Background: an optimization exercise with open tools, aiming at a short achievable clock period and few clock cycles per item. Do not read the settings as production practice.
Only simulation tests tie the RTL to the original design; equivalence was not proved.
Some runs may be left out. An edit can pass the tests and still lose a function that they never use.
Power and IR drop assume default switching activity.

run_1/layer_met1.png
Supply wires on this layer in gray. Cells faint in the background.
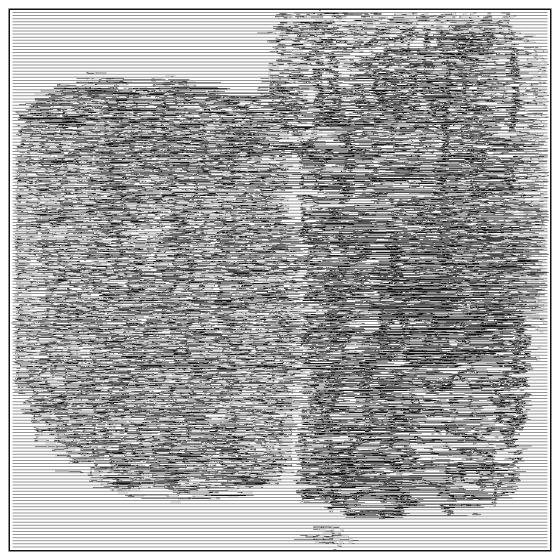
run_1/layer_met2.png
Bar = 100 um.
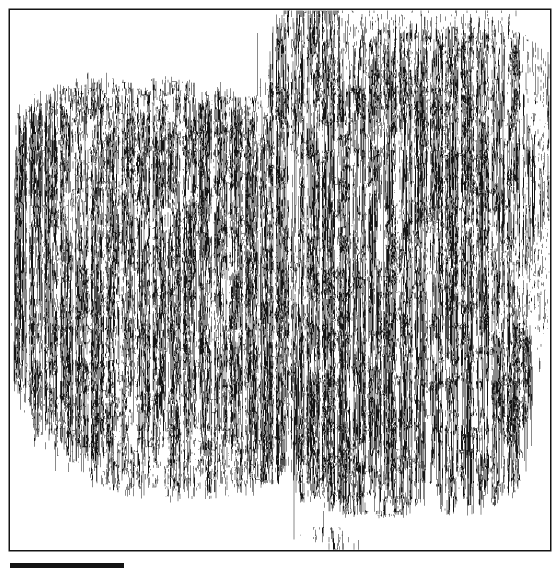
run_1/layer_met3.png
Bar = 100 um. Cells faint in the background.
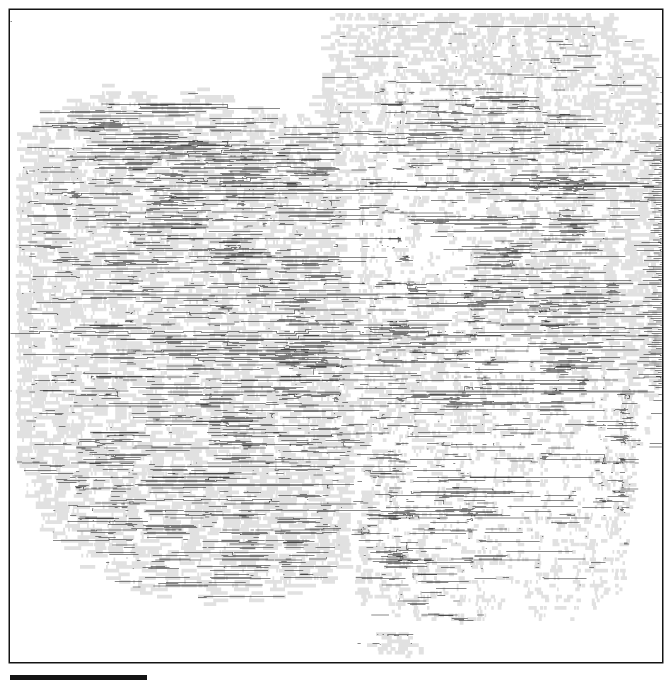
===== design/flow/config.mk =====
export PLATFORM = sky130hd
export DESIGN_NAME = myCPU
export DESIGN_NICKNAME = myCPU
export VERILOG_FILES = /design/flow/design.v
export SDC_FILE = /design/flow/constraint.sdc
export NUM_CORES = 4
export LEC_CHECK = 0
export CAP_MARGIN = 20
export CORE_MARGIN = 2
export CORE_UTILIZATION = 40
export SLEW_MARGIN = 20

===== design/flow/constraint.sdc =====
create_clock -name core_clock -period 10.0 [get_ports {cpu_clk}]
set_input_delay 2.0000 -clock core_clock [delete_from_list [all_inputs] [get_ports {cpu_clk}]]
set_output_delay 2.0000 -clock core_clock [all_outputs]
set_load 0.01 [all_outputs]

===== design/flow/design.v =====
module ALU (
   input wire [31:0] A,
   input wire [31:0] B,
   input wire [ 2:0] alu_op,
   input wire [ 2:0] br_op,
   output reg [31:0] ALU_C,
   output reg        ALU_F
);
reg [31:0] sub_result;
always @(*) begin
   case (alu_op)
      3'b000: ALU_C = A + B;
      3'b001: ALU_C = A - B;
      3'b010: ALU_C = A & B;
      3'b011:  ALU_C = A | B;
      3'b100: ALU_C = A ^ B;
      3'b101: ALU_C = A << B[4:0];
      3'b110: ALU_C = A >> B[4:0];
      3'b111: ALU_C = $signed(A) >>> B[4:0];
      default: ALU_C = 0;
   endcase
end
always @(*) begin
   sub_result = A - B; 
   case (br_op)
      3'b111:
         ALU_F = 1'b0;
      3'b000:
         if (sub_result == 0)
            ALU_F = 1'b1;
         else
            ALU_F = 1'b0;
      3'b010:
         if ($signed(A) < $signed(B))
            ALU_F = 1'b1;
         else
            ALU_F = 1'b0;
      3'b001:
         if (sub_result != 0)
            ALU_F = 1'b1;
         else
            ALU_F = 1'b0;
      3'b011:
         if (!($signed(A) < $signed(B)))
            ALU_F = 1'b1;
         else
            ALU_F = 1'b0;
      default: ALU_F = 1'b0;
   endcase
end
endmodule   
module ALUB_MUX (
   input wire        alub_sel,
   input wire [31:0] rD2,
   input wire [31:0] ext,
   output reg [31:0] B
);
   always @(*) begin
      case (alub_sel)
         1'b0: B = rD2;
         1'b1: B = ext;
         default: B = rD2;
      endcase
   end
endmodule  
module BMHU (  
   input cpu_rst,
   input cpu_clk,
   input wire is_B,    
   input wire real_br,   
   input wire pre_br,    
   input wire [31:0] pc_EX_out,
   input wire [31:0] pc4_EX_out,
   input wire [31:0] ext_EX_out,
   output wire Flush_B,
   output wire [31:0] br_pc
);
   reg pre_br_ex;
   always @(posedge cpu_clk or posedge cpu_rst) begin
      if (cpu_rst)
         pre_br_ex <= 1'b0;
      else 
         pre_br_ex <= pre_br;
   end
   assign Flush_B = is_B && (pre_br_ex != real_br); 
   assign br_pc = real_br? (pc_EX_out + ext_EX_out) : pc4_EX_out;
endmodule  
module BrPredictor (
   input wire cpu_rst,
   input wire cpu_clk,
   input wire is_B,      
   input wire real_br,   
   output wire pre_br
);
   reg [1:0] current_state;
   reg [1:0] next_state;
   always @(posedge cpu_clk or posedge cpu_rst) begin
      if (cpu_rst) 
         current_state <= 2'b01;    
      else if (is_B)
         current_state <= next_state;
      else 
         current_state <= current_state;
   end
   always @(*) begin
      case (current_state)
         2'b11:  
            if (real_br) 
               next_state = 2'b11;
            else 
               next_state = 2'b10;
         2'b10:
            if (real_br) 
               next_state = 2'b11;
            else 
               next_state = 2'b01;            
         2'b01:
            if (real_br) 
               next_state = 2'b10;
            else 
               next_state = 2'b00;
         2'b00:
            if (real_br) 
               next_state = 2'b01;
            else 
               next_state = 2'b00;
         default: next_state = 2'b01;
      endcase
   end
   assign pre_br = current_state[1];
endmodule  
module Controller (
   input  wire [31:0] inst,
   output wire [ 2:0] sext_op,
   output wire        ram_we,
   output wire [ 2:0] alu_op,
   output wire        alub_sel,
   output wire        rf_we,
   output wire [ 1:0] rf_wsel,
   output wire [ 2:0] br_op,
   output wire        rR1_read,
   output wire        rR2_read,
   output wire        is_load,
   output wire        is_B,
   output wire        is_jal,
   output wire        is_jalr
);
   assign rR1_read = ~ ((opcode == 7'b0110111) || (opcode == 7'b1101111));
   assign rR2_read = ((opcode == 7'b1100011) || (opcode == 7'b0100011) || (opcode == 7'b0110011));
   assign is_load = (opcode == 7'b0000011);
   assign is_B = (opcode == 7'b1100011);
   assign is_jal = (opcode == 7'b1101111);
   assign is_jalr = (opcode == 7'b1100111);
   wire [6:0] opcode = inst[6:0];
   wire [2:0] funct3 = inst[14:12];
   wire [6:0] funct7 = inst[31:25];
   reg [16:0] ctrl_info;
   always @(*) begin
      case (opcode)
         7'b0110011:
            case (funct3)
               3'b000:
                  case (funct7)
                     7'b0000000: ctrl_info = 16'b111_00_0_000_0_1_00_111;      
                     7'b0100000: ctrl_info = 16'b111_00_0_001_0_1_00_111;      
                     default:    ctrl_info = 16'b111_00_0_000_0_0_00_111;     
                  endcase
               3'b111:  ctrl_info = 16'b111_00_0_010_0_1_00_111;      
               3'b110:  ctrl_info = 16'b111_00_0_011_0_1_00_111;      
               3'b100:  ctrl_info = 16'b111_00_0_100_0_1_00_111;      
               3'b001:  ctrl_info = 16'b111_00_0_101_0_1_00_111;      
               3'b101: 
                  case (funct7)
                     7'b0000000: ctrl_info = 16'b111_00_0_110_0_1_00_111;      
                     7'b0100000: ctrl_info = 16'b111_00_0_111_0_1_00_111;      
                     default:    ctrl_info = 16'b111_00_0_000_0_0_00_111;     
                  endcase
               default: ctrl_info = 16'b111_00_0_000_0_0_00_111;
            endcase
         7'b0010011:
            case (funct3)
               3'b000:  ctrl_info = 16'b000_00_0_000_1_1_00_111;      
               3'b111:  ctrl_info = 16'b000_00_0_010_1_1_00_111;      
               3'b110:  ctrl_info = 16'b000_00_0_011_1_1_00_111;      
               3'b100:  ctrl_info = 16'b000_00_0_100_1_1_00_111;      
               3'b001:  ctrl_info = 16'b000_00_0_101_1_1_00_111;      
               3'b101:
                  case(funct7)
                     7'b0000000:  ctrl_info = 16'b000_00_0_110_1_1_00_111;      
                     7'b0100000:  ctrl_info = 16'b000_00_0_111_1_1_00_111;      
                     default:     ctrl_info = 16'b111_00_0_000_0_0_00_111;     
                  endcase
               default: ctrl_info = 16'b111_00_0_000_0_0_00_111;    
            endcase
         7'b0000011: ctrl_info = 16'b000_00_0_000_1_1_01_111;   
         7'b1100111: ctrl_info = 16'b000_11_0_000_0_1_10_111;     
         7'b0100011: ctrl_info = 16'b001_00_1_000_1_0_10_111;     
         7'b1100011: 
            case (funct3)
               3'b000:  ctrl_info = 16'b010_10_0_000_0_0_00_000;      
               3'b001:  ctrl_info = 16'b010_10_0_000_0_0_00_001;      
               3'b100:  ctrl_info = 16'b010_10_0_000_0_0_00_010;      
               3'b101:  ctrl_info = 16'b010_10_0_000_0_0_00_011;      
               default: ctrl_info = 16'b111_00_0_000_0_0_00_111;     
            endcase
         7'b0110111: ctrl_info = 16'b011_00_0_000_0_1_11_111;    
         7'b1101111: ctrl_info = 16'b100_01_0_000_0_1_10_111;    
         default:   ctrl_info = 16'b111_00_0_000_0_0_00_111;   
      endcase
   end
   assign sext_op  = ctrl_info[15:13];
   assign ram_we   = ctrl_info[10];
   assign alu_op   = ctrl_info[9:7];
   assign alub_sel = ctrl_info[6];
   assign rf_we    = ctrl_info[5];
   assign rf_wsel  = ctrl_info[4:3];
   assign br_op    = ctrl_info[2:0];
endmodule   
module DHDU (   
   input wire is_load,     
   input wire rR1_read,
   input wire rR2_read,
   input wire [4:0] rR1_ID_in,
   input wire [4:0] rR2_ID_in,
   input wire rf_we_EX_in,
   input wire rf_we_MEM_in,
   input wire rf_we_WB_in,
   input wire [4:0] wR_EX_in,
   input wire [4:0] wR_MEM_in,
   input wire [4:0] wR_WB_in,
   output wire RAW_A_rR1,
   output wire RAW_A_rR2,
   output wire RAW_B_rR1,
   output wire RAW_B_rR2,
   output wire RAW_C_rR1,
   output wire RAW_C_rR2,
   output wire nop_data
);
   wire load_use_hazard;
   assign RAW_A_rR1 = wR_EX_in && rR1_read && rf_we_EX_in && (rR1_ID_in == wR_EX_in); 
   assign RAW_A_rR2 = wR_EX_in && rR2_read && rf_we_EX_in && (rR2_ID_in == wR_EX_in);
   assign RAW_B_rR1 = wR_MEM_in && rR1_read && rf_we_MEM_in && (rR1_ID_in == wR_MEM_in);
   assign RAW_B_rR2 = wR_MEM_in && rR2_read && rf_we_MEM_in && (rR2_ID_in == wR_MEM_in);
   assign RAW_C_rR1 = wR_WB_in && rR1_read && rf_we_WB_in && (rR1_ID_in == wR_WB_in);
   assign RAW_C_rR2 = wR_WB_in && rR2_read && rf_we_WB_in && (rR2_ID_in == wR_WB_in);
   assign load_use_hazard = is_load && (RAW_A_rR1 || RAW_A_rR2);  
   assign nop_data = load_use_hazard;
endmodule  
module ForwardU (  
   input wire RAW_A_rR1,
   input wire RAW_A_rR2,
   input wire RAW_B_rR1,
   input wire RAW_B_rR2,
   input wire RAW_C_rR1,
   input wire RAW_C_rR2,
   input wire [31:0] ALU_C_EX_out,   
   input wire [31:0] ext_EX_out,
   input wire [31:0] pc4_EX_out,
   input wire [ 1:0] rf_wsel_EX_out, 
   input wire [31:0] wD_MEM_out,   
   input wire [31:0] wD_WB_in,    
   output wire forward_en_rD1,
   output wire forward_en_rD2,
   output reg [31:0] forward_rD1,
   output reg [31:0] forward_rD2
);
   reg [31:0] wD_RAW_A;   
   always @(*) begin
      case (rf_wsel_EX_out)
         2'b00 : wD_RAW_A = ALU_C_EX_out;
         2'b10 : wD_RAW_A = pc4_EX_out;
         2'b11 : wD_RAW_A = ext_EX_out;
         default : wD_RAW_A = 32'h0;
      endcase
   end
   assign forward_en_rD1 = (RAW_A_rR1 || RAW_B_rR1 || RAW_C_rR1);
   assign forward_en_rD2 = (RAW_A_rR2 || RAW_B_rR2 || RAW_C_rR2);
   always @(*) begin
      if (RAW_A_rR1)
         forward_rD1 = wD_RAW_A;
      else if (RAW_B_rR1)
         forward_rD1 = wD_MEM_out;
      else if (RAW_C_rR1)
         forward_rD1 = wD_WB_in;
      else
         forward_rD1 = 32'h0;
   end
   always @(*) begin
      if (RAW_A_rR2)
         forward_rD2 = wD_RAW_A;
      else if (RAW_B_rR2)
         forward_rD2 = wD_MEM_out;
      else if (RAW_C_rR2)
         forward_rD2 = wD_WB_in;
      else
         forward_rD2 = 32'h0;         
   end
endmodule  
module JumpDU (     
   input wire is_jal,
   input wire is_jalr,
   input wire is_B,    
   input wire pre_br,
   output wire Flush_jump,
   output wire B_jump
);
   assign Flush_jump = is_jal || is_jalr || B_jump;
   assign B_jump = is_B && pre_br;
endmodule
module NPC (
   input wire [31:0] pc,
   input wire        op,
   input wire [31:0] new_pc,
   output reg [31:0] npc,
   output reg [31:0] pc4
);
   always @(*) begin
      case (op)
         2'b0:   npc = pc + 4;
         2'b1:   npc = new_pc;
         default:    npc = pc + 4;
      endcase  
   end
   always @(*) begin
      pc4 = pc + 4;
   end
endmodule   
module NPC_Sel (
   input wire is_jal,
   input wire is_jalr,
   input wire Flush_B,
   input wire B_jump,       
   input wire [31:0] br_pc,   
   input wire [31:0] pc_ID_in,
   input wire [31:0] ext_ID_out,
   input wire [31:0] rD1_ID_out,
   input wire forward_en_rD1,
   input wire [31:0] forward_rD1,
   output reg [31:0] new_pc,
   output wire npc_op
);
   always @(*) begin
      new_pc = 32'h0;
      if (Flush_B) 
         new_pc = br_pc;
      else if (is_jal || B_jump) 
         new_pc = pc_ID_in + ext_ID_out;
      else if (is_jalr)
         if (forward_en_rD1) 
            new_pc = forward_rD1 + ext_ID_out;
         else
            new_pc = rD1_ID_out + ext_ID_out;
   end
   assign npc_op = is_jal || is_jalr || Flush_B || B_jump;
endmodule
module PC (
   input wire        cpu_rst,
   input wire        cpu_clk,
   input wire [31:0] din,
   input wire        nop_data,
   output reg [31:0] pc
);
   always @(posedge cpu_clk or posedge cpu_rst) begin
      if (cpu_rst) 
         pc <= 32'h0;
      else if (nop_data)
         pc <= pc;
      else
         pc <= din;
   end
endmodule   
module REG_EX_MEM (
   input wire cpu_rst,
   input wire cpu_clk,
   input wire [31:0] ext_EX_out,
   output reg [31:0] ext_MEM_in,
   input wire [31:0] pc4_EX_out,
   output reg [31:0] pc4_MEM_in,
   input wire [4:0] wR_EX_out,
   output reg [4:0] wR_MEM_in,
   input wire ram_we_EX_out,
   output reg ram_we_MEM_in,
   input wire [1:0] rf_wsel_EX_out,
   output reg [1:0] rf_wsel_MEM_in,
   input wire rf_we_EX_out,
   output reg rf_we_MEM_in,
   input wire [31:0] rD2_EX_out,
   output reg [31:0] rD2_MEM_in,
   input wire [31:0] ALU_C_EX_out,
   output reg [31:0] ALU_C_MEM_in,
   input wire [31:0] pc_EX_out,
   output reg [31:0] pc_MEM_in
   , 
   input wire inst_valid_EX_out,
   output reg inst_valid_MEM_in
);
   always @(posedge cpu_clk or posedge cpu_rst) begin
      if (cpu_rst) begin
         ext_MEM_in <= 32'h0;
      end
      else begin
         ext_MEM_in <= ext_EX_out;
      end
   end
   always @(posedge cpu_clk or posedge cpu_rst) begin
      if (cpu_rst) begin
         pc4_MEM_in <= 32'h0;
      end
      else begin
         pc4_MEM_in <= pc4_EX_out;
      end
   end
   always @(posedge cpu_clk or posedge cpu_rst) begin
      if (cpu_rst) begin
         wR_MEM_in <= 5'b0;
      end
      else begin
         wR_MEM_in <= wR_EX_out;
      end
   end
   always @(posedge cpu_clk or posedge cpu_rst) begin
      if (cpu_rst) begin
         ram_we_MEM_in <= 1'b0;
      end
      else begin
         ram_we_MEM_in <= ram_we_EX_out;
      end
   end
   always @(posedge cpu_clk or posedge cpu_rst) begin
      if (cpu_rst) begin
         rf_wsel_MEM_in <= 2'b0;
      end
      else begin
         rf_wsel_MEM_in <= rf_wsel_EX_out;
      end
   end
   always @(posedge cpu_clk or posedge cpu_rst) begin
      if (cpu_rst) begin
         rf_we_MEM_in <= 1'b0;
      end
      else begin
         rf_we_MEM_in <= rf_we_EX_out;
      end
   end
   always @(posedge cpu_clk or posedge cpu_rst) begin
      if (cpu_rst) begin
         rD2_MEM_in <= 32'h0;
      end
      else begin
         rD2_MEM_in <= rD2_EX_out;
      end
   end
   always @(posedge cpu_clk or posedge cpu_rst) begin
      if (cpu_rst) begin
         ALU_C_MEM_in <= 32'h0;
      end
      else begin
         ALU_C_MEM_in <= ALU_C_EX_out;
      end
   end
   always @(posedge cpu_clk or posedge cpu_rst) begin
      if (cpu_rst) begin
         pc_MEM_in <= 32'h0;
      end
      else begin
         pc_MEM_in <= pc_EX_out;
      end
   end
   always @(posedge cpu_clk or posedge cpu_rst) begin
      if (cpu_rst)
         inst_valid_MEM_in <= 1'b0;
      else 
         inst_valid_MEM_in <= inst_valid_EX_out;
   end
endmodule  
module REG_ID_EX (
   input wire cpu_rst,
   input wire cpu_clk,
   input wire [31:0] ext_ID_out,
   output reg [31:0] ext_EX_in,
   input wire [31:0] pc4_ID_out,
   output reg [31:0] pc4_EX_in,
   input wire [4:0] wR_ID_out,
   output reg [4:0] wR_EX_in,
   input wire ram_we_ID_out,
   output reg ram_we_EX_in,
   input wire [2:0] alu_op_ID_out,
   output reg [2:0] alu_op_EX_in,
   input wire alub_sel_ID_out,
   output reg alub_sel_EX_in,
   input wire [1:0] rf_wsel_ID_out,
   output reg [1:0] rf_wsel_EX_in,
   input wire rf_we_ID_out,
   output reg rf_we_EX_in,
   input wire [2:0] br_op_ID_out,
   output reg [2:0] br_op_EX_in,
   input wire [31:0] rD1_ID_out,
   output reg [31:0] rD1_EX_in,
   input wire [31:0] rD2_ID_out,
   output reg [31:0] rD2_EX_in,
   input wire forward_en_rD1,
   input wire forward_en_rD2,
   input wire [31:0] forward_rD1,
   input wire [31:0] forward_rD2,
   input wire is_load_ID_out,
   output reg is_load_EX_in,
   input wire is_B_ID_out,
   output reg is_B_EX_in,
   input wire [31:0] pc_ID_out,
   output reg [31:0] pc_EX_in,
   input wire nop_data,
   input wire Flush_B
   , 
   input wire inst_valid_ID_out,
   output reg inst_valid_EX_in
);
   always @(posedge cpu_clk or posedge cpu_rst) begin
      if (cpu_rst)
         ext_EX_in <= 32'h0;
      else
         ext_EX_in <= ext_ID_out;
   end
   always @(posedge cpu_clk or posedge cpu_rst) begin
      if (cpu_rst)
         pc4_EX_in <= 32'h0;
      else
         pc4_EX_in <= pc4_ID_out;
   end
   always @(posedge cpu_clk or posedge cpu_rst) begin
      if (cpu_rst)
         wR_EX_in <= 5'b0;
      else if (Flush_B || nop_data)
         wR_EX_in <= 5'b0;
      else
         wR_EX_in <= wR_ID_out;
   end
   always @(posedge cpu_clk or posedge cpu_rst) begin
      if (cpu_rst)
         ram_we_EX_in <= 1'b0;
      else if (Flush_B || nop_data)
         ram_we_EX_in <= 1'b0;
      else
         ram_we_EX_in <= ram_we_ID_out;
   end
   always @(posedge cpu_clk or posedge cpu_rst) begin
      if (cpu_rst)
         alu_op_EX_in <= 3'b0;
      else if (Flush_B || nop_data)
         alu_op_EX_in <= 3'b0;
      else
         alu_op_EX_in <= alu_op_ID_out;
   end
   always @(posedge cpu_clk or posedge cpu_rst) begin
      if (cpu_rst)
         alub_sel_EX_in <= 1'b0;
      else
         alub_sel_EX_in <= alub_sel_ID_out;
   end
   always @(posedge cpu_clk or posedge cpu_rst) begin
      if (cpu_rst)
         rf_wsel_EX_in <= 2'b0;
      else if (Flush_B || nop_data)
         rf_wsel_EX_in <= 2'b0;
      else
         rf_wsel_EX_in <= rf_wsel_ID_out;
   end
   always @(posedge cpu_clk or posedge cpu_rst) begin
      if (cpu_rst)
         rf_we_EX_in <= 1'b0;
      else if (Flush_B || nop_data)
         rf_we_EX_in <= 1'b0;
      else
         rf_we_EX_in <= rf_we_ID_out;
   end
   always @(posedge cpu_clk or posedge cpu_rst) begin
      if (cpu_rst)
         br_op_EX_in <= 3'b111;
      else if (Flush_B || nop_data)
         br_op_EX_in <= 3'b111;
      else
         br_op_EX_in <= br_op_ID_out;
   end
   always @(posedge cpu_clk or posedge cpu_rst) begin
      if (cpu_rst)
         rD1_EX_in <= 32'h0;
      else if (forward_en_rD1)
         rD1_EX_in <= forward_rD1;
      else
         rD1_EX_in <= rD1_ID_out;
   end
   always @(posedge cpu_clk or posedge cpu_rst) begin
      if (cpu_rst)
         rD2_EX_in <= 32'h0;
      else if (forward_en_rD2)
         rD2_EX_in <= forward_rD2;
      else
         rD2_EX_in <= rD2_ID_out;
   end
   always @(posedge cpu_clk or posedge cpu_rst) begin
      if (cpu_rst)
         is_load_EX_in <= 1'b0;
      else if (Flush_B || nop_data)
         is_load_EX_in <= 1'b0;
      else
         is_load_EX_in <= is_load_ID_out;
   end  
   always @(posedge cpu_clk or posedge cpu_rst) begin
      if (cpu_rst)
         is_B_EX_in <= 1'b0;
      else if (Flush_B || nop_data)
         is_B_EX_in <= 1'b0;
      else
         is_B_EX_in <= is_B_ID_out;
   end  
   always @(posedge cpu_clk or posedge cpu_rst) begin
      if (cpu_rst)
         pc_EX_in <= 32'h0;
      else if (Flush_B || nop_data)
         pc_EX_in <= 32'h0;
      else
         pc_EX_in <= pc_ID_out;
   end
   always @(posedge cpu_clk or posedge cpu_rst) begin
      if (cpu_rst)
         inst_valid_EX_in <= 1'b0;
      else if (Flush_B || nop_data)
         inst_valid_EX_in <= 1'b0;
      else
         inst_valid_EX_in <= inst_valid_ID_out;
   end
endmodule  
module REG_IF_ID (
   input cpu_rst,
   input cpu_clk,
   input wire [31:0] pc4_IF_out,
   output reg [31:0] pc4_ID_in,
   input wire [31:0] inst_IF_out,
   output reg [31:0] inst_ID_in,
   input wire [31:0] pc_IF_out,
   output reg [31:0] pc_ID_in,
   input wire nop_data,
   input wire Flush_B,
   input wire Flush_jump
   , 
   output reg inst_valid_ID_in
);
   always @(posedge cpu_clk or posedge cpu_rst ) begin
      if (cpu_rst) 
         pc4_ID_in <= 32'h0;
      else if (Flush_B || (Flush_jump && !nop_data)) 
         pc4_ID_in <= 32'h0;
      else if (nop_data) 
         pc4_ID_in <= pc4_ID_in;
      else 
         pc4_ID_in <= pc4_IF_out;
   end
   always @(posedge cpu_clk or posedge cpu_rst) begin
      if (cpu_rst)
         inst_ID_in <= 32'h0;
      else if (Flush_B || (Flush_jump && !nop_data)) 
         inst_ID_in <= 32'h0;
      else if (nop_data)
         inst_ID_in <= inst_ID_in;
      else
         inst_ID_in <= inst_IF_out;
   end
   always @(posedge cpu_clk or posedge cpu_rst) begin
      if (cpu_rst)
         pc_ID_in <= 32'h0;
      else if (Flush_B || (Flush_jump && !nop_data))
         pc_ID_in <= 32'h0;
      else if (nop_data)
         pc_ID_in <= pc_ID_in;
      else
         pc_ID_in <= pc_IF_out;
   end   
   always @(posedge cpu_clk or posedge cpu_rst) begin
      if (cpu_rst)
         inst_valid_ID_in <= 1'b0;
      else if (Flush_B || (Flush_jump && !nop_data))
         inst_valid_ID_in <= 1'b0;
      else
         inst_valid_ID_in <= 1'b1;
   end
endmodule  
module REG_MEM_WB (
   input wire cpu_rst,
   input wire cpu_clk,
   input wire [4:0] wR_MEM_out,
   output reg [4:0] wR_WB_in,
   input wire rf_we_MEM_out,
   output reg rf_we_WB_in,
   input wire [31:0] wD_MEM_out,
   output reg [31:0] wD_WB_in,
   input wire [31:0] pc_MEM_out,
   output reg [31:0] pc_WB_in   
   , 
   input wire inst_valid_MEM_out,
   output reg inst_valid_WB_in
);
   always @(posedge cpu_clk or posedge cpu_rst) begin
      if (cpu_rst) begin
         wR_WB_in <= 5'b0;
      end
      else begin
         wR_WB_in <= wR_MEM_out;
      end
   end
   always @(posedge cpu_clk or posedge cpu_rst) begin
      if (cpu_rst) begin
         rf_we_WB_in <= 1'b0;
      end
      else begin
         rf_we_WB_in <= rf_we_MEM_out;
      end
   end
   always @(posedge cpu_clk or posedge cpu_rst) begin
      if (cpu_rst) begin
         wD_WB_in <= 32'h0;
      end
      else begin
         wD_WB_in <= wD_MEM_out;
      end
   end
   always @(posedge cpu_clk or posedge cpu_rst) begin
      if (cpu_rst) begin
         pc_WB_in <= 32'h0;
      end
      else begin
         pc_WB_in <= pc_MEM_out;
      end
   end
   always @(posedge cpu_clk or posedge cpu_rst) begin
      if (cpu_rst)
         inst_valid_WB_in <= 1'b0;
      else 
         inst_valid_WB_in <= inst_valid_MEM_out;
   end
endmodule  
module RF (
   input  wire        cpu_clk,
   input  wire        cpu_rst,
   input  wire [ 4:0] rR1,    
   input  wire [ 4:0] rR2,    
   input  wire [ 4:0] wR,     
   input  wire        we,     
   input  wire [31:0] wD,     
   output reg  [31:0] rD1,    
   output reg  [31:0] rD2     
);
   reg [31:0] registers [31:0];    
   integer i;
   always @(posedge cpu_clk) begin
      if (cpu_rst) begin
         for (i = 0; i < 32; i = i + 1) begin
            registers[i] <= 0;
         end
      end
      if (we) begin
         if (wR == 0) begin
            registers[wR] <= 0;
         end
         else registers[wR] <= wD;
      end
   end
   always @(*) begin
      rD1 = registers[rR1];
      rD2 = registers[rR2];
   end
endmodule   
module RF_MUX (
   input wire [ 1:0] rf_wsel,
   input wire [31:0] pc4,
   input wire [31:0] ext,
   input wire [31:0] ALU_C,
   input wire [31:0] rdo,
   output reg [31:0] wD
);
   always @(*) begin
      case (rf_wsel)
         2'b00: wD = ALU_C;
         2'b01: wD = rdo;
         2'b10: wD = pc4;
         2'b11: wD = ext;
         default: wD = 32'h00000000;
      endcase
   end
endmodule   
module SEXT (
   input wire [ 2:0] op,
   input wire [24:0] din,
   output reg [31:0] ext
);
   always @(*) begin
      case (op)
         3'b000: ext = {(din[24]? 20'hFFFFF : 20'h00000), din[24:13]};
         3'b001: ext = {(din[24]? 20'hFFFFF : 20'h00000), din[24:18], din[4:0]};
         3'b010: ext = {(din[24]? 20'hFFFFF : 20'h00000), din[0], din[23:18], din[4:1], 1'b0};
         3'b011: ext = {din[24:5], 12'h000};
         3'b100: ext = {(din[24]? 12'hFFF : 12'h000), din[12:5], din[13], din[23:14], 1'b0};
         default: ext = 32'h00000000;
      endcase
   end
endmodule  
`timescale 1ns / 1ps
module myCPU (
    input  wire         cpu_rst,
    input  wire         cpu_clk,
    output wire [15:0]  inst_addr,
    input  wire [31:0]  inst
    ,
    output wire [31:0] ram_addr,
    input  wire [31:0] ram_rdata,
    output wire        ram_wen,
    output wire [31:0] ram_wdata,
    output reg         debug_wb_have_inst,
    output reg [31:0]  debug_wb_pc,
    output reg         debug_wb_ena,
    output reg [ 4:0]  debug_wb_reg,
    output reg [31:0]  debug_wb_value
);
    wire [31:0] pc4_IF_out;
    wire [31:0] pc4_ID_in; 
    wire [31:0] inst_ID_in;
    wire [31:0] ext_ID_out;
    wire [31:0] ext_EX_in;
    wire [31:0] pc4_ID_out = pc4_ID_in;
    wire [31:0] pc4_EX_in;
    wire [4:0] wR_ID_out = wR_ID_in;
    wire [4:0] wR_EX_in;
    wire ram_we_ID_out;
    wire ram_we_EX_in;
    wire [2:0] alu_op_ID_out;
    wire [2:0] alu_op_EX_in;
    wire alub_sel_ID_out;
    wire alub_sel_EX_in;
    wire [1:0] rf_wsel_ID_out;
    wire [1:0] rf_wsel_EX_in;
    wire rf_we_ID_out;
    wire rf_we_EX_in;
    wire [2:0] br_op_ID_out;
    wire [2:0] br_op_EX_in;
    wire [31:0] rD1_ID_out;
    wire [31:0] rD1_EX_in;
    wire [31:0] rD2_ID_out;
    wire [31:0] rD2_EX_in;
    wire is_load_ID_out;
    wire is_load_EX_in;
    wire is_B_ID_out;
    wire is_B_EX_in;
    wire [31:0] ext_EX_out = ext_EX_in;
    wire [31:0] ext_MEM_in;
    wire [31:0] pc4_EX_out = pc4_EX_in;
    wire [31:0] pc4_MEM_in;
    wire [4:0] wR_EX_out = wR_EX_in;
    wire [4:0] wR_MEM_in;
    wire ram_we_EX_out = ram_we_EX_in;
    wire ram_we_MEM_in;
    wire [1:0] rf_wsel_EX_out = rf_wsel_EX_in;
    wire [1:0] rf_wsel_MEM_in;
    wire rf_we_EX_out = rf_we_EX_in;
    wire rf_we_MEM_in;
    wire [31:0] rD2_EX_out = rD2_EX_in;
    wire [31:0] rD2_MEM_in;
    wire [31:0] ALU_C_EX_out;
    wire [31:0] ALU_C_MEM_in; 
    wire [4:0] wR_MEM_out = wR_MEM_in;
    wire [4:0] wR_WB_in;
    wire rf_we_MEM_out = rf_we_MEM_in;
    wire rf_we_WB_in;
    wire [31:0] wD_MEM_out;
    wire [31:0] wD_WB_in; 
    wire [31:0] pc_ID_in;
    wire [31:0] pc_ID_out = pc_ID_in;
    wire [31:0] pc_EX_in;
    wire [31:0] pc_EX_out = pc_EX_in;
    wire [31:0] pc_MEM_in;
    wire [31:0] pc_MEM_out = pc_MEM_in;
    wire [31:0] pc_WB_in;
    wire inst_valid_ID_in;
    wire inst_valid_ID_out = inst_valid_ID_in;
    wire inst_valid_EX_in;
    wire inst_valid_EX_out = inst_valid_EX_in;
    wire inst_valid_MEM_in;
    wire inst_valid_MEM_out = inst_valid_MEM_in;
    wire inst_valid_WB_in;
    wire [31:0] npc_IF_out;
    wire [31:0] pc_IF_out;
    wire [2:0] sext_op_ID_out;
    wire [31:0] B_EX_out;
    wire [24:0] sext_din_ID_in = inst_ID_in[31:7];
    wire [4:0] rR1_ID_in = inst_ID_in[19:15];
    wire [4:0] rR2_ID_in = inst_ID_in[24:20];
    wire [4:0] wR_ID_in  = inst_ID_in[11:7];
    wire ALU_F_EX_out;
    wire rR1_read;
    wire rR2_read;
    wire RAW_A_rR1;
    wire RAW_A_rR2;
    wire RAW_B_rR1;
    wire RAW_B_rR2;
    wire RAW_C_rR1;
    wire RAW_C_rR2;
    wire nop_data;
    wire forward_en_rD1;
    wire forward_en_rD2;
    wire [31:0] forward_rD1;
    wire [31:0] forward_rD2;
    wire pre_br;
    wire [31:0] br_pc;
    wire Flush_B;
    wire is_jal;
    wire is_jalr;
    wire Flush_jump;
    wire B_jump;
    wire npc_op;
    wire [31:0] new_pc;
    wire [31:0] rdo_MEM_out = ram_rdata;
    assign ram_addr = ALU_C_MEM_in;
    assign ram_wen = ram_we_MEM_in;
    assign ram_wdata = rD2_MEM_in;
    assign inst_addr = pc_IF_out[17:2]; 
    DHDU data_hazard_detection_unit (
        .is_load(is_load_EX_in),
        .rR1_read(rR1_read),
        .rR2_read(rR2_read),
        .rR1_ID_in(rR1_ID_in),
        .rR2_ID_in(rR2_ID_in),
        .rf_we_EX_in(rf_we_EX_in),
        .rf_we_MEM_in(rf_we_MEM_in),
        .rf_we_WB_in(rf_we_WB_in),
        .wR_EX_in(wR_EX_in),
        .wR_MEM_in(wR_MEM_in),
        .wR_WB_in(wR_WB_in),
        .RAW_A_rR1(RAW_A_rR1),
        .RAW_A_rR2(RAW_A_rR2),
        .RAW_B_rR1(RAW_B_rR1),
        .RAW_B_rR2(RAW_B_rR2),
        .RAW_C_rR1(RAW_C_rR1),
        .RAW_C_rR2(RAW_C_rR2),
        .nop_data(nop_data)
    );
    ForwardU forwarding_unit (
        .RAW_A_rR1(RAW_A_rR1),
        .RAW_A_rR2(RAW_A_rR2),
        .RAW_B_rR1(RAW_B_rR1),
        .RAW_B_rR2(RAW_B_rR2),
        .RAW_C_rR1(RAW_C_rR1),
        .RAW_C_rR2(RAW_C_rR2),
        .ALU_C_EX_out(ALU_C_EX_out),
        .ext_EX_out(ext_EX_out),
        .pc4_EX_out(pc4_EX_out),
        .rf_wsel_EX_out(rf_wsel_EX_out),
        .wD_MEM_out(wD_MEM_out),
        .wD_WB_in(wD_WB_in),
        .forward_en_rD1(forward_en_rD1),
        .forward_en_rD2(forward_en_rD2),
        .forward_rD1(forward_rD1),
        .forward_rD2(forward_rD2)
    );
    BrPredictor branch_predictor_inst (
        .cpu_rst(cpu_rst),
        .cpu_clk(cpu_clk),
        .is_B(is_B_EX_in),
        .real_br(ALU_F_EX_out),
        .pre_br(pre_br)
    );
    BMHU bmhu_inst (
        .cpu_rst(cpu_rst),
        .cpu_clk(cpu_clk),
        .is_B(is_B_EX_in),
        .real_br(ALU_F_EX_out),
        .pre_br(pre_br),
        .pc_EX_out(pc_EX_out),
        .pc4_EX_out(pc4_EX_out),
        .ext_EX_out(ext_EX_out),
        .Flush_B(Flush_B),
        .br_pc(br_pc)
    );
    JumpDU jump_detection_unit (
        .is_jal(is_jal),
        .is_jalr(is_jalr),
        .is_B(is_B_ID_out),
        .pre_br(pre_br),
        .Flush_jump(Flush_jump),
        .B_jump(B_jump)
    );
    NPC_Sel npc_select (
        .is_jal(is_jal),
        .is_jalr(is_jalr),
        .Flush_B(Flush_B),
        .B_jump(B_jump),
        .br_pc(br_pc),
        .pc_ID_in(pc_ID_in),
        .ext_ID_out(ext_ID_out),
        .rD1_ID_out(rD1_ID_out),
        .forward_en_rD1(forward_en_rD1),
        .forward_rD1(forward_rD1),
        .new_pc(new_pc),
        .npc_op(npc_op)
    );
    PC pc_inst (
        .cpu_rst(cpu_rst),
        .cpu_clk(cpu_clk),
        .din(npc_IF_out),
        .nop_data(nop_data),
        .pc(pc_IF_out)
    );
    NPC npc_inst (
        .pc(pc_IF_out),
        .op(npc_op),
        .new_pc(new_pc),
        .npc(npc_IF_out),
        .pc4(pc4_IF_out)
    );
    REG_IF_ID reg_if_id (
        .cpu_rst(cpu_rst),  
        .cpu_clk(cpu_clk),
        .pc4_IF_out(pc4_IF_out),
        .pc4_ID_in(pc4_ID_in),
        .inst_IF_out(inst),
        .inst_ID_in(inst_ID_in),
        .pc_IF_out(pc_IF_out),
        .pc_ID_in(pc_ID_in),
        .nop_data(nop_data),
        .Flush_B(Flush_B),
        .Flush_jump(Flush_jump)
        ,
        .inst_valid_ID_in(inst_valid_ID_in)
    );
    SEXT sext_inst (
        .op(sext_op_ID_out),
        .din(sext_din_ID_in),
        .ext(ext_ID_out)
    );
    RF rf_inst (
        .cpu_clk(cpu_clk),
        .cpu_rst(cpu_rst),
        .rR1(rR1_ID_in),
        .rR2(rR2_ID_in),
        .wR(wR_WB_in),
        .we(rf_we_WB_in),
        .wD(wD_WB_in),
        .rD1(rD1_ID_out),
        .rD2(rD2_ID_out)
    );
    Controller controller_inst (
        .inst(inst_ID_in),
        .sext_op(sext_op_ID_out),
        .ram_we(ram_we_ID_out),
        .alu_op(alu_op_ID_out),
        .alub_sel(alub_sel_ID_out),
        .rf_we(rf_we_ID_out),
        .rf_wsel(rf_wsel_ID_out),
        .br_op(br_op_ID_out),
        .rR1_read(rR1_read),
        .rR2_read(rR2_read),
        .is_load(is_load_ID_out),
        .is_B(is_B_ID_out),
        .is_jal(is_jal),
        .is_jalr(is_jalr)
    );
    REG_ID_EX reg_id_ex (
        .cpu_rst(cpu_rst),   
        .cpu_clk(cpu_clk),
        .ext_ID_out(ext_ID_out),
        .ext_EX_in(ext_EX_in),
        .pc4_ID_out(pc4_ID_out),
        .pc4_EX_in(pc4_EX_in),
        .wR_ID_out(wR_ID_out),
        .wR_EX_in(wR_EX_in),
        .ram_we_ID_out(ram_we_ID_out),
        .ram_we_EX_in(ram_we_EX_in),
        .alu_op_ID_out(alu_op_ID_out),
        .alu_op_EX_in(alu_op_EX_in),
        .alub_sel_ID_out(alub_sel_ID_out),
        .alub_sel_EX_in(alub_sel_EX_in),
        .rf_wsel_ID_out(rf_wsel_ID_out),
        .rf_wsel_EX_in(rf_wsel_EX_in),
        .rf_we_ID_out(rf_we_ID_out),
        .rf_we_EX_in(rf_we_EX_in),
        .br_op_ID_out(br_op_ID_out),
        .br_op_EX_in(br_op_EX_in),
        .rD1_ID_out(rD1_ID_out),
        .rD1_EX_in(rD1_EX_in),
        .rD2_ID_out(rD2_ID_out),
        .rD2_EX_in(rD2_EX_in),
        .forward_en_rD1(forward_en_rD1),
        .forward_en_rD2(forward_en_rD2),
        .forward_rD1(forward_rD1),
        .forward_rD2(forward_rD2),
        .is_load_ID_out(is_load_ID_out),
        .is_load_EX_in(is_load_EX_in),
        .is_B_ID_out(is_B_ID_out),
        .is_B_EX_in(is_B_EX_in),
        .pc_ID_out(pc_ID_out),
        .pc_EX_in(pc_EX_in),
        .nop_data(nop_data),
        .Flush_B(Flush_B)
        ,
        .inst_valid_ID_out(inst_valid_ID_out),
        .inst_valid_EX_in(inst_valid_EX_in)
    );
    ALUB_MUX alub_mux_inst (
        .alub_sel(alub_sel_EX_in),
        .rD2(rD2_EX_in),
        .ext(ext_EX_in),
        .B(B_EX_out)
    );
    ALU alu_inst (
        .A(rD1_EX_in),
        .B(B_EX_out),
        .alu_op(alu_op_EX_in),
        .br_op(br_op_EX_in),
        .ALU_C(ALU_C_EX_out),
        .ALU_F(ALU_F_EX_out)
    );
    REG_EX_MEM reg_ex_mem (
    .cpu_rst(cpu_rst),
    .cpu_clk(cpu_clk),
    .ext_EX_out(ext_EX_out),
    .ext_MEM_in(ext_MEM_in),
    .pc4_EX_out(pc4_EX_out),
    .pc4_MEM_in(pc4_MEM_in),
    .wR_EX_out(wR_EX_out),
    .wR_MEM_in(wR_MEM_in),
    .ram_we_EX_out(ram_we_EX_out),
    .ram_we_MEM_in(ram_we_MEM_in),
    .rf_wsel_EX_out(rf_wsel_EX_out),
    .rf_wsel_MEM_in(rf_wsel_MEM_in),
    .rf_we_EX_out(rf_we_EX_out),
    .rf_we_MEM_in(rf_we_MEM_in),
    .rD2_EX_out(rD2_EX_out),
    .rD2_MEM_in(rD2_MEM_in),
    .ALU_C_EX_out(ALU_C_EX_out),
    .ALU_C_MEM_in(ALU_C_MEM_in),
    .pc_EX_out(pc_EX_out),
    .pc_MEM_in(pc_MEM_in)
    ,
    .inst_valid_EX_out(inst_valid_EX_out),
    .inst_valid_MEM_in(inst_valid_MEM_in)
    );
    RF_MUX rf_mux_inst (
        .rf_wsel(rf_wsel_MEM_in),
        .pc4(pc4_MEM_in),
        .ext(ext_MEM_in),
        .ALU_C(ALU_C_MEM_in),
        .rdo(rdo_MEM_out),
        .wD(wD_MEM_out)
    );
    REG_MEM_WB reg_mem_wb (
    .cpu_rst(cpu_rst),
    .cpu_clk(cpu_clk),
    .wR_MEM_out(wR_MEM_out),
    .wR_WB_in(wR_WB_in),
    .rf_we_MEM_out(rf_we_MEM_out),
    .rf_we_WB_in(rf_we_WB_in),
    .wD_MEM_out(wD_MEM_out),
    .wD_WB_in(wD_WB_in),
    .pc_MEM_out(pc_MEM_out),
    .pc_WB_in(pc_WB_in)
    ,
    .inst_valid_MEM_out(inst_valid_MEM_out),
    .inst_valid_WB_in(inst_valid_WB_in)
);
    always @(posedge cpu_clk) begin
        debug_wb_have_inst <= inst_valid_WB_in ;
        debug_wb_pc        <= pc_WB_in ;
        debug_wb_ena       <= rf_we_WB_in ;
        debug_wb_reg       <= wR_WB_in ;
        debug_wb_value     <= wD_WB_in;
    end
endmodule

===== design/flow/run.sh =====
#!/bin/bash
# synth_recipe.tcl (not shown) runs the flow's synth.tcl, then flattens the netlist and writes it again
# the make line also repeats each setting of config.mk as NAME=value (left out here)
make -C /OpenROAD-flow-scripts/flow DESIGN_CONFIG=/design/flow/config.mk WORK_HOME=/design/flow/orfs CLKGATE_MAP_FILE= SYNTH_SCRIPT=/design/flow/synth_recipe.tcl finish

==> results_dict.tcl, run 1 <==
set metrics [dict create \
    status "finished clean" \
    fillCellCount 19900 \
    p_comb_mw 5.22 \
    rows 173 \
    r2r_slack_ns 0.76 \
    cts_num_sinks 1645 \
    io_buffers 217 \
    area_growth_syn_to_layout_pct 13.5 \
    top_layer "met5" \
    cts_setup_buffers 0 \
    grt_util_met3_pct 8.38 \
    syn_avg_cell_area_sq_um 12.5 \
    synth_fa_ha_area_share_pct 2.97 \
    min_period_ns 9.24 \
    worstRegToRegCells 34 \
    start_util_pct 40.1 \
    synth_top_family_by_area "multiplexers" \
    routed-wl-met3_um 43000 \
    synthSimpleGateAreaFrac_pct 9.92 \
    cts_made_buffers 179 \
    yosys_register_bits 1645 \
    regMostFlops "rf_inst.registers" \
    rr_endpoint "pc_inst.pc[31]$_DFFE_PP0N_" \
    min_to "reg_mem_wb.pc_WB_in[26]$_DFF_PP0_" \
    hold_depth 0 \
    die_w_um 475 \
    largest_reg_flops 1024 \
    dr_wl_met2_um 174000 \
    pg_clk_mw 6.72 \
    synthArstFlopShare_pct 33.4 \
    max-clock-path-buffers 3 \
    synthMuxAreaShare_pct 20.6 \
    setup_viol 0 \
    dpl_cell_area_sq_mm 0.0950 \
    overflow 0 \
    final_layout_size_suffix_gt1_share_pct 19.2 \
    synth_xor_area_share_pct 1.63 \
    syn_inst 7110 \
    antenna_found_initial 27 \
    setup_ws_ns 0.764 \
    fin_cells 10300 \
    met1_usage_pct 43.1 \
    synth_warnings 17 \
    crit_fanout 23 \
    core-area_sq_mm 0.222 \
    grt_max_degree 155 \
    power.internal_mw 13.9 \
    finalPower_mw 21.0 \
    clk_pin_slew_ns 0.06 \
    path_buf_inv 4 \
    synthFlopType "edfxtp_1" \
    track_usage_pct 33.4 \
    crit_end "pc_inst.pc[31]$_DFFE_PP0N_" \
    p_seq_share_pct 43.3 \
    dp_slack_ns 0.944 \
    startpoint "reg_id_ex.alub_sel_EX_in$_DFF_PP0_" \
    ir_drop_mv 0.194 \
    die_y_um 475 \
    multi_input_area_sq_mm 0.0405 \
    htreeDepth 4 \
    nNetsFinal 7450 \
    seqCellArea_sq_mm 0.0460 \
    synth_top_cell_by_area "edfxtp_1" \
    combPwrFrac_pct 24.8 \
    viasPerCell 6.56 \
    drv_cap 0 \
    worst_pin_slew_ns 1.20 \
    p_clk_share_pct 31.9 \
    synth-edff-count 1024 \
    synthDistinctLibCells 103 \
    drc 0 \
    holdCritStartpoint "reg_ex_mem.pc_MEM_in[26]$_DFF_PP0_" \
    hold_viol 0 \
    slew_headroom_pct 17.4 \
    clk_latency_ns 0.86 \
    cp.required_ns 10.73 \
    finalSetupTns_ns 0 \
    rsz0062_at_grt "false" \
    synthTopCellsByCount "nor2_1 (1293), edfxtp_1 (1024), mux4_2 (706)" \
    syn_area_sq_mm 0.0889 \
    synth_top_area_share_pct 34.6 \
    power_switching_mw 7.16 \
    gp_congestion 1.04 \
    p_leak_nw 37.0 \
    critical_path_class "reg2reg" \
]
Testbench counts for the RTL of run 1, summed over its fixed seeds: cycles 30,546, instrs 22,862.
Back to the opening pictures, layer_met1.png:
wire length on this layer: 141 mm
share of all routed wire: 37%

Back to the opening pictures, layer_met2.png:
longest straight run: 176 um
share of all routed wire: 45%
final WL: 382000 um
met2 GRT Util: 52.0%
DR vias: 67.6k

Back to the opening pictures, layer_met3.png:
share of all routed wire: 11%
longest straight run: 191 um

## run 1: cell usage in the layout, fill, tap and decap left out, types with 51 or more instances in the layout
| cell type | count |
|---|---|
| clkbuf_16 | 181 |
| xor2_1 | 55 |
| nand2_1 | 283 |
| inv_1 | 152 |
| dfrtp_1 | 533 |
| nand3_1 | 66 |
| edfxtp_1 | 1024 |
| clkdlybuf4s50_1 | 217 |
| mux2i_1 | 192 |
| a22oi_1 | 73 |
| a21o_1 | 79 |
| ha_1 | 202 |
| o22ai_1 | 61 |
| nor3_1 | 90 |
| mux4_2 | 706 |
| o211ai_1 | 51 |
| a22o_1 | 85 |
| buf_4 | 233 |
| o21ai_0 | 267 |
| a21oi_1 | 293 |
| dfxtp_1 | 71 |
| xnor2_1 | 110 |
| nor2_1 | 1289 |
## run 1: layout make-up
class                      instances  area share, %
tap                             2975           3.69
inverter                         158          0.595
clock buffer                     240           4.84
multi-input combinational       4729           40.2
antenna                           13         0.0322
clock inverter                    87          0.974
sequential                      1645           45.6
timing repair buffer             464           4.16
## run 1: metrics by stage
stage               util [%]  hold WS [ns]
detailed placement      42.8         0.327
finish                  45.5         0.328
global placement        42.8         0.325
global route            45.5         0.338
floorplan                  -         0.324
CTS                     45.5         0.325
--- run 2 (changed files replaced; the others as in run 1) ---
==> design/flow/design.v <==
`timescale 1ns / 1ps
module myCPU (
    input  wire         cpu_rst,
    input  wire         cpu_clk,
    output wire [15:0]  inst_addr,
    input  wire [31:0]  inst,
    output wire [31:0]  ram_addr,
    input  wire [31:0]  ram_rdata,
    output wire         ram_wen,
    output wire [31:0]  ram_wdata,
    output reg          debug_wb_have_inst,
    output reg  [31:0]  debug_wb_pc,
    output reg          debug_wb_ena,
    output reg  [ 4:0]  debug_wb_reg,
    output reg  [31:0]  debug_wb_value
);
    localparam NB = 16;    
    localparam NR = 4;     
    integer k;
    reg [31:0] pc_f;
    reg        v_d;
    reg [31:0] inst_d, pc_d;
    reg        pt_d;
    reg [31:0] ptgt_d;
    reg [31:0] rv1_d, rv2_d;
    reg        v_e;
    reg [31:0] pc_e, a_e, b_e, const_e, tgt_e, pc4_e, ptgt_e;
    reg        pt_e, ptf_e;
    reg        is_br_e, is_jal_e, is_jalr_e;
    reg        sel_lw_e, sel_const_e;
    reg [2:0]  f3_e;
    reg        op_add_e, op_sub_e, op_and_e, op_or_e, op_xor_e, op_sll_e, op_srl_e, op_sra_e;
    reg        wen_e, hasrd_e;
    reg [4:0]  rd_e;
    reg [31:0] ram_addr_e, ram_wdata_e;
    reg        ram_wen_e;
    reg        wbw;
    reg [4:0]  wb_rd;
    reg [31:0] wb_val;
    reg        rst_q;       
    reg [15:0] pc_o;        
    reg [31:0] rf [1:31];
    reg        bv   [0:NB-1];
    reg [15:0] btag [0:NB-1];
    reg [15:0] btgt [0:NB-1];
    reg        bjmp [0:NB-1];
    reg        bret [0:NB-1];
    reg [1:0]  bctr [0:NB-1];
    reg [3:0]  bptr;
    reg [31:0] ras  [0:NR-1];
    assign inst_addr = pc_o;
    assign ram_addr  = ram_addr_e;
    assign ram_wdata = ram_wdata_e;
    assign ram_wen   = ram_wen_e;
    reg [NB-1:0] hit_f;
    reg          pred_f;
    reg [31:0]   ptgt_f;
    reg [15:0]   btsel_f;
    reg          rsel_f;
    always @(*) begin
        pred_f = 1'b0;
        btsel_f = 16'h0;
        rsel_f = 1'b0;
        for (k = 0; k < NB; k = k + 1) begin
            hit_f[k] = bv[k] && (btag[k] == pc_f[17:2]);
            pred_f = pred_f | (hit_f[k] & (bjmp[k] | bctr[k][1]));
            btsel_f = btsel_f | ({16{hit_f[k] & ~bret[k]}} & btgt[k]);
            rsel_f = rsel_f | (hit_f[k] & bret[k]);
        end
        ptgt_f = rsel_f ? ras[0] : {pc_f[31:18], btsel_f, 2'b00};
    end
    wire        is_jal_f = (inst[6:0] == 7'b1101111);
    wire        is_bb_f  = (inst[6:0] == 7'b1100011) & inst[31];
    wire        st_f     = ~(|hit_f) & (is_jal_f | is_bb_f);
    wire [32:0] tj_s, tb_s;
    ksadd32 u_tj_s (.a(pc_f), .b({{12{inst[31]}}, inst[19:12], inst[20], inst[30:21], 1'b0}), .cin(1'b0), .s(tj_s));
    ksadd32 u_tb_s (.a(pc_f), .b({{20{inst[31]}}, inst[7], inst[30:25], inst[11:8], 1'b0}), .cin(1'b0), .s(tb_s));
    wire [31:0] stgt_f = is_jal_f ? tj_s[31:0] : tb_s[31:0];
    wire [4:0]  rs1_f = inst[19:15];
    wire [4:0]  rs2_f = inst[24:20];
    wire [31:0] rf_rd1 = (rs1_f == 5'd0) ? 32'h0 :
                         (wbw && wb_rd == rs1_f) ? wb_val : rf[rs1_f];
    wire [31:0] rf_rd2 = (rs2_f == 5'd0) ? 32'h0 :
                         (wbw && wb_rd == rs2_f) ? wb_val : rf[rs2_f];
    wire [6:0] op_d  = inst_d[6:0];
    wire [2:0] f3_d  = inst_d[14:12];
    wire [4:0] rd_d  = inst_d[11:7];
    wire [4:0] rs1_d = inst_d[19:15];
    wire [4:0] rs2_d = inst_d[24:20];
    wire is_lui_d  = (op_d == 7'b0110111);
    wire is_jal_d  = (op_d == 7'b1101111);
    wire is_jalr_d = (op_d == 7'b1100111);
    wire is_br_d   = (op_d == 7'b1100011);
    wire is_lw_d   = (op_d == 7'b0000011);
    wire is_sw_d   = (op_d == 7'b0100011);
    wire is_r_d    = (op_d == 7'b0110011);
    wire is_i_d    = (op_d == 7'b0010011);
    wire hasrd_d = is_r_d | is_i_d | is_lw_d | is_lui_d | is_jal_d | is_jalr_d;
    wire wen_d   = hasrd_d & (rd_d != 5'd0);
    wire [31:0] immI = {{20{inst_d[31]}}, inst_d[31:20]};
    wire [31:0] immS = {{20{inst_d[31]}}, inst_d[31:25], inst_d[11:7]};
    wire [31:0] immB = {{20{inst_d[31]}}, inst_d[7], inst_d[30:25], inst_d[11:8], 1'b0};
    wire [31:0] immU = {inst_d[31:12], 12'h0};
    wire [31:0] immJ = {{12{inst_d[31]}}, inst_d[19:12], inst_d[20], inst_d[30:21], 1'b0};
    wire alu_d = is_r_d | is_i_d;
    wire op_add_d = alu_d & (f3_d == 3'b000) & ~(is_r_d & inst_d[30]);
    wire op_sub_d = is_r_d & (f3_d == 3'b000) & inst_d[30];
    wire op_and_d = alu_d & (f3_d == 3'b111);
    wire op_or_d  = alu_d & (f3_d == 3'b110);
    wire op_xor_d = alu_d & (f3_d == 3'b100);
    wire op_sll_d = alu_d & (f3_d == 3'b001);
    wire op_srl_d = alu_d & (f3_d == 3'b101) & ~inst_d[30];
    wire op_sra_d = alu_d & (f3_d == 3'b101) & inst_d[30];
    wire [31:0] pc4_d = pc_d + 32'd4;
    wire [32:0] tgtj_s, tgtb_s;
    ksadd32 u_tgtj_s (.a(pc_d), .b(immJ), .cin(1'b0), .s(tgtj_s));
    ksadd32 u_tgtb_s (.a(pc_d), .b(immB), .cin(1'b0), .s(tgtb_s));
    wire [31:0] tgt_d = is_jal_d ? tgtj_s[31:0] : tgtb_s[31:0];
    wire [31:0] res_e;
    reg fe1, fe2, fw1, fw2;
    wire [31:0] old1 = fw1 ? wb_val : rv1_d;
    wire [31:0] old2 = fw2 ? wb_val : rv2_d;
    wire [31:0] fwd1 = fe1 ? res_e : old1;
    wire [31:0] fwd2 = fe2 ? res_e : old2;
    wire [32:0] agui_s, agus_s;
    ksadd32 u_agui_s (.a(old1), .b(immI), .cin(1'b0), .s(agui_s));
    ksadd32 u_agus_s (.a(old1), .b(immS), .cin(1'b0), .s(agus_s));
    wire [31:0] agu_d = is_sw_d ? agus_s[31:0] : agui_s[31:0];
    wire stall = v_d & (is_lw_d | is_sw_d) & fe1;
    wire [32:0] add_s;
    ksadd32 u_add_s (.a(a_e), .b(b_e), .cin(1'b0), .s(add_s));
    wire [32:0] sub_s;
    ksadd32 u_sub_s (.a(a_e), .b(~b_e), .cin(1'b1), .s(sub_s));
    wire [31:0] add_e = add_s[31:0];
    wire [31:0] sub_e = sub_s[31:0];
    wire [31:0] sra_e = $signed(a_e) >>> b_e[4:0];
    wire [31:0] alu_e =
          ({32{op_add_e}} & add_e)
        | ({32{op_sub_e}} & sub_e)
        | ({32{op_and_e}} & (a_e & b_e))
        | ({32{op_or_e }} & (a_e | b_e))
        | ({32{op_xor_e}} & (a_e ^ b_e))
        | ({32{op_sll_e}} & (a_e << b_e[4:0]))
        | ({32{op_srl_e}} & (a_e >> b_e[4:0]))
        | ({32{op_sra_e}} & sra_e);
    assign res_e = alu_e
                 | ({32{sel_lw_e}} & ram_rdata)
                 | ({32{sel_const_e}} & const_e);
    wire eq_e = (a_e == b_e);
    wire [32:0] cmp_s;
    ksadd32 u_cmp_s (.a({~a_e[31], a_e[30:0]}), .b({b_e[31], ~b_e[30:0]}), .cin(1'b1), .s(cmp_s));
    wire lt_e = ~cmp_s[32];
    wire taken_e = f3_e[2] ? (lt_e ^ f3_e[0]) : (eq_e ^ f3_e[0]);
    wire [31:0] jc  = {ptgt_e[31:1], a_e[0] ^ b_e[0]};
    wire [31:0] jx  = a_e ^ b_e;
    wire jmatch_e = ((jx ^ jc) == {((a_e[30:0] & b_e[30:0]) | (jx[30:0] & ~jc[30:0])), 1'b0});
    wire [31:0] rc  = {ras[0][31:1], a_e[0] ^ b_e[0]};
    wire rmatch_e = ((jx ^ rc) == {((a_e[30:0] & b_e[30:0]) | (jx[30:0] & ~rc[30:0])), 1'b0});
    wire [31:0] jt_e = {add_e[31:1], 1'b0};
    wire tne_e = (tgt_e != ptgt_e);
    wire ctl_e = is_br_e | is_jal_e | is_jalr_e;
    wire mis_o = v_e & (  (is_jalr_e & ~(pt_e & jmatch_e))
                        | (~ctl_e & pt_e)
                        | (is_jal_e & ptf_e & tne_e));
    wire mis_t = mis_o | (v_e & is_br_e & (~pt_e | (ptf_e & tne_e)));
    wire mis_n = mis_o | (v_e & is_br_e & pt_e);
    wire mis_e = taken_e ? mis_t : mis_n;
    wire [31:0] redir_t = is_jalr_e ? jt_e : ctl_e ? tgt_e : pc4_e;
    wire [31:0] redir_n = is_jalr_e ? jt_e : is_jal_e ? tgt_e : pc4_e;
    wire [32:0] cmpd_s;
    ksadd32 u_cmpd_s (.a({~old1[31], old1[30:0]}), .b({old2[31], ~old2[30:0]}), .cin(1'b1), .s(cmpd_s));
    wire eq_d = (old1 == old2);
    wire lt_d = ~cmpd_s[32];
    wire taken_d = f3_d[2] ? (lt_d ^ f3_d[0]) : (eq_d ^ f3_d[0]);
    wire fixb_d = v_d & is_br_d & ~fe1 & ~fe2 & (taken_d ^ pt_d);
    wire [31:0] jtd = {agui_s[31:1], 1'b0};
    wire [31:0] jdc = {ptgt_d[31:1], old1[0] ^ immI[0]};
    wire [31:0] jdx = old1 ^ immI;
    wire jdmatch = ((jdx ^ jdc) == {((old1[30:0] & immI[30:0]) | (jdx[30:0] & ~jdc[30:0])), 1'b0});
    wire fixj_d = v_d & is_jalr_d & ~fe1 & ~(pt_d & jdmatch);
    wire fix_d = fixb_d | fixj_d;
    wire [31:0] fixpc_d = is_jalr_d ? jtd : taken_d ? tgt_d : pc4_d;
    wire pt_id = fixb_d ? taken_d : (pt_d | fixj_d);
    wire [31:0] pc_nm = fix_d ? fixpc_d : stall ? pc_f : pred_f ? ptgt_f : st_f ? stgt_f : pc_f + 32'd4;
    wire [31:0] pc_next = taken_e ? (mis_t ? redir_t : pc_nm) : (mis_n ? redir_n : pc_nm);
    always @(posedge cpu_clk) begin
        rst_q <= cpu_rst;
        if (cpu_rst)
            pc_o <= 16'h0;
        else
            pc_o <= pc_next[17:2];
    end
    always @(posedge cpu_clk or posedge cpu_rst) begin
        if (cpu_rst) begin
            pc_f <= 32'h0;
            v_d  <= 1'b0;
            pt_d <= 1'b0;
            fe1  <= 1'b0;
            fe2  <= 1'b0;
            fw1  <= 1'b0;
            fw2  <= 1'b0;
        end else begin
            if (stall) begin
                fe1 <= 1'b0;
                fe2 <= 1'b0;
                fw1 <= 1'b0;
                fw2 <= 1'b0;
            end else begin
                fe1 <= v_d & wen_d & (rd_d == rs1_f);
                fe2 <= v_d & wen_d & (rd_d == rs2_f);
                fw1 <= v_e & wen_e & (rd_e == rs1_f);
                fw2 <= v_e & wen_e & (rd_e == rs2_f);
            end
            pc_f <= pc_next;
            if (mis_e | fix_d)
                v_d <= 1'b0;
            else if (!stall)
                v_d <= 1'b1;
            if (!stall)
                pt_d <= pred_f | st_f;
        end
    end
    always @(posedge cpu_clk) begin
        if (stall) begin
            rv1_d <= fwd1;
            rv2_d <= fwd2;
        end else begin
            inst_d <= inst;
            pc_d   <= pc_f;
            ptgt_d <= pred_f ? ptgt_f : stgt_f;
            rv1_d  <= rf_rd1;
            rv2_d  <= rf_rd2;
        end
    end
    always @(posedge cpu_clk or posedge cpu_rst) begin
        if (cpu_rst) begin
            v_e       <= 1'b0;
            ram_wen_e <= 1'b0;
        end else begin
            v_e       <= v_d & ~mis_e & ~stall;
            ram_wen_e <= v_d & is_sw_d & ~mis_e & ~stall;
        end
    end
    always @(posedge cpu_clk) begin
        pc_e      <= pc_d;
        a_e       <= fwd1;
        b_e       <= ((is_r_d | is_br_d) & fe2) ? res_e :
                     (is_r_d | is_br_d) ? old2 : immI;
        const_e   <= is_lui_d ? immU : pc4_d;
        tgt_e     <= tgt_d;
        pc4_e     <= pc4_d;
        ptgt_e    <= fixj_d ? jtd : ptgt_d;
        pt_e      <= pt_id;
        ptf_e     <= pt_d & ~fix_d;
        is_br_e   <= is_br_d;
        is_jal_e  <= is_jal_d;
        is_jalr_e <= is_jalr_d;
        sel_lw_e    <= is_lw_d;
        sel_const_e <= is_lui_d | is_jal_d | is_jalr_d;
        f3_e      <= f3_d;
        op_add_e  <= op_add_d;
        op_sub_e  <= op_sub_d;
        op_and_e  <= op_and_d;
        op_or_e   <= op_or_d;
        op_xor_e  <= op_xor_d;
        op_sll_e  <= op_sll_d;
        op_srl_e  <= op_srl_d;
        op_sra_e  <= op_sra_d;
        wen_e     <= wen_d;
        hasrd_e   <= hasrd_d;
        rd_e      <= rd_d;
        ram_addr_e  <= agu_d;
        ram_wdata_e <= fwd2;
    end
    always @(posedge cpu_clk or posedge cpu_rst) begin
        if (cpu_rst) begin
            debug_wb_have_inst <= 1'b0;
            wbw <= 1'b0;
        end else begin
            debug_wb_have_inst <= v_e;
            wbw <= v_e & wen_e;
        end
    end
    always @(posedge cpu_clk) begin
        debug_wb_pc    <= pc_e;
        debug_wb_ena   <= hasrd_e;
        wb_rd          <= rd_e;
        wb_val         <= res_e;
        if (v_e) begin
            debug_wb_reg   <= rd_e;
            debug_wb_value <= res_e;
        end
    end
    always @(posedge cpu_clk) begin
        for (k = 1; k < 32; k = k + 1) begin
            if (rst_q)
                rf[k] <= 32'h0;
            else if (wbw && wb_rd == k)
                rf[k] <= wb_val;
        end
    end
    reg [NB-1:0] hit_e;
    always @(*) begin
        for (k = 0; k < NB; k = k + 1)
            hit_e[k] = bv[k] && (btag[k] == pc_e[17:2]);
    end
    wire hitany_e = |hit_e;
    wire upd_e = v_e & ctl_e;
    wire ret_e = is_jalr_e & (rd_e == 5'd0) & rmatch_e;
    wire alloc_e = v_e & ~hitany_e & ctl_e;
    wire push_e = v_e & (is_jal_e | is_jalr_e) & wen_e;
    wire pop_e  = v_e & ret_e;
    always @(posedge cpu_clk or posedge cpu_rst) begin
        if (cpu_rst) begin
            for (k = 0; k < NB; k = k + 1) begin
                bv[k]   <= 1'b0;
                bjmp[k] <= 1'b0;
                bret[k] <= 1'b0;
                bctr[k] <= 2'b00;
            end
            bptr <= 4'd0;
        end else begin
            for (k = 0; k < NB; k = k + 1) begin
                if (alloc_e && bptr == k) begin
                    bv[k]   <= 1'b1;
                    bjmp[k] <= ~is_br_e;
                    bret[k] <= ret_e;
                    bctr[k] <= taken_e ? 2'b10 : 2'b01;
                end else if (upd_e && hit_e[k]) begin
                    if (is_br_e) begin
                        if (taken_e && bctr[k] != 2'b11) bctr[k] <= bctr[k] + 2'b01;
                        if (!taken_e && bctr[k] != 2'b00) bctr[k] <= bctr[k] - 2'b01;
                    end
                    if (is_jalr_e) bret[k] <= ret_e;
                end
            end
            if (alloc_e) bptr <= bptr + 4'd1;
        end
    end
    reg [NB-1:0] jw_slot;
    reg [31:0]   jw_tgt;
    always @(posedge cpu_clk or posedge cpu_rst) begin
        if (cpu_rst)
            jw_slot <= {NB{1'b0}};
        else
            for (k = 0; k < NB; k = k + 1)
                jw_slot[k] <= v_e & is_jalr_e & (alloc_e ? (bptr == k) : hit_e[k]);
    end
    always @(posedge cpu_clk) begin
        jw_tgt <= jt_e;
        for (k = 0; k < NB; k = k + 1) begin
            if (alloc_e && bptr == k) begin
                btag[k] <= pc_e[17:2];
                btgt[k] <= tgt_e[17:2];
            end else if (jw_slot[k])
                btgt[k] <= jw_tgt[17:2];
        end
    end
    always @(posedge cpu_clk or posedge cpu_rst) begin
        if (cpu_rst) begin
            for (k = 0; k < NR; k = k + 1) ras[k] <= 32'h0;
        end else if (push_e) begin
            ras[0] <= pc4_e;
            for (k = 1; k < NR; k = k + 1) ras[k] <= ras[k-1];
        end else if (pop_e) begin
            for (k = 0; k < NR - 1; k = k + 1) ras[k] <= ras[k+1];
        end
    end
endmodule
module ksadd32 (
    input  wire [31:0] a,
    input  wire [31:0] b,
    input  wire        cin,
    output wire [32:0] s
);
    wire [31:0] x = a ^ b;
    wire [31:0] g0 = (a & b) | {31'b0, x[0] & cin};
    wire [31:0] g1, p1, g2, p2, g3, p3, g4, p4, g5, p5;
    assign g1 = g0 | (x  & {g0[30:0], 1'b0});  assign p1 = x  & {x[30:0],  1'b0};
    assign g2 = g1 | (p1 & {g1[29:0], 2'b0});  assign p2 = p1 & {p1[29:0], 2'b0};
    assign g3 = g2 | (p2 & {g2[27:0], 4'b0});  assign p3 = p2 & {p2[27:0], 4'b0};
    assign g4 = g3 | (p3 & {g3[23:0], 8'b0});  assign p4 = p3 & {p3[23:0], 8'b0};
    assign g5 = g4 | (p4 & {g4[15:0], 16'b0}); assign p5 = p4 & {p4[15:0], 16'b0};
    assign s = {g5[31], x ^ {g5[30:0], cin}};
endmodule
==> design/flow/config.mk <==
export PLATFORM = sky130hd
export DESIGN_NAME = myCPU
export DESIGN_NICKNAME = myCPU
export VERILOG_FILES = /design/flow/design.v
export SDC_FILE = /design/flow/constraint.sdc
export NUM_CORES = 4
export LEC_CHECK = 0
export CAP_MARGIN = 20
export CORE_MARGIN = 2
export CORE_UTILIZATION = 35
export PLACE_DENSITY = 0.45
export SETUP_SLACK_MARGIN = 5
export SLEW_MARGIN = 20
export SYNTH_HIERARCHICAL = 1
export SYNTH_MINIMUM_KEEP_SIZE = 0
export TNS_END_PERCENT = 100
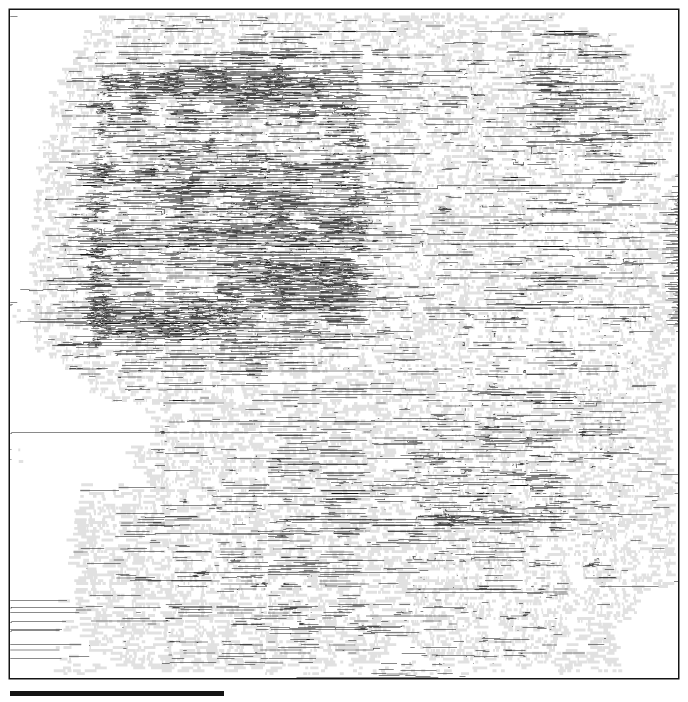
run_2/layer_met3.png
Bar = 200 um. Cells faint in the background.
wire length on this layer: 81.8 mm
nets with wire on the layer: 2077
DR vias: 131k
final WL: 777000 um
GR met3 Demand/Resource: 9.85%

==> run 2 against run 1 <==
  * Synthesized cell count rose by 120%
  * Clock power is 64% higher
  * Count of clock-buffer cells in the layout is 175 higher
  * Clock skew up 0.013 ns
  * Total power increased by 60%
  * Hold slack got worse by 0.0029 ns
  * Register-to-register slack better by 4.2 ns
  * Cell count grew 99%
  * Non-clock buffer count rose by 294
  * Utilization down 5.2 points
  * Largest cell class is now multi-input gates
  * Highest routed layer unchanged
==> results_dict.tcl, run 2 <==
set metrics [dict create \
    status "finished clean" \
    htreeDepth 5 \
    power.internal_mw 20.8 \
    die_w_um 625 \
    hold_viol 0 \
    p_leak_nw 55.7 \
    top_regs "rf: 992 flops, btag: 256 flops, btgt: 256 flops" \
    io_buffers 217 \
    drt-initial-drc-count 21200 \
    overflow 0 \
    first_global_vias 120000 \
    cp.depth 12 \
    slowest_delay_ns 0.79 \
    cts-root-buf "clkbuf_16" \
    place_hpwl_um 509000 \
    power_density_mw_per_mm2 217 \
    pg_clk_mw 11.0 \
    max-clock-path-buffers 4 \
    skew_ns 0.0715 \
    syn_area_sq_mm 0.135 \
    ant_nets 0 \
    p_seq_share_pct 37.1 \
    ir_drop_mv 0.179 \
    slew_headroom_pct 9.98 \
    hold_buffers 0 \
    swShare_pct 38.3 \
    die_y_um 625 \
    clk_pin_slew_ns 0.06 \
    grt_first_pass_wirelength_um 1040000 \
    drv_cap 0 \
    clk_latency_ns 0.96 \
    gp_congestion 0.999 \
    hp-class "reg2reg" \
    power_switching_mw 12.9 \
    cts_resized 130 \
    worst_ep_arrival_time_ns 5.94 \
    holdCritStartpoint "pc_e[30]$_DFF_P_" \
    dieArea_sq_mm 0.391 \
    cp.required_ns 10.79 \
    worstRegToRegCells 16 \
    start_util_pct 35.1 \
    rr_endpoint "pc_f[13]$_DFF_PP0_" \
    viasPerCell 6.39 \
    p_comb_mw 10.2 \
    p_clk_share_pct 32.6 \
    cp_slowest_cell "nor3_1" \
    largest_reg_flops 992 \
    final_layout_size_suffix_gt1_share_pct 13.6 \
    syn_inst 15300 \
    cts_setup_buffers 31 \
    regMostFlops "rf" \
    track_usage_pct 38.2 \
    finalCritPeriodShare_pct 51.5 \
    wl_per_cell_um 37.8 \
    rows 228 \
    core-area_sq_mm 0.385 \
    worst_pin_slew_ns 1.35 \
    area_growth_syn_to_layout_pct 15.0 \
    r2r_slack_ns 4.98 \
    dr.pass1.iters 11 \
    min_period_ns 5.15 \
    min_to "debug_wb_pc[30]$_DFF_P_" \
    cp_top_family "simple AND/OR/NAND/NOR gates" \
    seq-power_mw 12.5 \
    rsz0062_at_grt "true" \
    drc 0 \
    start_kind "input pin" \
    path_common_cell "nor3_1" \
    crit_end "rv2_d[24]$_DFF_P_" \
    nNetsFinal 15700 \
    cts_made_buffers 290 \
    layout_common_cells "nand2_1 (2765), a21oi_1 (1576), dfxtp_1 (1414), a22oi_1 (725), nor2_1 (664)" \
    cts_tree "built" \
    crit_fanout 24 \
    path_buf_inv 3 \
    syn_avg_cell_area_sq_um 8.82 \
    whs_ns 0.325 \
    critical_path_class "in2reg" \
    setup_viol 0 \
    finalPower_mw 33.7 \
    end_kind "register" \
    cts_num_sinks 2384 \
    max_freq_mhz 194 \
    antenna_found_initial 56 \
    synth_warnings 47 \
    startpoint "inst[21]" \
    slew_viol_final 0 \
    grt_max_degree 191 \
    mostFrequentLayoutCell "nand2_1" \
    io_pins 218 \
    finalSetupTns_ns 0 \
    hold_depth 0 \
    power-top-group "sequential cells" \
    r2r-start "b_e[28]$_DFF_P_" \
    path_cells "clkdlybuf4s50_1 > buf_6 > nand2_1 > nor2_4 > buf_4 > a22o_1 > a221oi_1 > nand4_1 > nor3_1 > nor3_1 > a21oi_1 > o22ai_1" \
    combPwrFrac_pct 30.3 \
]
Testbench counts for the RTL of run 2, summed over its fixed seeds: cycles 24,186, instrs 22,862.
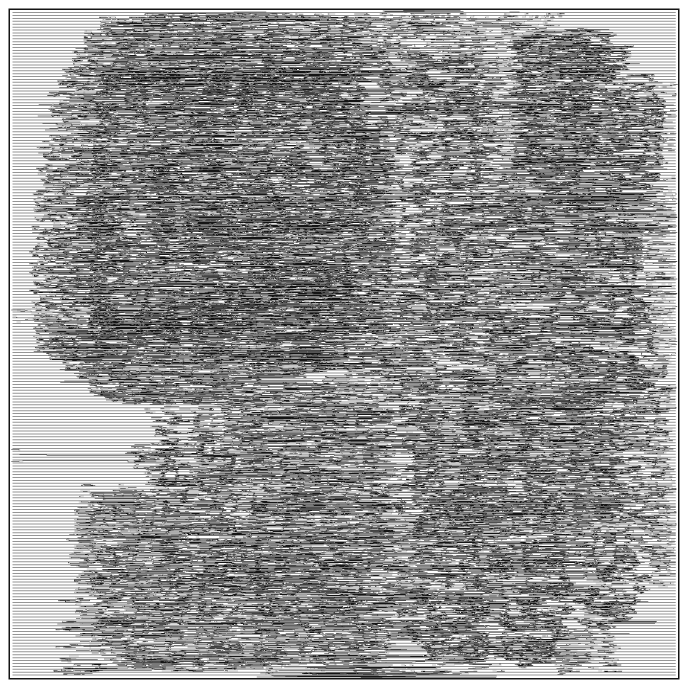
run_2/layer_met1.png
Supply wires on this layer in gray. Cells faint in the background.
wire length on this layer: 310 mm
main direction: horizontal
nets with wire on the layer: 14994
share of all routed wire: 40%
longest straight run: 157 um
Global Route met1 Usage: 49.7%

## run 2: changes by cell type in the layout (fill, tap and decap cells not counted), moves of 391 or more
cell,change
nand2_1,+2482
dfxtp_1,+1343
a21oi_1,+1283
mux4_2,-656
a22oi_1,+652
nor2_1,-625
mux2_2,+425
xor2_1,+391
## run 2: metrics by stage
stage	setup slack [ns]	std cells	cell area [sq um]	utilization [%]
6_report	4.85	20600	155000	40.4
5_1_grt	4.90	20500	155000	40.3
4_1_cts	5.00	20500	154000	40.0
3_5_place_dp	3.09	19900	144000	37.3
3_3_place_gp	3.19	19900	144000	37.3
2_1_floorplan	4.14	15300	135000	-
## run 2: final cells by class
| class | count | area, sq um |
|---|---|---|
| multi-input combinational | 11300 | 75100 |
| tap | 5060 | 6330 |
| clock buffer | 415 | 8380 |
| sequential | 2384 | 55700 |
| timing repair buffer | 758 | 6860 |
| antenna | 68 | 170 |
| clock inverter | 116 | 1210 |
| fill | 38300 | 230000 |
| inverter | 452 | 1720 |
## run 2: metal layers
layer	track usage [%]	vias to the layer above	routed length, um
met1	49.7	64700	310000
met5	0.840	-	335
met4	25.7	22	64200
met3	9.85	2480	81800
met2	55.6	8981	321000
li1	-	55200	-
## Run 3: what changed since run 2
--- a/design/flow/design.v
+++ b/design/flow/design.v
@@ -168,19 +168,6 @@
     wire [31:0] redir_t = is_jalr_e ? jt_e : ctl_e ? tgt_e : pc4_e;
     wire [31:0] redir_n = is_jalr_e ? jt_e : is_jal_e ? tgt_e : pc4_e;
-    wire [32:0] cmpd_s;
-    ksadd32 u_cmpd_s (.a({~old1[31], old1[30:0]}), .b({old2[31], ~old2[30:0]}), .cin(1'b1), .s(cmpd_s));
-    wire eq_d = (old1 == old2);
-    wire lt_d = ~cmpd_s[32];
-    wire taken_d = f3_d[2] ? (lt_d ^ f3_d[0]) : (eq_d ^ f3_d[0]);
-    wire fixb_d = v_d & is_br_d & ~fe1 & ~fe2 & (taken_d ^ pt_d);
-    wire [31:0] jtd = {agui_s[31:1], 1'b0};
-    wire [31:0] jdc = {ptgt_d[31:1], old1[0] ^ immI[0]};
-    wire [31:0] jdx = old1 ^ immI;
-    wire jdmatch = ((jdx ^ jdc) == {((old1[30:0] & immI[30:0]) | (jdx[30:0] & ~jdc[30:0])), 1'b0});
-    wire fixj_d = v_d & is_jalr_d & ~fe1 & ~(pt_d & jdmatch);
-    wire fix_d = fixb_d | fixj_d;
-    wire [31:0] fixpc_d = is_jalr_d ? jtd : taken_d ? tgt_d : pc4_d;
-    wire pt_id = fixb_d ? taken_d : (pt_d | fixj_d);
-    wire [31:0] pc_nm = fix_d ? fixpc_d : stall ? pc_f : pred_f ? ptgt_f : st_f ? stgt_f : pc_f + 32'd4;
+    wire pt_id = pt_d;
+    wire [31:0] pc_nm = stall ? pc_f : pred_f ? ptgt_f : st_f ? stgt_f : pc_f + 32'd4;
     wire [31:0] pc_next = taken_e ? (mis_t ? redir_t : pc_nm) : (mis_n ? redir_n : pc_nm);
     always @(posedge cpu_clk) begin
@@ -213,5 +200,5 @@
             end
             pc_f <= pc_next;
-            if (mis_e | fix_d)
+            if (mis_e)
                 v_d <= 1'b0;
             else if (!stall)
@@ -250,7 +237,7 @@
         tgt_e     <= tgt_d;
         pc4_e     <= pc4_d;
-        ptgt_e    <= fixj_d ? jtd : ptgt_d;
+        ptgt_e    <= ptgt_d;
         pt_e      <= pt_id;
-        ptf_e     <= pt_d & ~fix_d;
+        ptf_e     <= pt_d;
         is_br_e   <= is_br_d;
         is_jal_e  <= is_jal_d;
==> design/flow/flow/run.sh (new file) <==
#!/bin/bash
set -euo pipefail
MARGIN=6.5
export BUFFER_PORTS_ARGS="-buffer_cell sky130_fd_sc_hd__buf_4"
sed -e "s/SETUP_SLACK_MARGIN=[0-9.]*/SETUP_SLACK_MARGIN=${MARGIN}/" standard.sh > standard_margin.sh
grep -q "SETUP_SLACK_MARGIN=${MARGIN}" standard_margin.sh
bash standard_margin.sh > flow_make.log 2>&1
==> design/flow/standard.sh (new file) <==
#!/bin/bash
# synth_recipe.tcl (not shown) runs the flow's synth.tcl, then flattens the netlist and writes it again
# the make line also repeats each setting of config.mk as NAME=value (left out here)
make -C /OpenROAD-flow-scripts/flow DESIGN_CONFIG=/design/flow/config.mk WORK_HOME=/design/flow/orfs CLKGATE_MAP_FILE= SYNTH_SCRIPT=/design/flow/synth_recipe.tcl "${@:-finish}"
--- a/design/flow/config.mk
+++ b/design/flow/config.mk
@@ -7,10 +7,12 @@
 export LEC_CHECK = 0
 export CAP_MARGIN = 20
+export CELL_PAD_IN_SITES_DETAIL_PLACEMENT = 1
+export CELL_PAD_IN_SITES_GLOBAL_PLACEMENT = 1
 export CORE_MARGIN = 2
-export CORE_UTILIZATION = 35
-export PLACE_DENSITY = 0.45
+export CORE_UTILIZATION = 25
+export PLACE_DENSITY = 0.35
 export SETUP_SLACK_MARGIN = 5
 export SLEW_MARGIN = 20
 export SYNTH_HIERARCHICAL = 1
 export SYNTH_MINIMUM_KEEP_SIZE = 0
-export TNS_END_PERCENT = 100
+export TNS_END_PERCENT = 10
removed: design/flow/run.sh
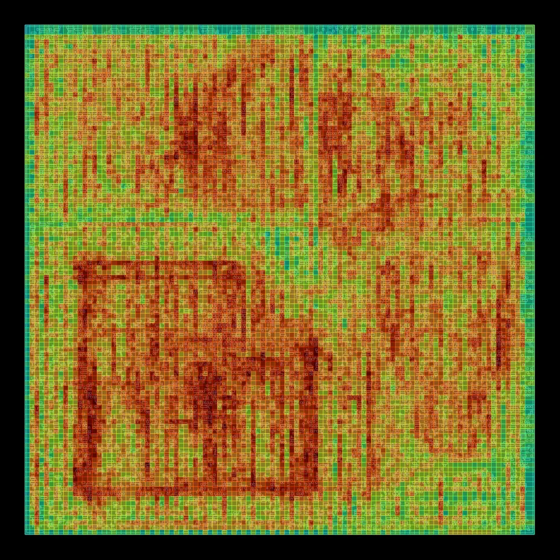
run_3/congestion.png
Global Route met1 Usage: 49.0%
met2 GRT Util: 53.7%
GR met3 Demand/Resource: 6.96%
most used routing layer: met2

==> run 3 against run 2 <==
  * Clock power increased by 14%
  * Critical path depth is 5 higher
  * Cell count up 10%
  * Clock skew decreased by 0.0046 ns
  * Register-to-register slack better by 0.55 ns
  * Non-clock buffer count increased by 682
  * Routed wire length increased by 29%
  * Critical path type is now reg2reg
  * Largest cell class unchanged
==> results_dict.tcl, run 3 <==
set metrics [dict create \
    regMostFlops "rf" \
    swShare_pct 37.9 \
    grt_first_pass_wirelength_um 1280000 \
    track_usage_pct 35.4 \
    mostFrequentLayoutCell "nand2_1" \
    antenna_found_initial 134 \
    ir_drop_mv 0.178 \
    rows 267 \
    skew_ns 0.0668 \
    min_period_ns 4.47 \
    multi_input_area_sq_mm 0.0763 \
    worstRegToRegCells 17 \
    fillCellCount 59200 \
    drc 0 \
    gp_congestion 0.914 \
    r2r-start "b_e[0]$_DFF_P_" \
    rr_endpoint "b_e[16]$_DFF_P_" \
    n_all_buffers 1440 \
    nMultiInputCombCells 10900 \
    fin_cells 22700 \
    dp_slack_ns 3.39 \
    dpl_cell_area_sq_mm 0.143 \
    power_density_mw_per_mm2 212 \
    viasPerCell 5.93 \
    first_global_vias 130000 \
    clk_latency_ns 1.03 \
    nClkBuffers 468 \
    slew_headroom_pct 9.33 \
    largest_class "multi-input gates" \
    status "finished clean" \
    dr.pass1.iters 9 \
    clkCellAreaFrac_pct 6.52 \
    cp_top_family "compound AO/OA/AOI/OAI gates" \
    io_pins 218 \
    cp.required_ns 10.88 \
    htreeDepth 5 \
    hp-class "reg2reg" \
    final_util_pct 32.1 \
    finalCritPeriodShare_pct 44.7 \
    path_buf_inv 4 \
    holdCritStartpoint "ptgt_d[1]$_DFFE_PN_" \
    setup_ws_ns 5.53 \
    top_regs "rf: 992 flops, btag: 256 flops, btgt: 256 flops" \
    hold_viol 0 \
    start_kind "register" \
    dp_cells 21300 \
    seqCellArea_sq_mm 0.0557 \
    place_hpwl_um 628000 \
    max_freq_mhz 224 \
    rsz0062_at_grt "true" \
    startpoint "b_e[0]$_DFF_P_" \
    end_kind "register" \
    power_switching_mw 13.6 \
    power.internal_mw 22.4 \
    crit_fanout 3 \
    cts_made_buffers 325 \
    start_util_pct 25.1 \
    critical_path_class "reg2reg" \
    max-clock-path-buffers 4 \
    overflow 0 \
    seq_cell_count 2383 \
    finalSetupTns_ns 0 \
    die_w_um 731 \
    whs_ns 0.303 \
    area_growth_syn_to_layout_pct 28.3 \
    cp.depth 17 \
    worst_pin_slew_ns 1.36 \
    nNetsFinal 15900 \
    largest_reg_flops 992 \
    final_area_sq_mm 0.170 \
    p_seq_share_pct 34.4 \
    layout_common_cells "nand2_1 (2643), a21oi_1 (1481), dfxtp_1 (1407), buf_4 (965), a22oi_1 (811)" \
    nNonClkInverters 330 \
    path_cells "buf_4 > fa_2 > inv_2 > fa_2 > nand2b_4 > a21oi_4 > buf_4 > o2111ai_4 > a21oi_2 > nor2b_2 > xnor2_4 > a222oi_1 > nand3_1 > a2111oi_4 > a21oi_1 > buf_4 > mux2_2" \
    grt_max_degree 166 \
    drv_cap 0 \
    io_buffers 217 \
    cts_setup_buffers 451 \
    clk_pin_slew_ns 0.07 \
    path_common_cell "buf_4" \
    slew_viol_final 0 \
    antenna_cells 52 \
    drt-initial-drc-count 17600 \
    cts-root-buf "clkbuf_16" \
    multi_input_area_share_pct 45.0 \
    slowest_delay_ns 0.75 \
    cts_tree "built" \
    core-area_sq_mm 0.527 \
    p_leak_nw 61.4 \
    nWellTaps 6994 \
    cts_num_sinks 2383 \
    crit_end "b_e[16]$_DFF_P_" \
    worst_ep_arrival_time_ns 5.35 \
    cp_slowest_cell "a222oi_1" \
    syn_avg_cell_area_sq_um 8.93 \
    finalPower_mw 36.0 \
    syn_area_sq_mm 0.132 \
    seq_share_pct 32.9 \
    synth_warnings 47 \
    syn_inst 14800 \
    cts_resized 1035 \
    hold_buffers 0 \
    wl_per_cell_um 44.2 \
]
Testbench counts for the RTL of run 3, summed over its fixed seeds: cycles 24,429, instrs 22,862.
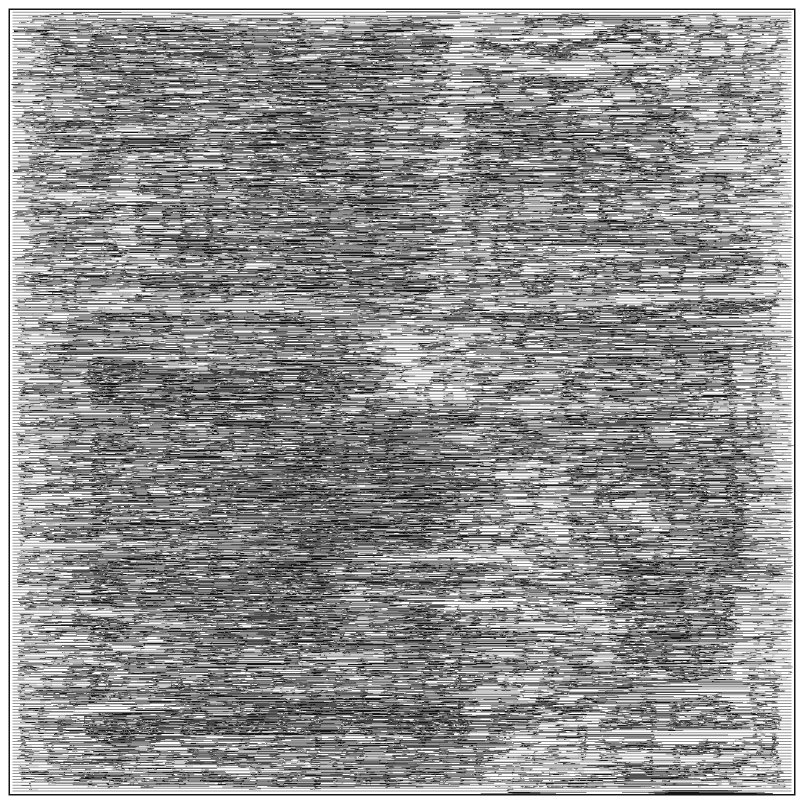
run_3/layer_met1.png
Supply wires on this layer in gray. Cells faint in the background.
wire length on this layer: 439 mm
longest straight run: 292 um
nets with wire on the layer: 14973
DR vias: 135k
final WL: 1000000 um

run 3: how the worst min path moves through the flow:
stage / to / slack (ns) / depth (start not counted)
6_report: ptgt_e[1]$_DFF_P_ / 0.30 / 0
5_1_grt: ptgt_e[1]$_DFF_P_ / 0.32 / 0
4_1_cts: ptgt_e[1]$_DFF_P_ / 0.28 / 0
3_5_place_dp: debug_wb_pc[25]$_DFF_P_ / 0.31 / 0
3_3_place_gp: debug_wb_pc[29]$_DFF_P_ / 0.31 / 0
2_1_floorplan: debug_wb_ena$_DFF_P_ / 0.31 / 0
run 3: per-layer routing:
metal / vias up / global-route usage [%] / wire, um
met1: 70900 / 49.0 / 439000
met3: 1739 / 6.96 / 83000
met2: 7017 / 53.7 / 429000
met4: 32 / 14.7 / 50700
met5: - / 0 / 410
li1: 54900 / - / -
run 3: power groups by stage:
| stage | Combinational, mW | Sequential (mW) | Clock [mW] |
|---|---|---|---|
| after detailed placement | 9.04 | 12.7 | 0 |
| after floorplan | 5.46 | 11.6 | 0 |
| final | 11.1 | 12.4 | 12.5 |
| after CTS | 10.8 | 12.4 | 12.7 |
| after global placement | 9.01 | 12.7 | 0 |
| after global routing | 11.6 | 12.4 | 13.1 |
## Run 4: what changed since run 3
--- a/design/flow/config.mk
+++ b/design/flow/config.mk
@@ -10,6 +10,6 @@
 export CELL_PAD_IN_SITES_GLOBAL_PLACEMENT = 1
 export CORE_MARGIN = 2
-export CORE_UTILIZATION = 25
-export PLACE_DENSITY = 0.35
+export CORE_UTILIZATION = 35
+export PLACE_DENSITY = 0.45
 export SETUP_SLACK_MARGIN = 5
 export SLEW_MARGIN = 20
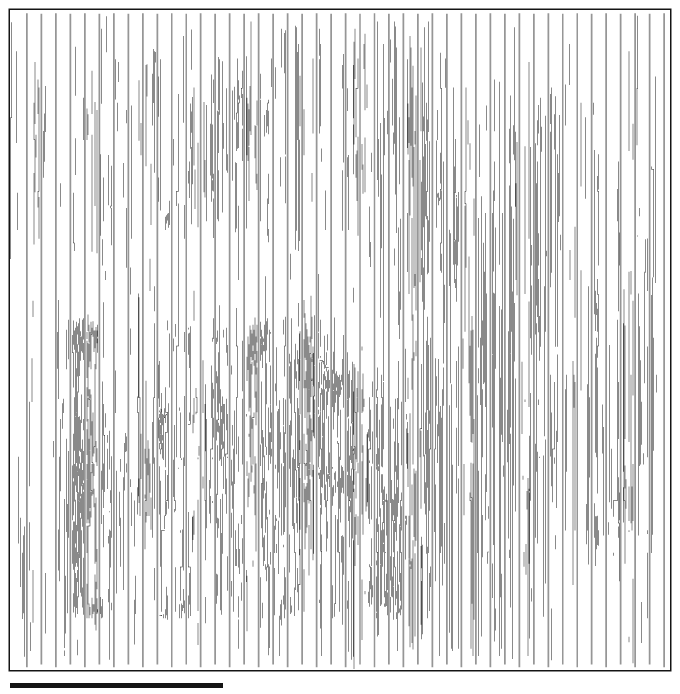
run_4/layer_met4.png
Bar = 200 um. Supply wires on this layer in gray.
wire length on this layer: 65.8 mm
share of all routed wire: 7.5%

==> run 4 against run 3 <==
  * Register-to-register slack improved by 0.21 ns
  * Total power decreased by 3.8%
  * Clock skew increased by 0.017 ns
  * Cell area decreased by 2.2%
  * Die area decreased by 28%
  * Sequential share of layout area increased by 0.74 points
  * Global-route usage increased by 7.6 points
  * Clock power decreased by 9.6%
  * Cell count decreased by 9.1%
  * First-iteration DRC count increased by 20%
  * Sequential power about the same
  * Count of clock-buffer cells in the layout decreased by 41
  * Critical path type unchanged
==> results_dict.tcl, run 4 <==
set metrics [dict create \
    startpoint "b_e[0]$_DFF_P_" \
    combPwrFrac_pct 31.8 \
    io_pins 218 \
    worst_pin_slew_ns 1.29 \
    mostFrequentLayoutCell "nand2_1" \
    worst_ep_arrival_time_ns 5.05 \
    hp-class "reg2reg" \
    end_kind "register" \
    layout_common_cells "nand2_1 (2711), a21oi_1 (1476), dfxtp_1 (1404), buf_4 (990), a22oi_1 (803)" \
    cp.required_ns 10.79 \
    holdCritStartpoint "pc_e[21]$_DFF_P_" \
    nNetsFinal 15800 \
    grt_util_met3_pct 13.6 \
    cts_tree "built" \
    die_y_um 618 \
    regMostFlops "rf" \
    path_buf_inv 4 \
    hold_buffers 0 \
    ant_nets 0 \
    whs_ns 0.327 \
    min_period_ns 4.26 \
    dp_cells 19300 \
    place_hpwl_um 535000 \
    cp_slowest_cell "a222oi_1" \
    power.internal_mw 21.7 \
    dr_wl_met2_um 357000 \
    cts_num_sinks 2383 \
    hold_viol 0 \
    fin_cells 20600 \
    viasPerCell 6.68 \
    syn_avg_cell_area_sq_um 8.93 \
    path_cells "buf_12 > fa_2 > buf_6 > a21oi_4 > nand4b_1 > buf_4 > a21oi_4 > a2111oi_4 > o221a_4 > o31ai_4 > xor2_2 > a222oi_1 > o2111ai_2 > buf_6 > mux2_4 > o2bb2ai_2" \
    finalSetupTns_ns 0 \
    start_util_pct 35.2 \
    routed-wl-met3_um 105000 \
    met1_usage_pct 56.0 \
    pg_clk_mw 11.3 \
    area_growth_syn_to_layout_pct 25.5 \
    cp_top_family "compound AO/OA/AOI/OAI gates" \
    setup_viol 0 \
    grt-busiest-layer "met2" \
    antenna_found_initial 93 \
    status "finished clean" \
    cts_made_buffers 298 \
    syn_inst 14800 \
    rsz0062_at_grt "true" \
    final_area_sq_mm 0.166 \
    wl_met1_um 344000 \
    rows 225 \
    max_freq_mhz 235 \
    seqCellArea_sq_mm 0.0557 \
    skew_ns 0.0838 \
    ir_drop_mv 0.168 \
    p_clk_share_pct 32.7 \
    max-clock-path-buffers 4 \
    dpl_cell_area_sq_mm 0.140 \
    synth_warnings 47 \
    gp_congestion 0.969 \
    wl_per_cell_um 42.3 \
    clk_pin_slew_ns 0.06 \
    power_density_mw_per_mm2 209 \
    slew_headroom_pct 14.1 \
    p_seq_share_pct 35.5 \
    seq-power_mw 12.3 \
    r2r-start "b_e[0]$_DFF_P_" \
    top_layer "met5" \
    track_usage_pct 43.0 \
    clk_latency_ns 0.99 \
    finalPower_mw 34.6 \
    fillCellCount 41800 \
    grt_max_degree 195 \
    crit_fanout 5 \
    syn_area_sq_mm 0.132 \
    slowest_delay_ns 0.62 \
    overflow 0 \
    final_util_pct 44.1 \
    drc 0 \
    io_buffers 217 \
    power-top-group "sequential cells" \
    p_comb_mw 11.0 \
    largest_reg_flops 992 \
    power_switching_mw 12.9 \
    dr.pass1.iters 10 \
    cts-root-buf "clkbuf_16" \
    p_leak_nw 60.3 \
    drv_cap 0 \
    setup_ws_ns 5.74 \
    top_regs "rf: 992 flops, btag: 256 flops, btgt: 256 flops" \
    htreeDepth 5 \
    first_global_vias 132000 \
    core-area_sq_mm 0.376 \
    critical_path_class "reg2reg" \
    grt_first_pass_wirelength_um 1140000 \
    drt-initial-drc-count 21100 \
    final_layout_size_suffix_gt1_share_pct 22.4 \
    multi_input_area_sq_mm 0.0764 \
    dieArea_sq_mm 0.382 \
    slew_viol_final 0 \
    finalCritPeriodShare_pct 42.6 \
    start_kind "register" \
    die_w_um 618 \
]
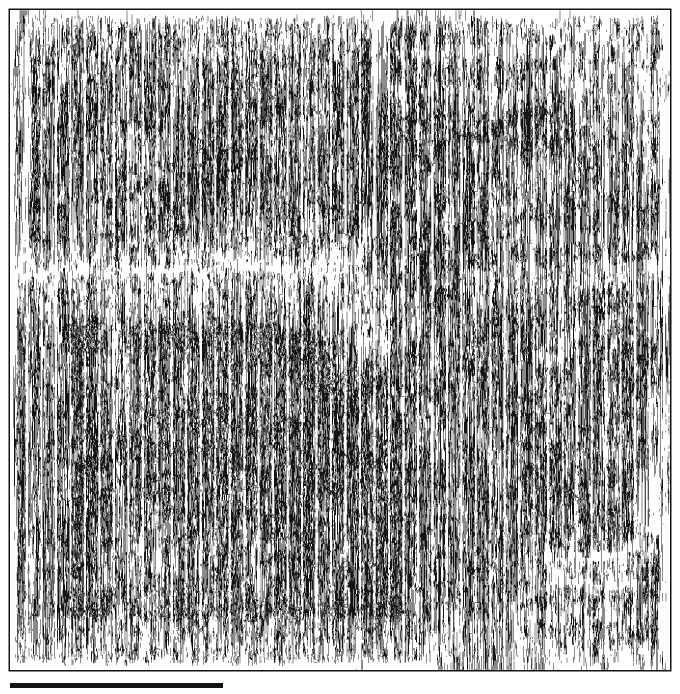
run_4/layer_met2.png
Bar = 200 um.
wire length on this layer: 357 mm
share of all routed wire: 41%
met2 GRT Util: 61.6%
final WL: 873000 um
DR vias: 138k

[run 4: layout make-up]
| class | count | share of cell area (%) |
|---|---|---|
| Tap cell | 4994 | 3.77 |
| Sequential cell | 2383 | 33.6 |
| Antenna cell | 52 | 0.0785 |
| Timing Repair inverter | 2 | 0.0166 |
| Inverter | 328 | 0.810 |
| Clock inverter | 113 | 0.822 |
| Multi-Input combinational cell | 10900 | 46.0 |
| Clock buffer | 427 | 5.18 |
| Timing Repair Buffer | 1441 | 9.67 |
[run 4: worst paths after layout]
check / end / slack [ns] / cells after the start
worst max-delay path: rv1_d[29]$_DFF_P_ / 5.74 / 16
max in group asynchronous: jw_slot[3]$_DFF_PP0_ / 6.64 / 4
worst min register to register: debug_wb_pc[21]$_DFF_P_ / 0.33 / 0
worst min-delay path: debug_wb_pc[21]$_DFF_P_ / 0.33 / 0
worst max register to register: rv1_d[29]$_DFF_P_ / 5.74 / 16
min in group asynchronous: bv[1]$_DFFE_PP0P_ / 1.24 / 2
[run 4: timing repair]
item,in CTS,in global routing
pin swaps,206,242
gates cloned,42,34
setup endpoints to repair,1518,1274
gates resized for setup,994,729
setup buffers,368,311
## Run 5: what changed since run 4
==> design/flow/flow/run.sh (replaced) <==
#!/bin/bash
set -euo pipefail
MARGIN=6.5
export BUFFER_PORTS_ARGS="-buffer_cell sky130_fd_sc_hd__buf_4"
sed -e "s/SETUP_SLACK_MARGIN=[0-9.]*/SETUP_SLACK_MARGIN=${MARGIN} ADDER_MAP_FILE=/" standard.sh > standard_margin.sh
grep -q "SETUP_SLACK_MARGIN=${MARGIN} ADDER_MAP_FILE=" standard_margin.sh
bash standard_margin.sh > flow_make.log 2>&1
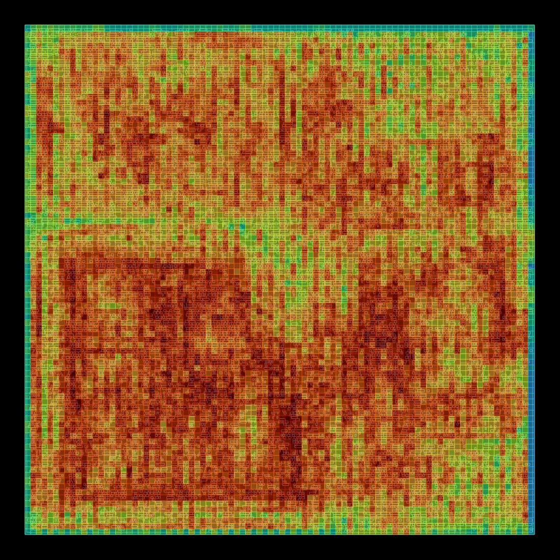
run_5/congestion.png
wire per inst: 41.1 um
GR met3 Demand/Resource: 11.1%
fin util: 44.1%
Global Route met1 Usage: 55.1%
global-route usage over all layers: 42.2%

==> run 5 against run 4 <==
  * Non-clock buffer count fell by 20
  * First-iteration DRC count fell by 1.7%
  * Still clean on timing, DRC and antenna
  * Combinational power barely moved
  * Clock skew fell by 0.0019 ns
  * Maximum frequency fell by 0.94%
  * Critical endpoint is now rv1_d[16]$_DFF_P_
  * Critical path type unchanged
==> results_dict.tcl, run 5 <==
set metrics [dict create \
    slew_headroom_pct 13.9 \
    final_area_sq_mm 0.167 \
    setup_ws_ns 5.70 \
    die_y_um 622 \
    place_hpwl_um 530000 \
    cp_slowest_cell "maj3_1" \
    routed-wl-met3_um 97100 \
    mostFrequentLayoutCell "nand2_1" \
    swShare_pct 37.9 \
    overflow 0 \
    clkCellAreaFrac_pct 5.97 \
    r2r-start "a_e[8]$_DFF_P_" \
    core-area_sq_mm 0.379 \
    worst_pin_slew_ns 1.28 \
    hp-class "reg2reg" \
    clk_latency_ns 1.02 \
    top_layer "met5" \
    dieArea_sq_mm 0.387 \
    use_met2_pct 62.0 \
    io_pins 218 \
    p_leak_nw 59.3 \
    cts_tree "built" \
    final_layout_size_suffix_gt1_share_pct 21.3 \
    grt_first_pass_wirelength_um 1140000 \
    hold_depth 0 \
    gp_congestion 0.973 \
    crit_end "rv1_d[16]$_DFF_P_" \
    power.internal_mw 21.5 \
    p_clk_share_pct 32.8 \
    path_buf_inv 3 \
    max-clock-path-buffers 4 \
    grt-busiest-layer "met2" \
    synth_warnings 47 \
    syn_avg_cell_area_sq_um 8.72 \
    min_to "debug_wb_pc[26]$_DFF_P_" \
    layout.nonclk_buf_share_pct 9.23 \
    syn_inst 15300 \
    ir_drop_mv 0.174 \
    hold_buffers 0 \
    nWellTaps 5016 \
    cts_made_buffers 298 \
    critical_path_class "reg2reg" \
    status "finished clean" \
    n_all_buffers 1421 \
    antenna_found_initial 86 \
    min_period_ns 4.30 \
    largest_reg_flops 992 \
    finalSetupTns_ns 0 \
    cp_top_family "compound AO/OA/AOI/OAI gates" \
    largest_class "multi-input gates" \
    ant_nets 0 \
    nNonClkInverters 242 \
    worstRegToRegCells 18 \
    first_global_vias 134000 \
    crit_fanout 26 \
    p_seq_share_pct 35.7 \
    r2r_slack_ns 5.70 \
    setup_viol 0 \
    rr_endpoint "rv1_d[16]$_DFF_P_" \
    top_regs "rf: 992 flops, btag: 256 flops, btgt: 256 flops" \
    whs_ns 0.324 \
    nMultiInputCombCells 11500 \
    vias 140000 \
    fillCellCount 42500 \
    drt-initial-drc-count 20800 \
    htreeDepth 5 \
    cts-root-buf "clkbuf_16" \
    rsz0062_at_grt "true" \
    combPwrFrac_pct 31.4 \
    skew_ns 0.0818 \
    fin_cells 21200 \
    dp_cells 19900 \
    drc 0 \
    seq_cell_count 2383 \
    max_freq_mhz 232 \
    multi_input_area_share_pct 46.9 \
    die_w_um 622 \
    worst_ep_arrival_time_ns 5.12 \
    wl_met1_um 343000 \
    start_kind "register" \
    rows 226 \
    clk_pin_slew_ns 0.06 \
    path_cells "buf_8 > and2_2 > maj3_1 > nor2_2 > nand2_1 > o21a_4 > a31oi_2 > xor2_1 > buf_4 > a22oi_2 > nand2_1 > a21oi_1 > o2111ai_2 > a31oi_1 > o21ai_0 > buf_4 > mux2_2 > o2bb2ai_1" \
    start_util_pct 35.2 \
    dpl_cell_area_sq_mm 0.142 \
]
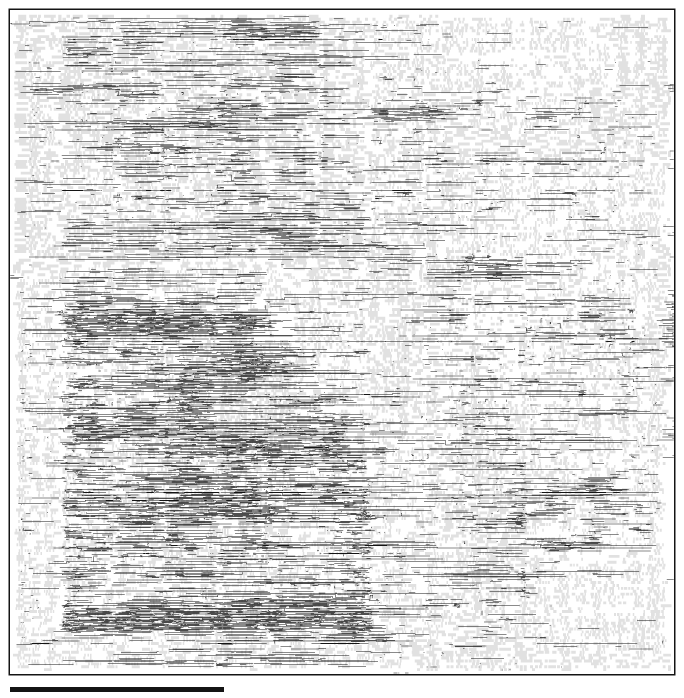
run_5/layer_met3.png
Bar = 200 um. Cells faint in the background.
share of all routed wire: 11%
wire length on this layer: 97.1 mm
longest straight run: 317 um

## run 5: cell types whose count changed in the layout (fill, tap and decap cells not counted), moves of 114 or more
cell / delta
a21oi_1: +218
a221oi_1: +115
a22o_1: +141
a22oi_1: -144
and2_1: +133
ha_1: -266
maj3_1: +165
nand4_1: -114
nand4b_1: -128
nor2_1: +172
xnor2_1: +190
## run 5: timing repair
item / in CTS / in global routing
setup buffers: 288 / 337
endpoints found under the hold margin: 0 / 0
setup endpoints to repair: 1438 / 1253
gates cloned: 45 / 36
pin swaps: 137 / 169
gates resized for setup: 906 / 768
## run 5: power by group through the flow
| stage | Clock, mW | Combinational (mW) | Sequential, mW |
|---|---|---|---|
| 4_1_cts | 11.4 | 10.4 | 12.3 |
| 5_1_grt | 11.8 | 11.3 | 12.4 |
| 3_3_place_gp | 0 | 8.53 | 12.6 |
| 6_report | 11.4 | 10.9 | 12.4 |
| 2_1_floorplan | 0 | 5.53 | 11.7 |
| 3_5_place_dp | 0 | 8.65 | 12.6 |

==> notes/layouts.md <==
Pictures saved along the way, in no particular order.

M2 wires.
Bar = 200 um.
shot_01.png
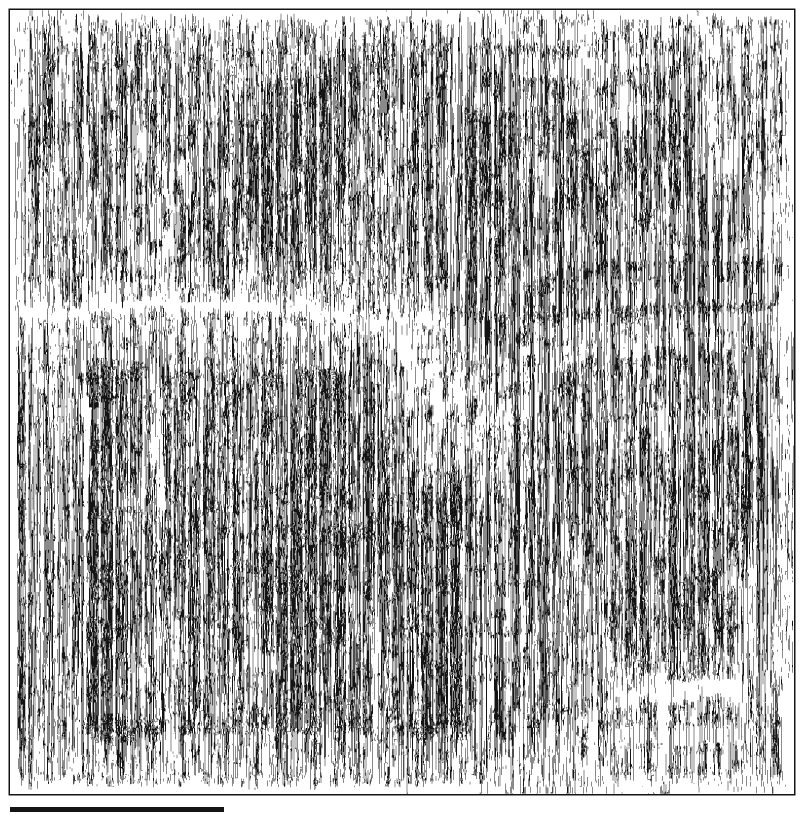
shot_02.png
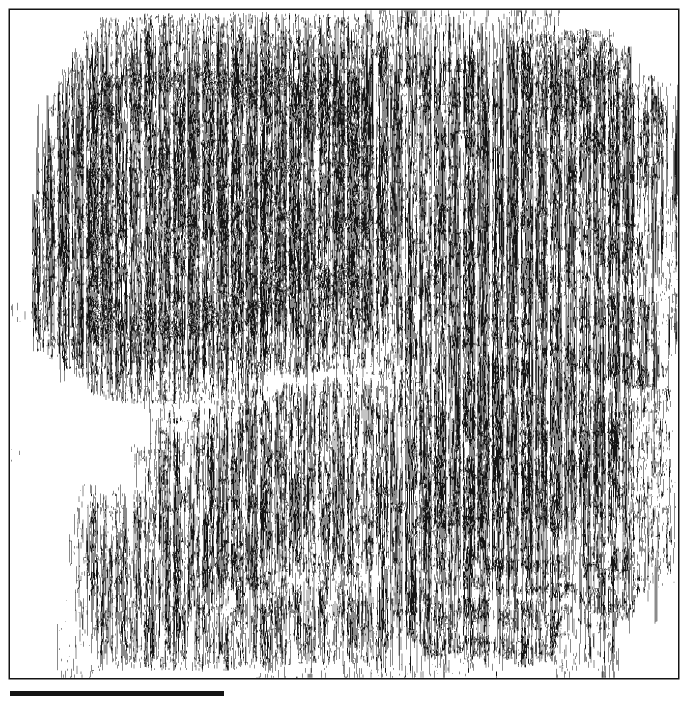
- shot_02.png = run 2
- shot_01.png = run 3
Of these, largest die: shot_01.png


==> gallery <==
Track usage over the die.
picture 1
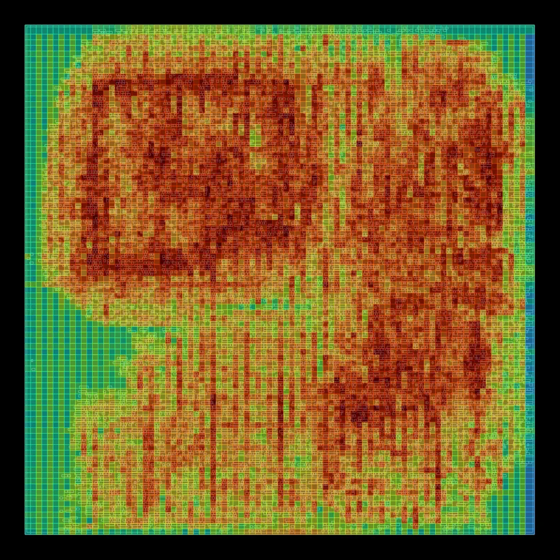
picture 2
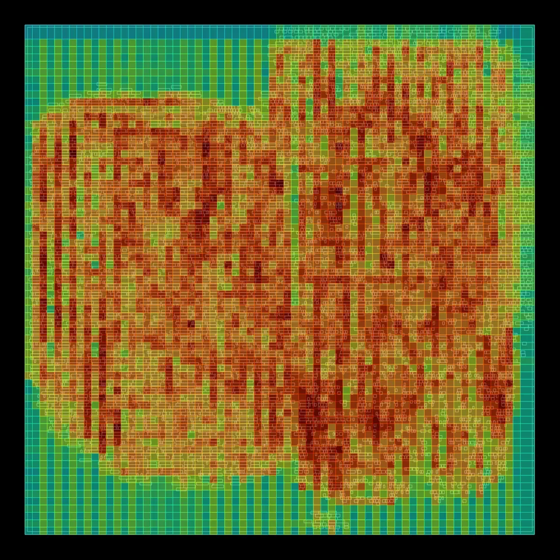
picture 3
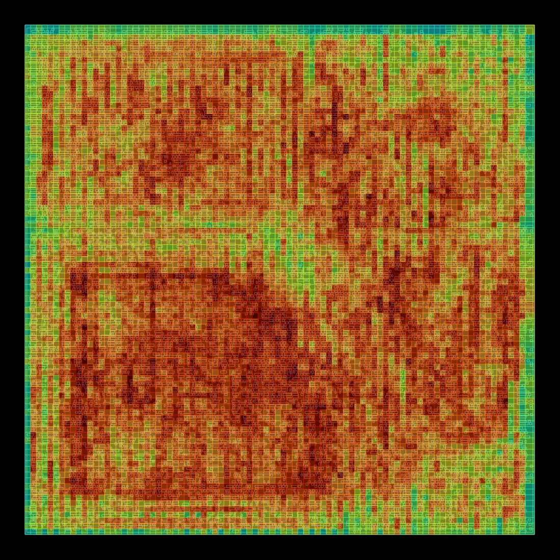
run 1 -> picture 2
run 2 -> picture 1
run 4 -> picture 3

static timing again, ports no longer ideal:
The flow's constraints put no driver on any port. The routed layouts listed below were extracted and timed again, unchanged, in two steps. Step 1, drivers: a clkbuf_16 drives cpu_clk and a buf_2 each remaining input, both assumed. Step 2 times the ports against the registers' clock, not the clock port: input delays grow and output delays shrink by t, the midpoint of the rising clock arrivals with the driver on. a / b / c = ideal / step 1 / step 2; a / b = the first two.
run	shift t [ns]	slack for setup (ns)	worst setup path at the end	clock arrival spread, ns	pins driven straight from the clock port
run 1	0.922	0.764 / 0.764 / 0.764	register to register	0.059 / 0.059	1
run 2	1.062	4.850 / 4.953 / 3.891	input to register	0.100 / 0.100	1
run 3	1.129	5.532 / 5.504 / 4.376	input to register	0.074 / 0.073	1
run 4	1.067	5.738 / 5.719 / 4.651	input to register	0.085 / 0.085	1
run 5	1.092	5.698 / 5.698 / 4.619	input to register	0.088 / 0.088	1
After both steps every run listed still meets setup and hold. For run 3, which loses most, drivers alone change the setup slack by -0.028 ns; drivers and shift together by -1.156 ns.
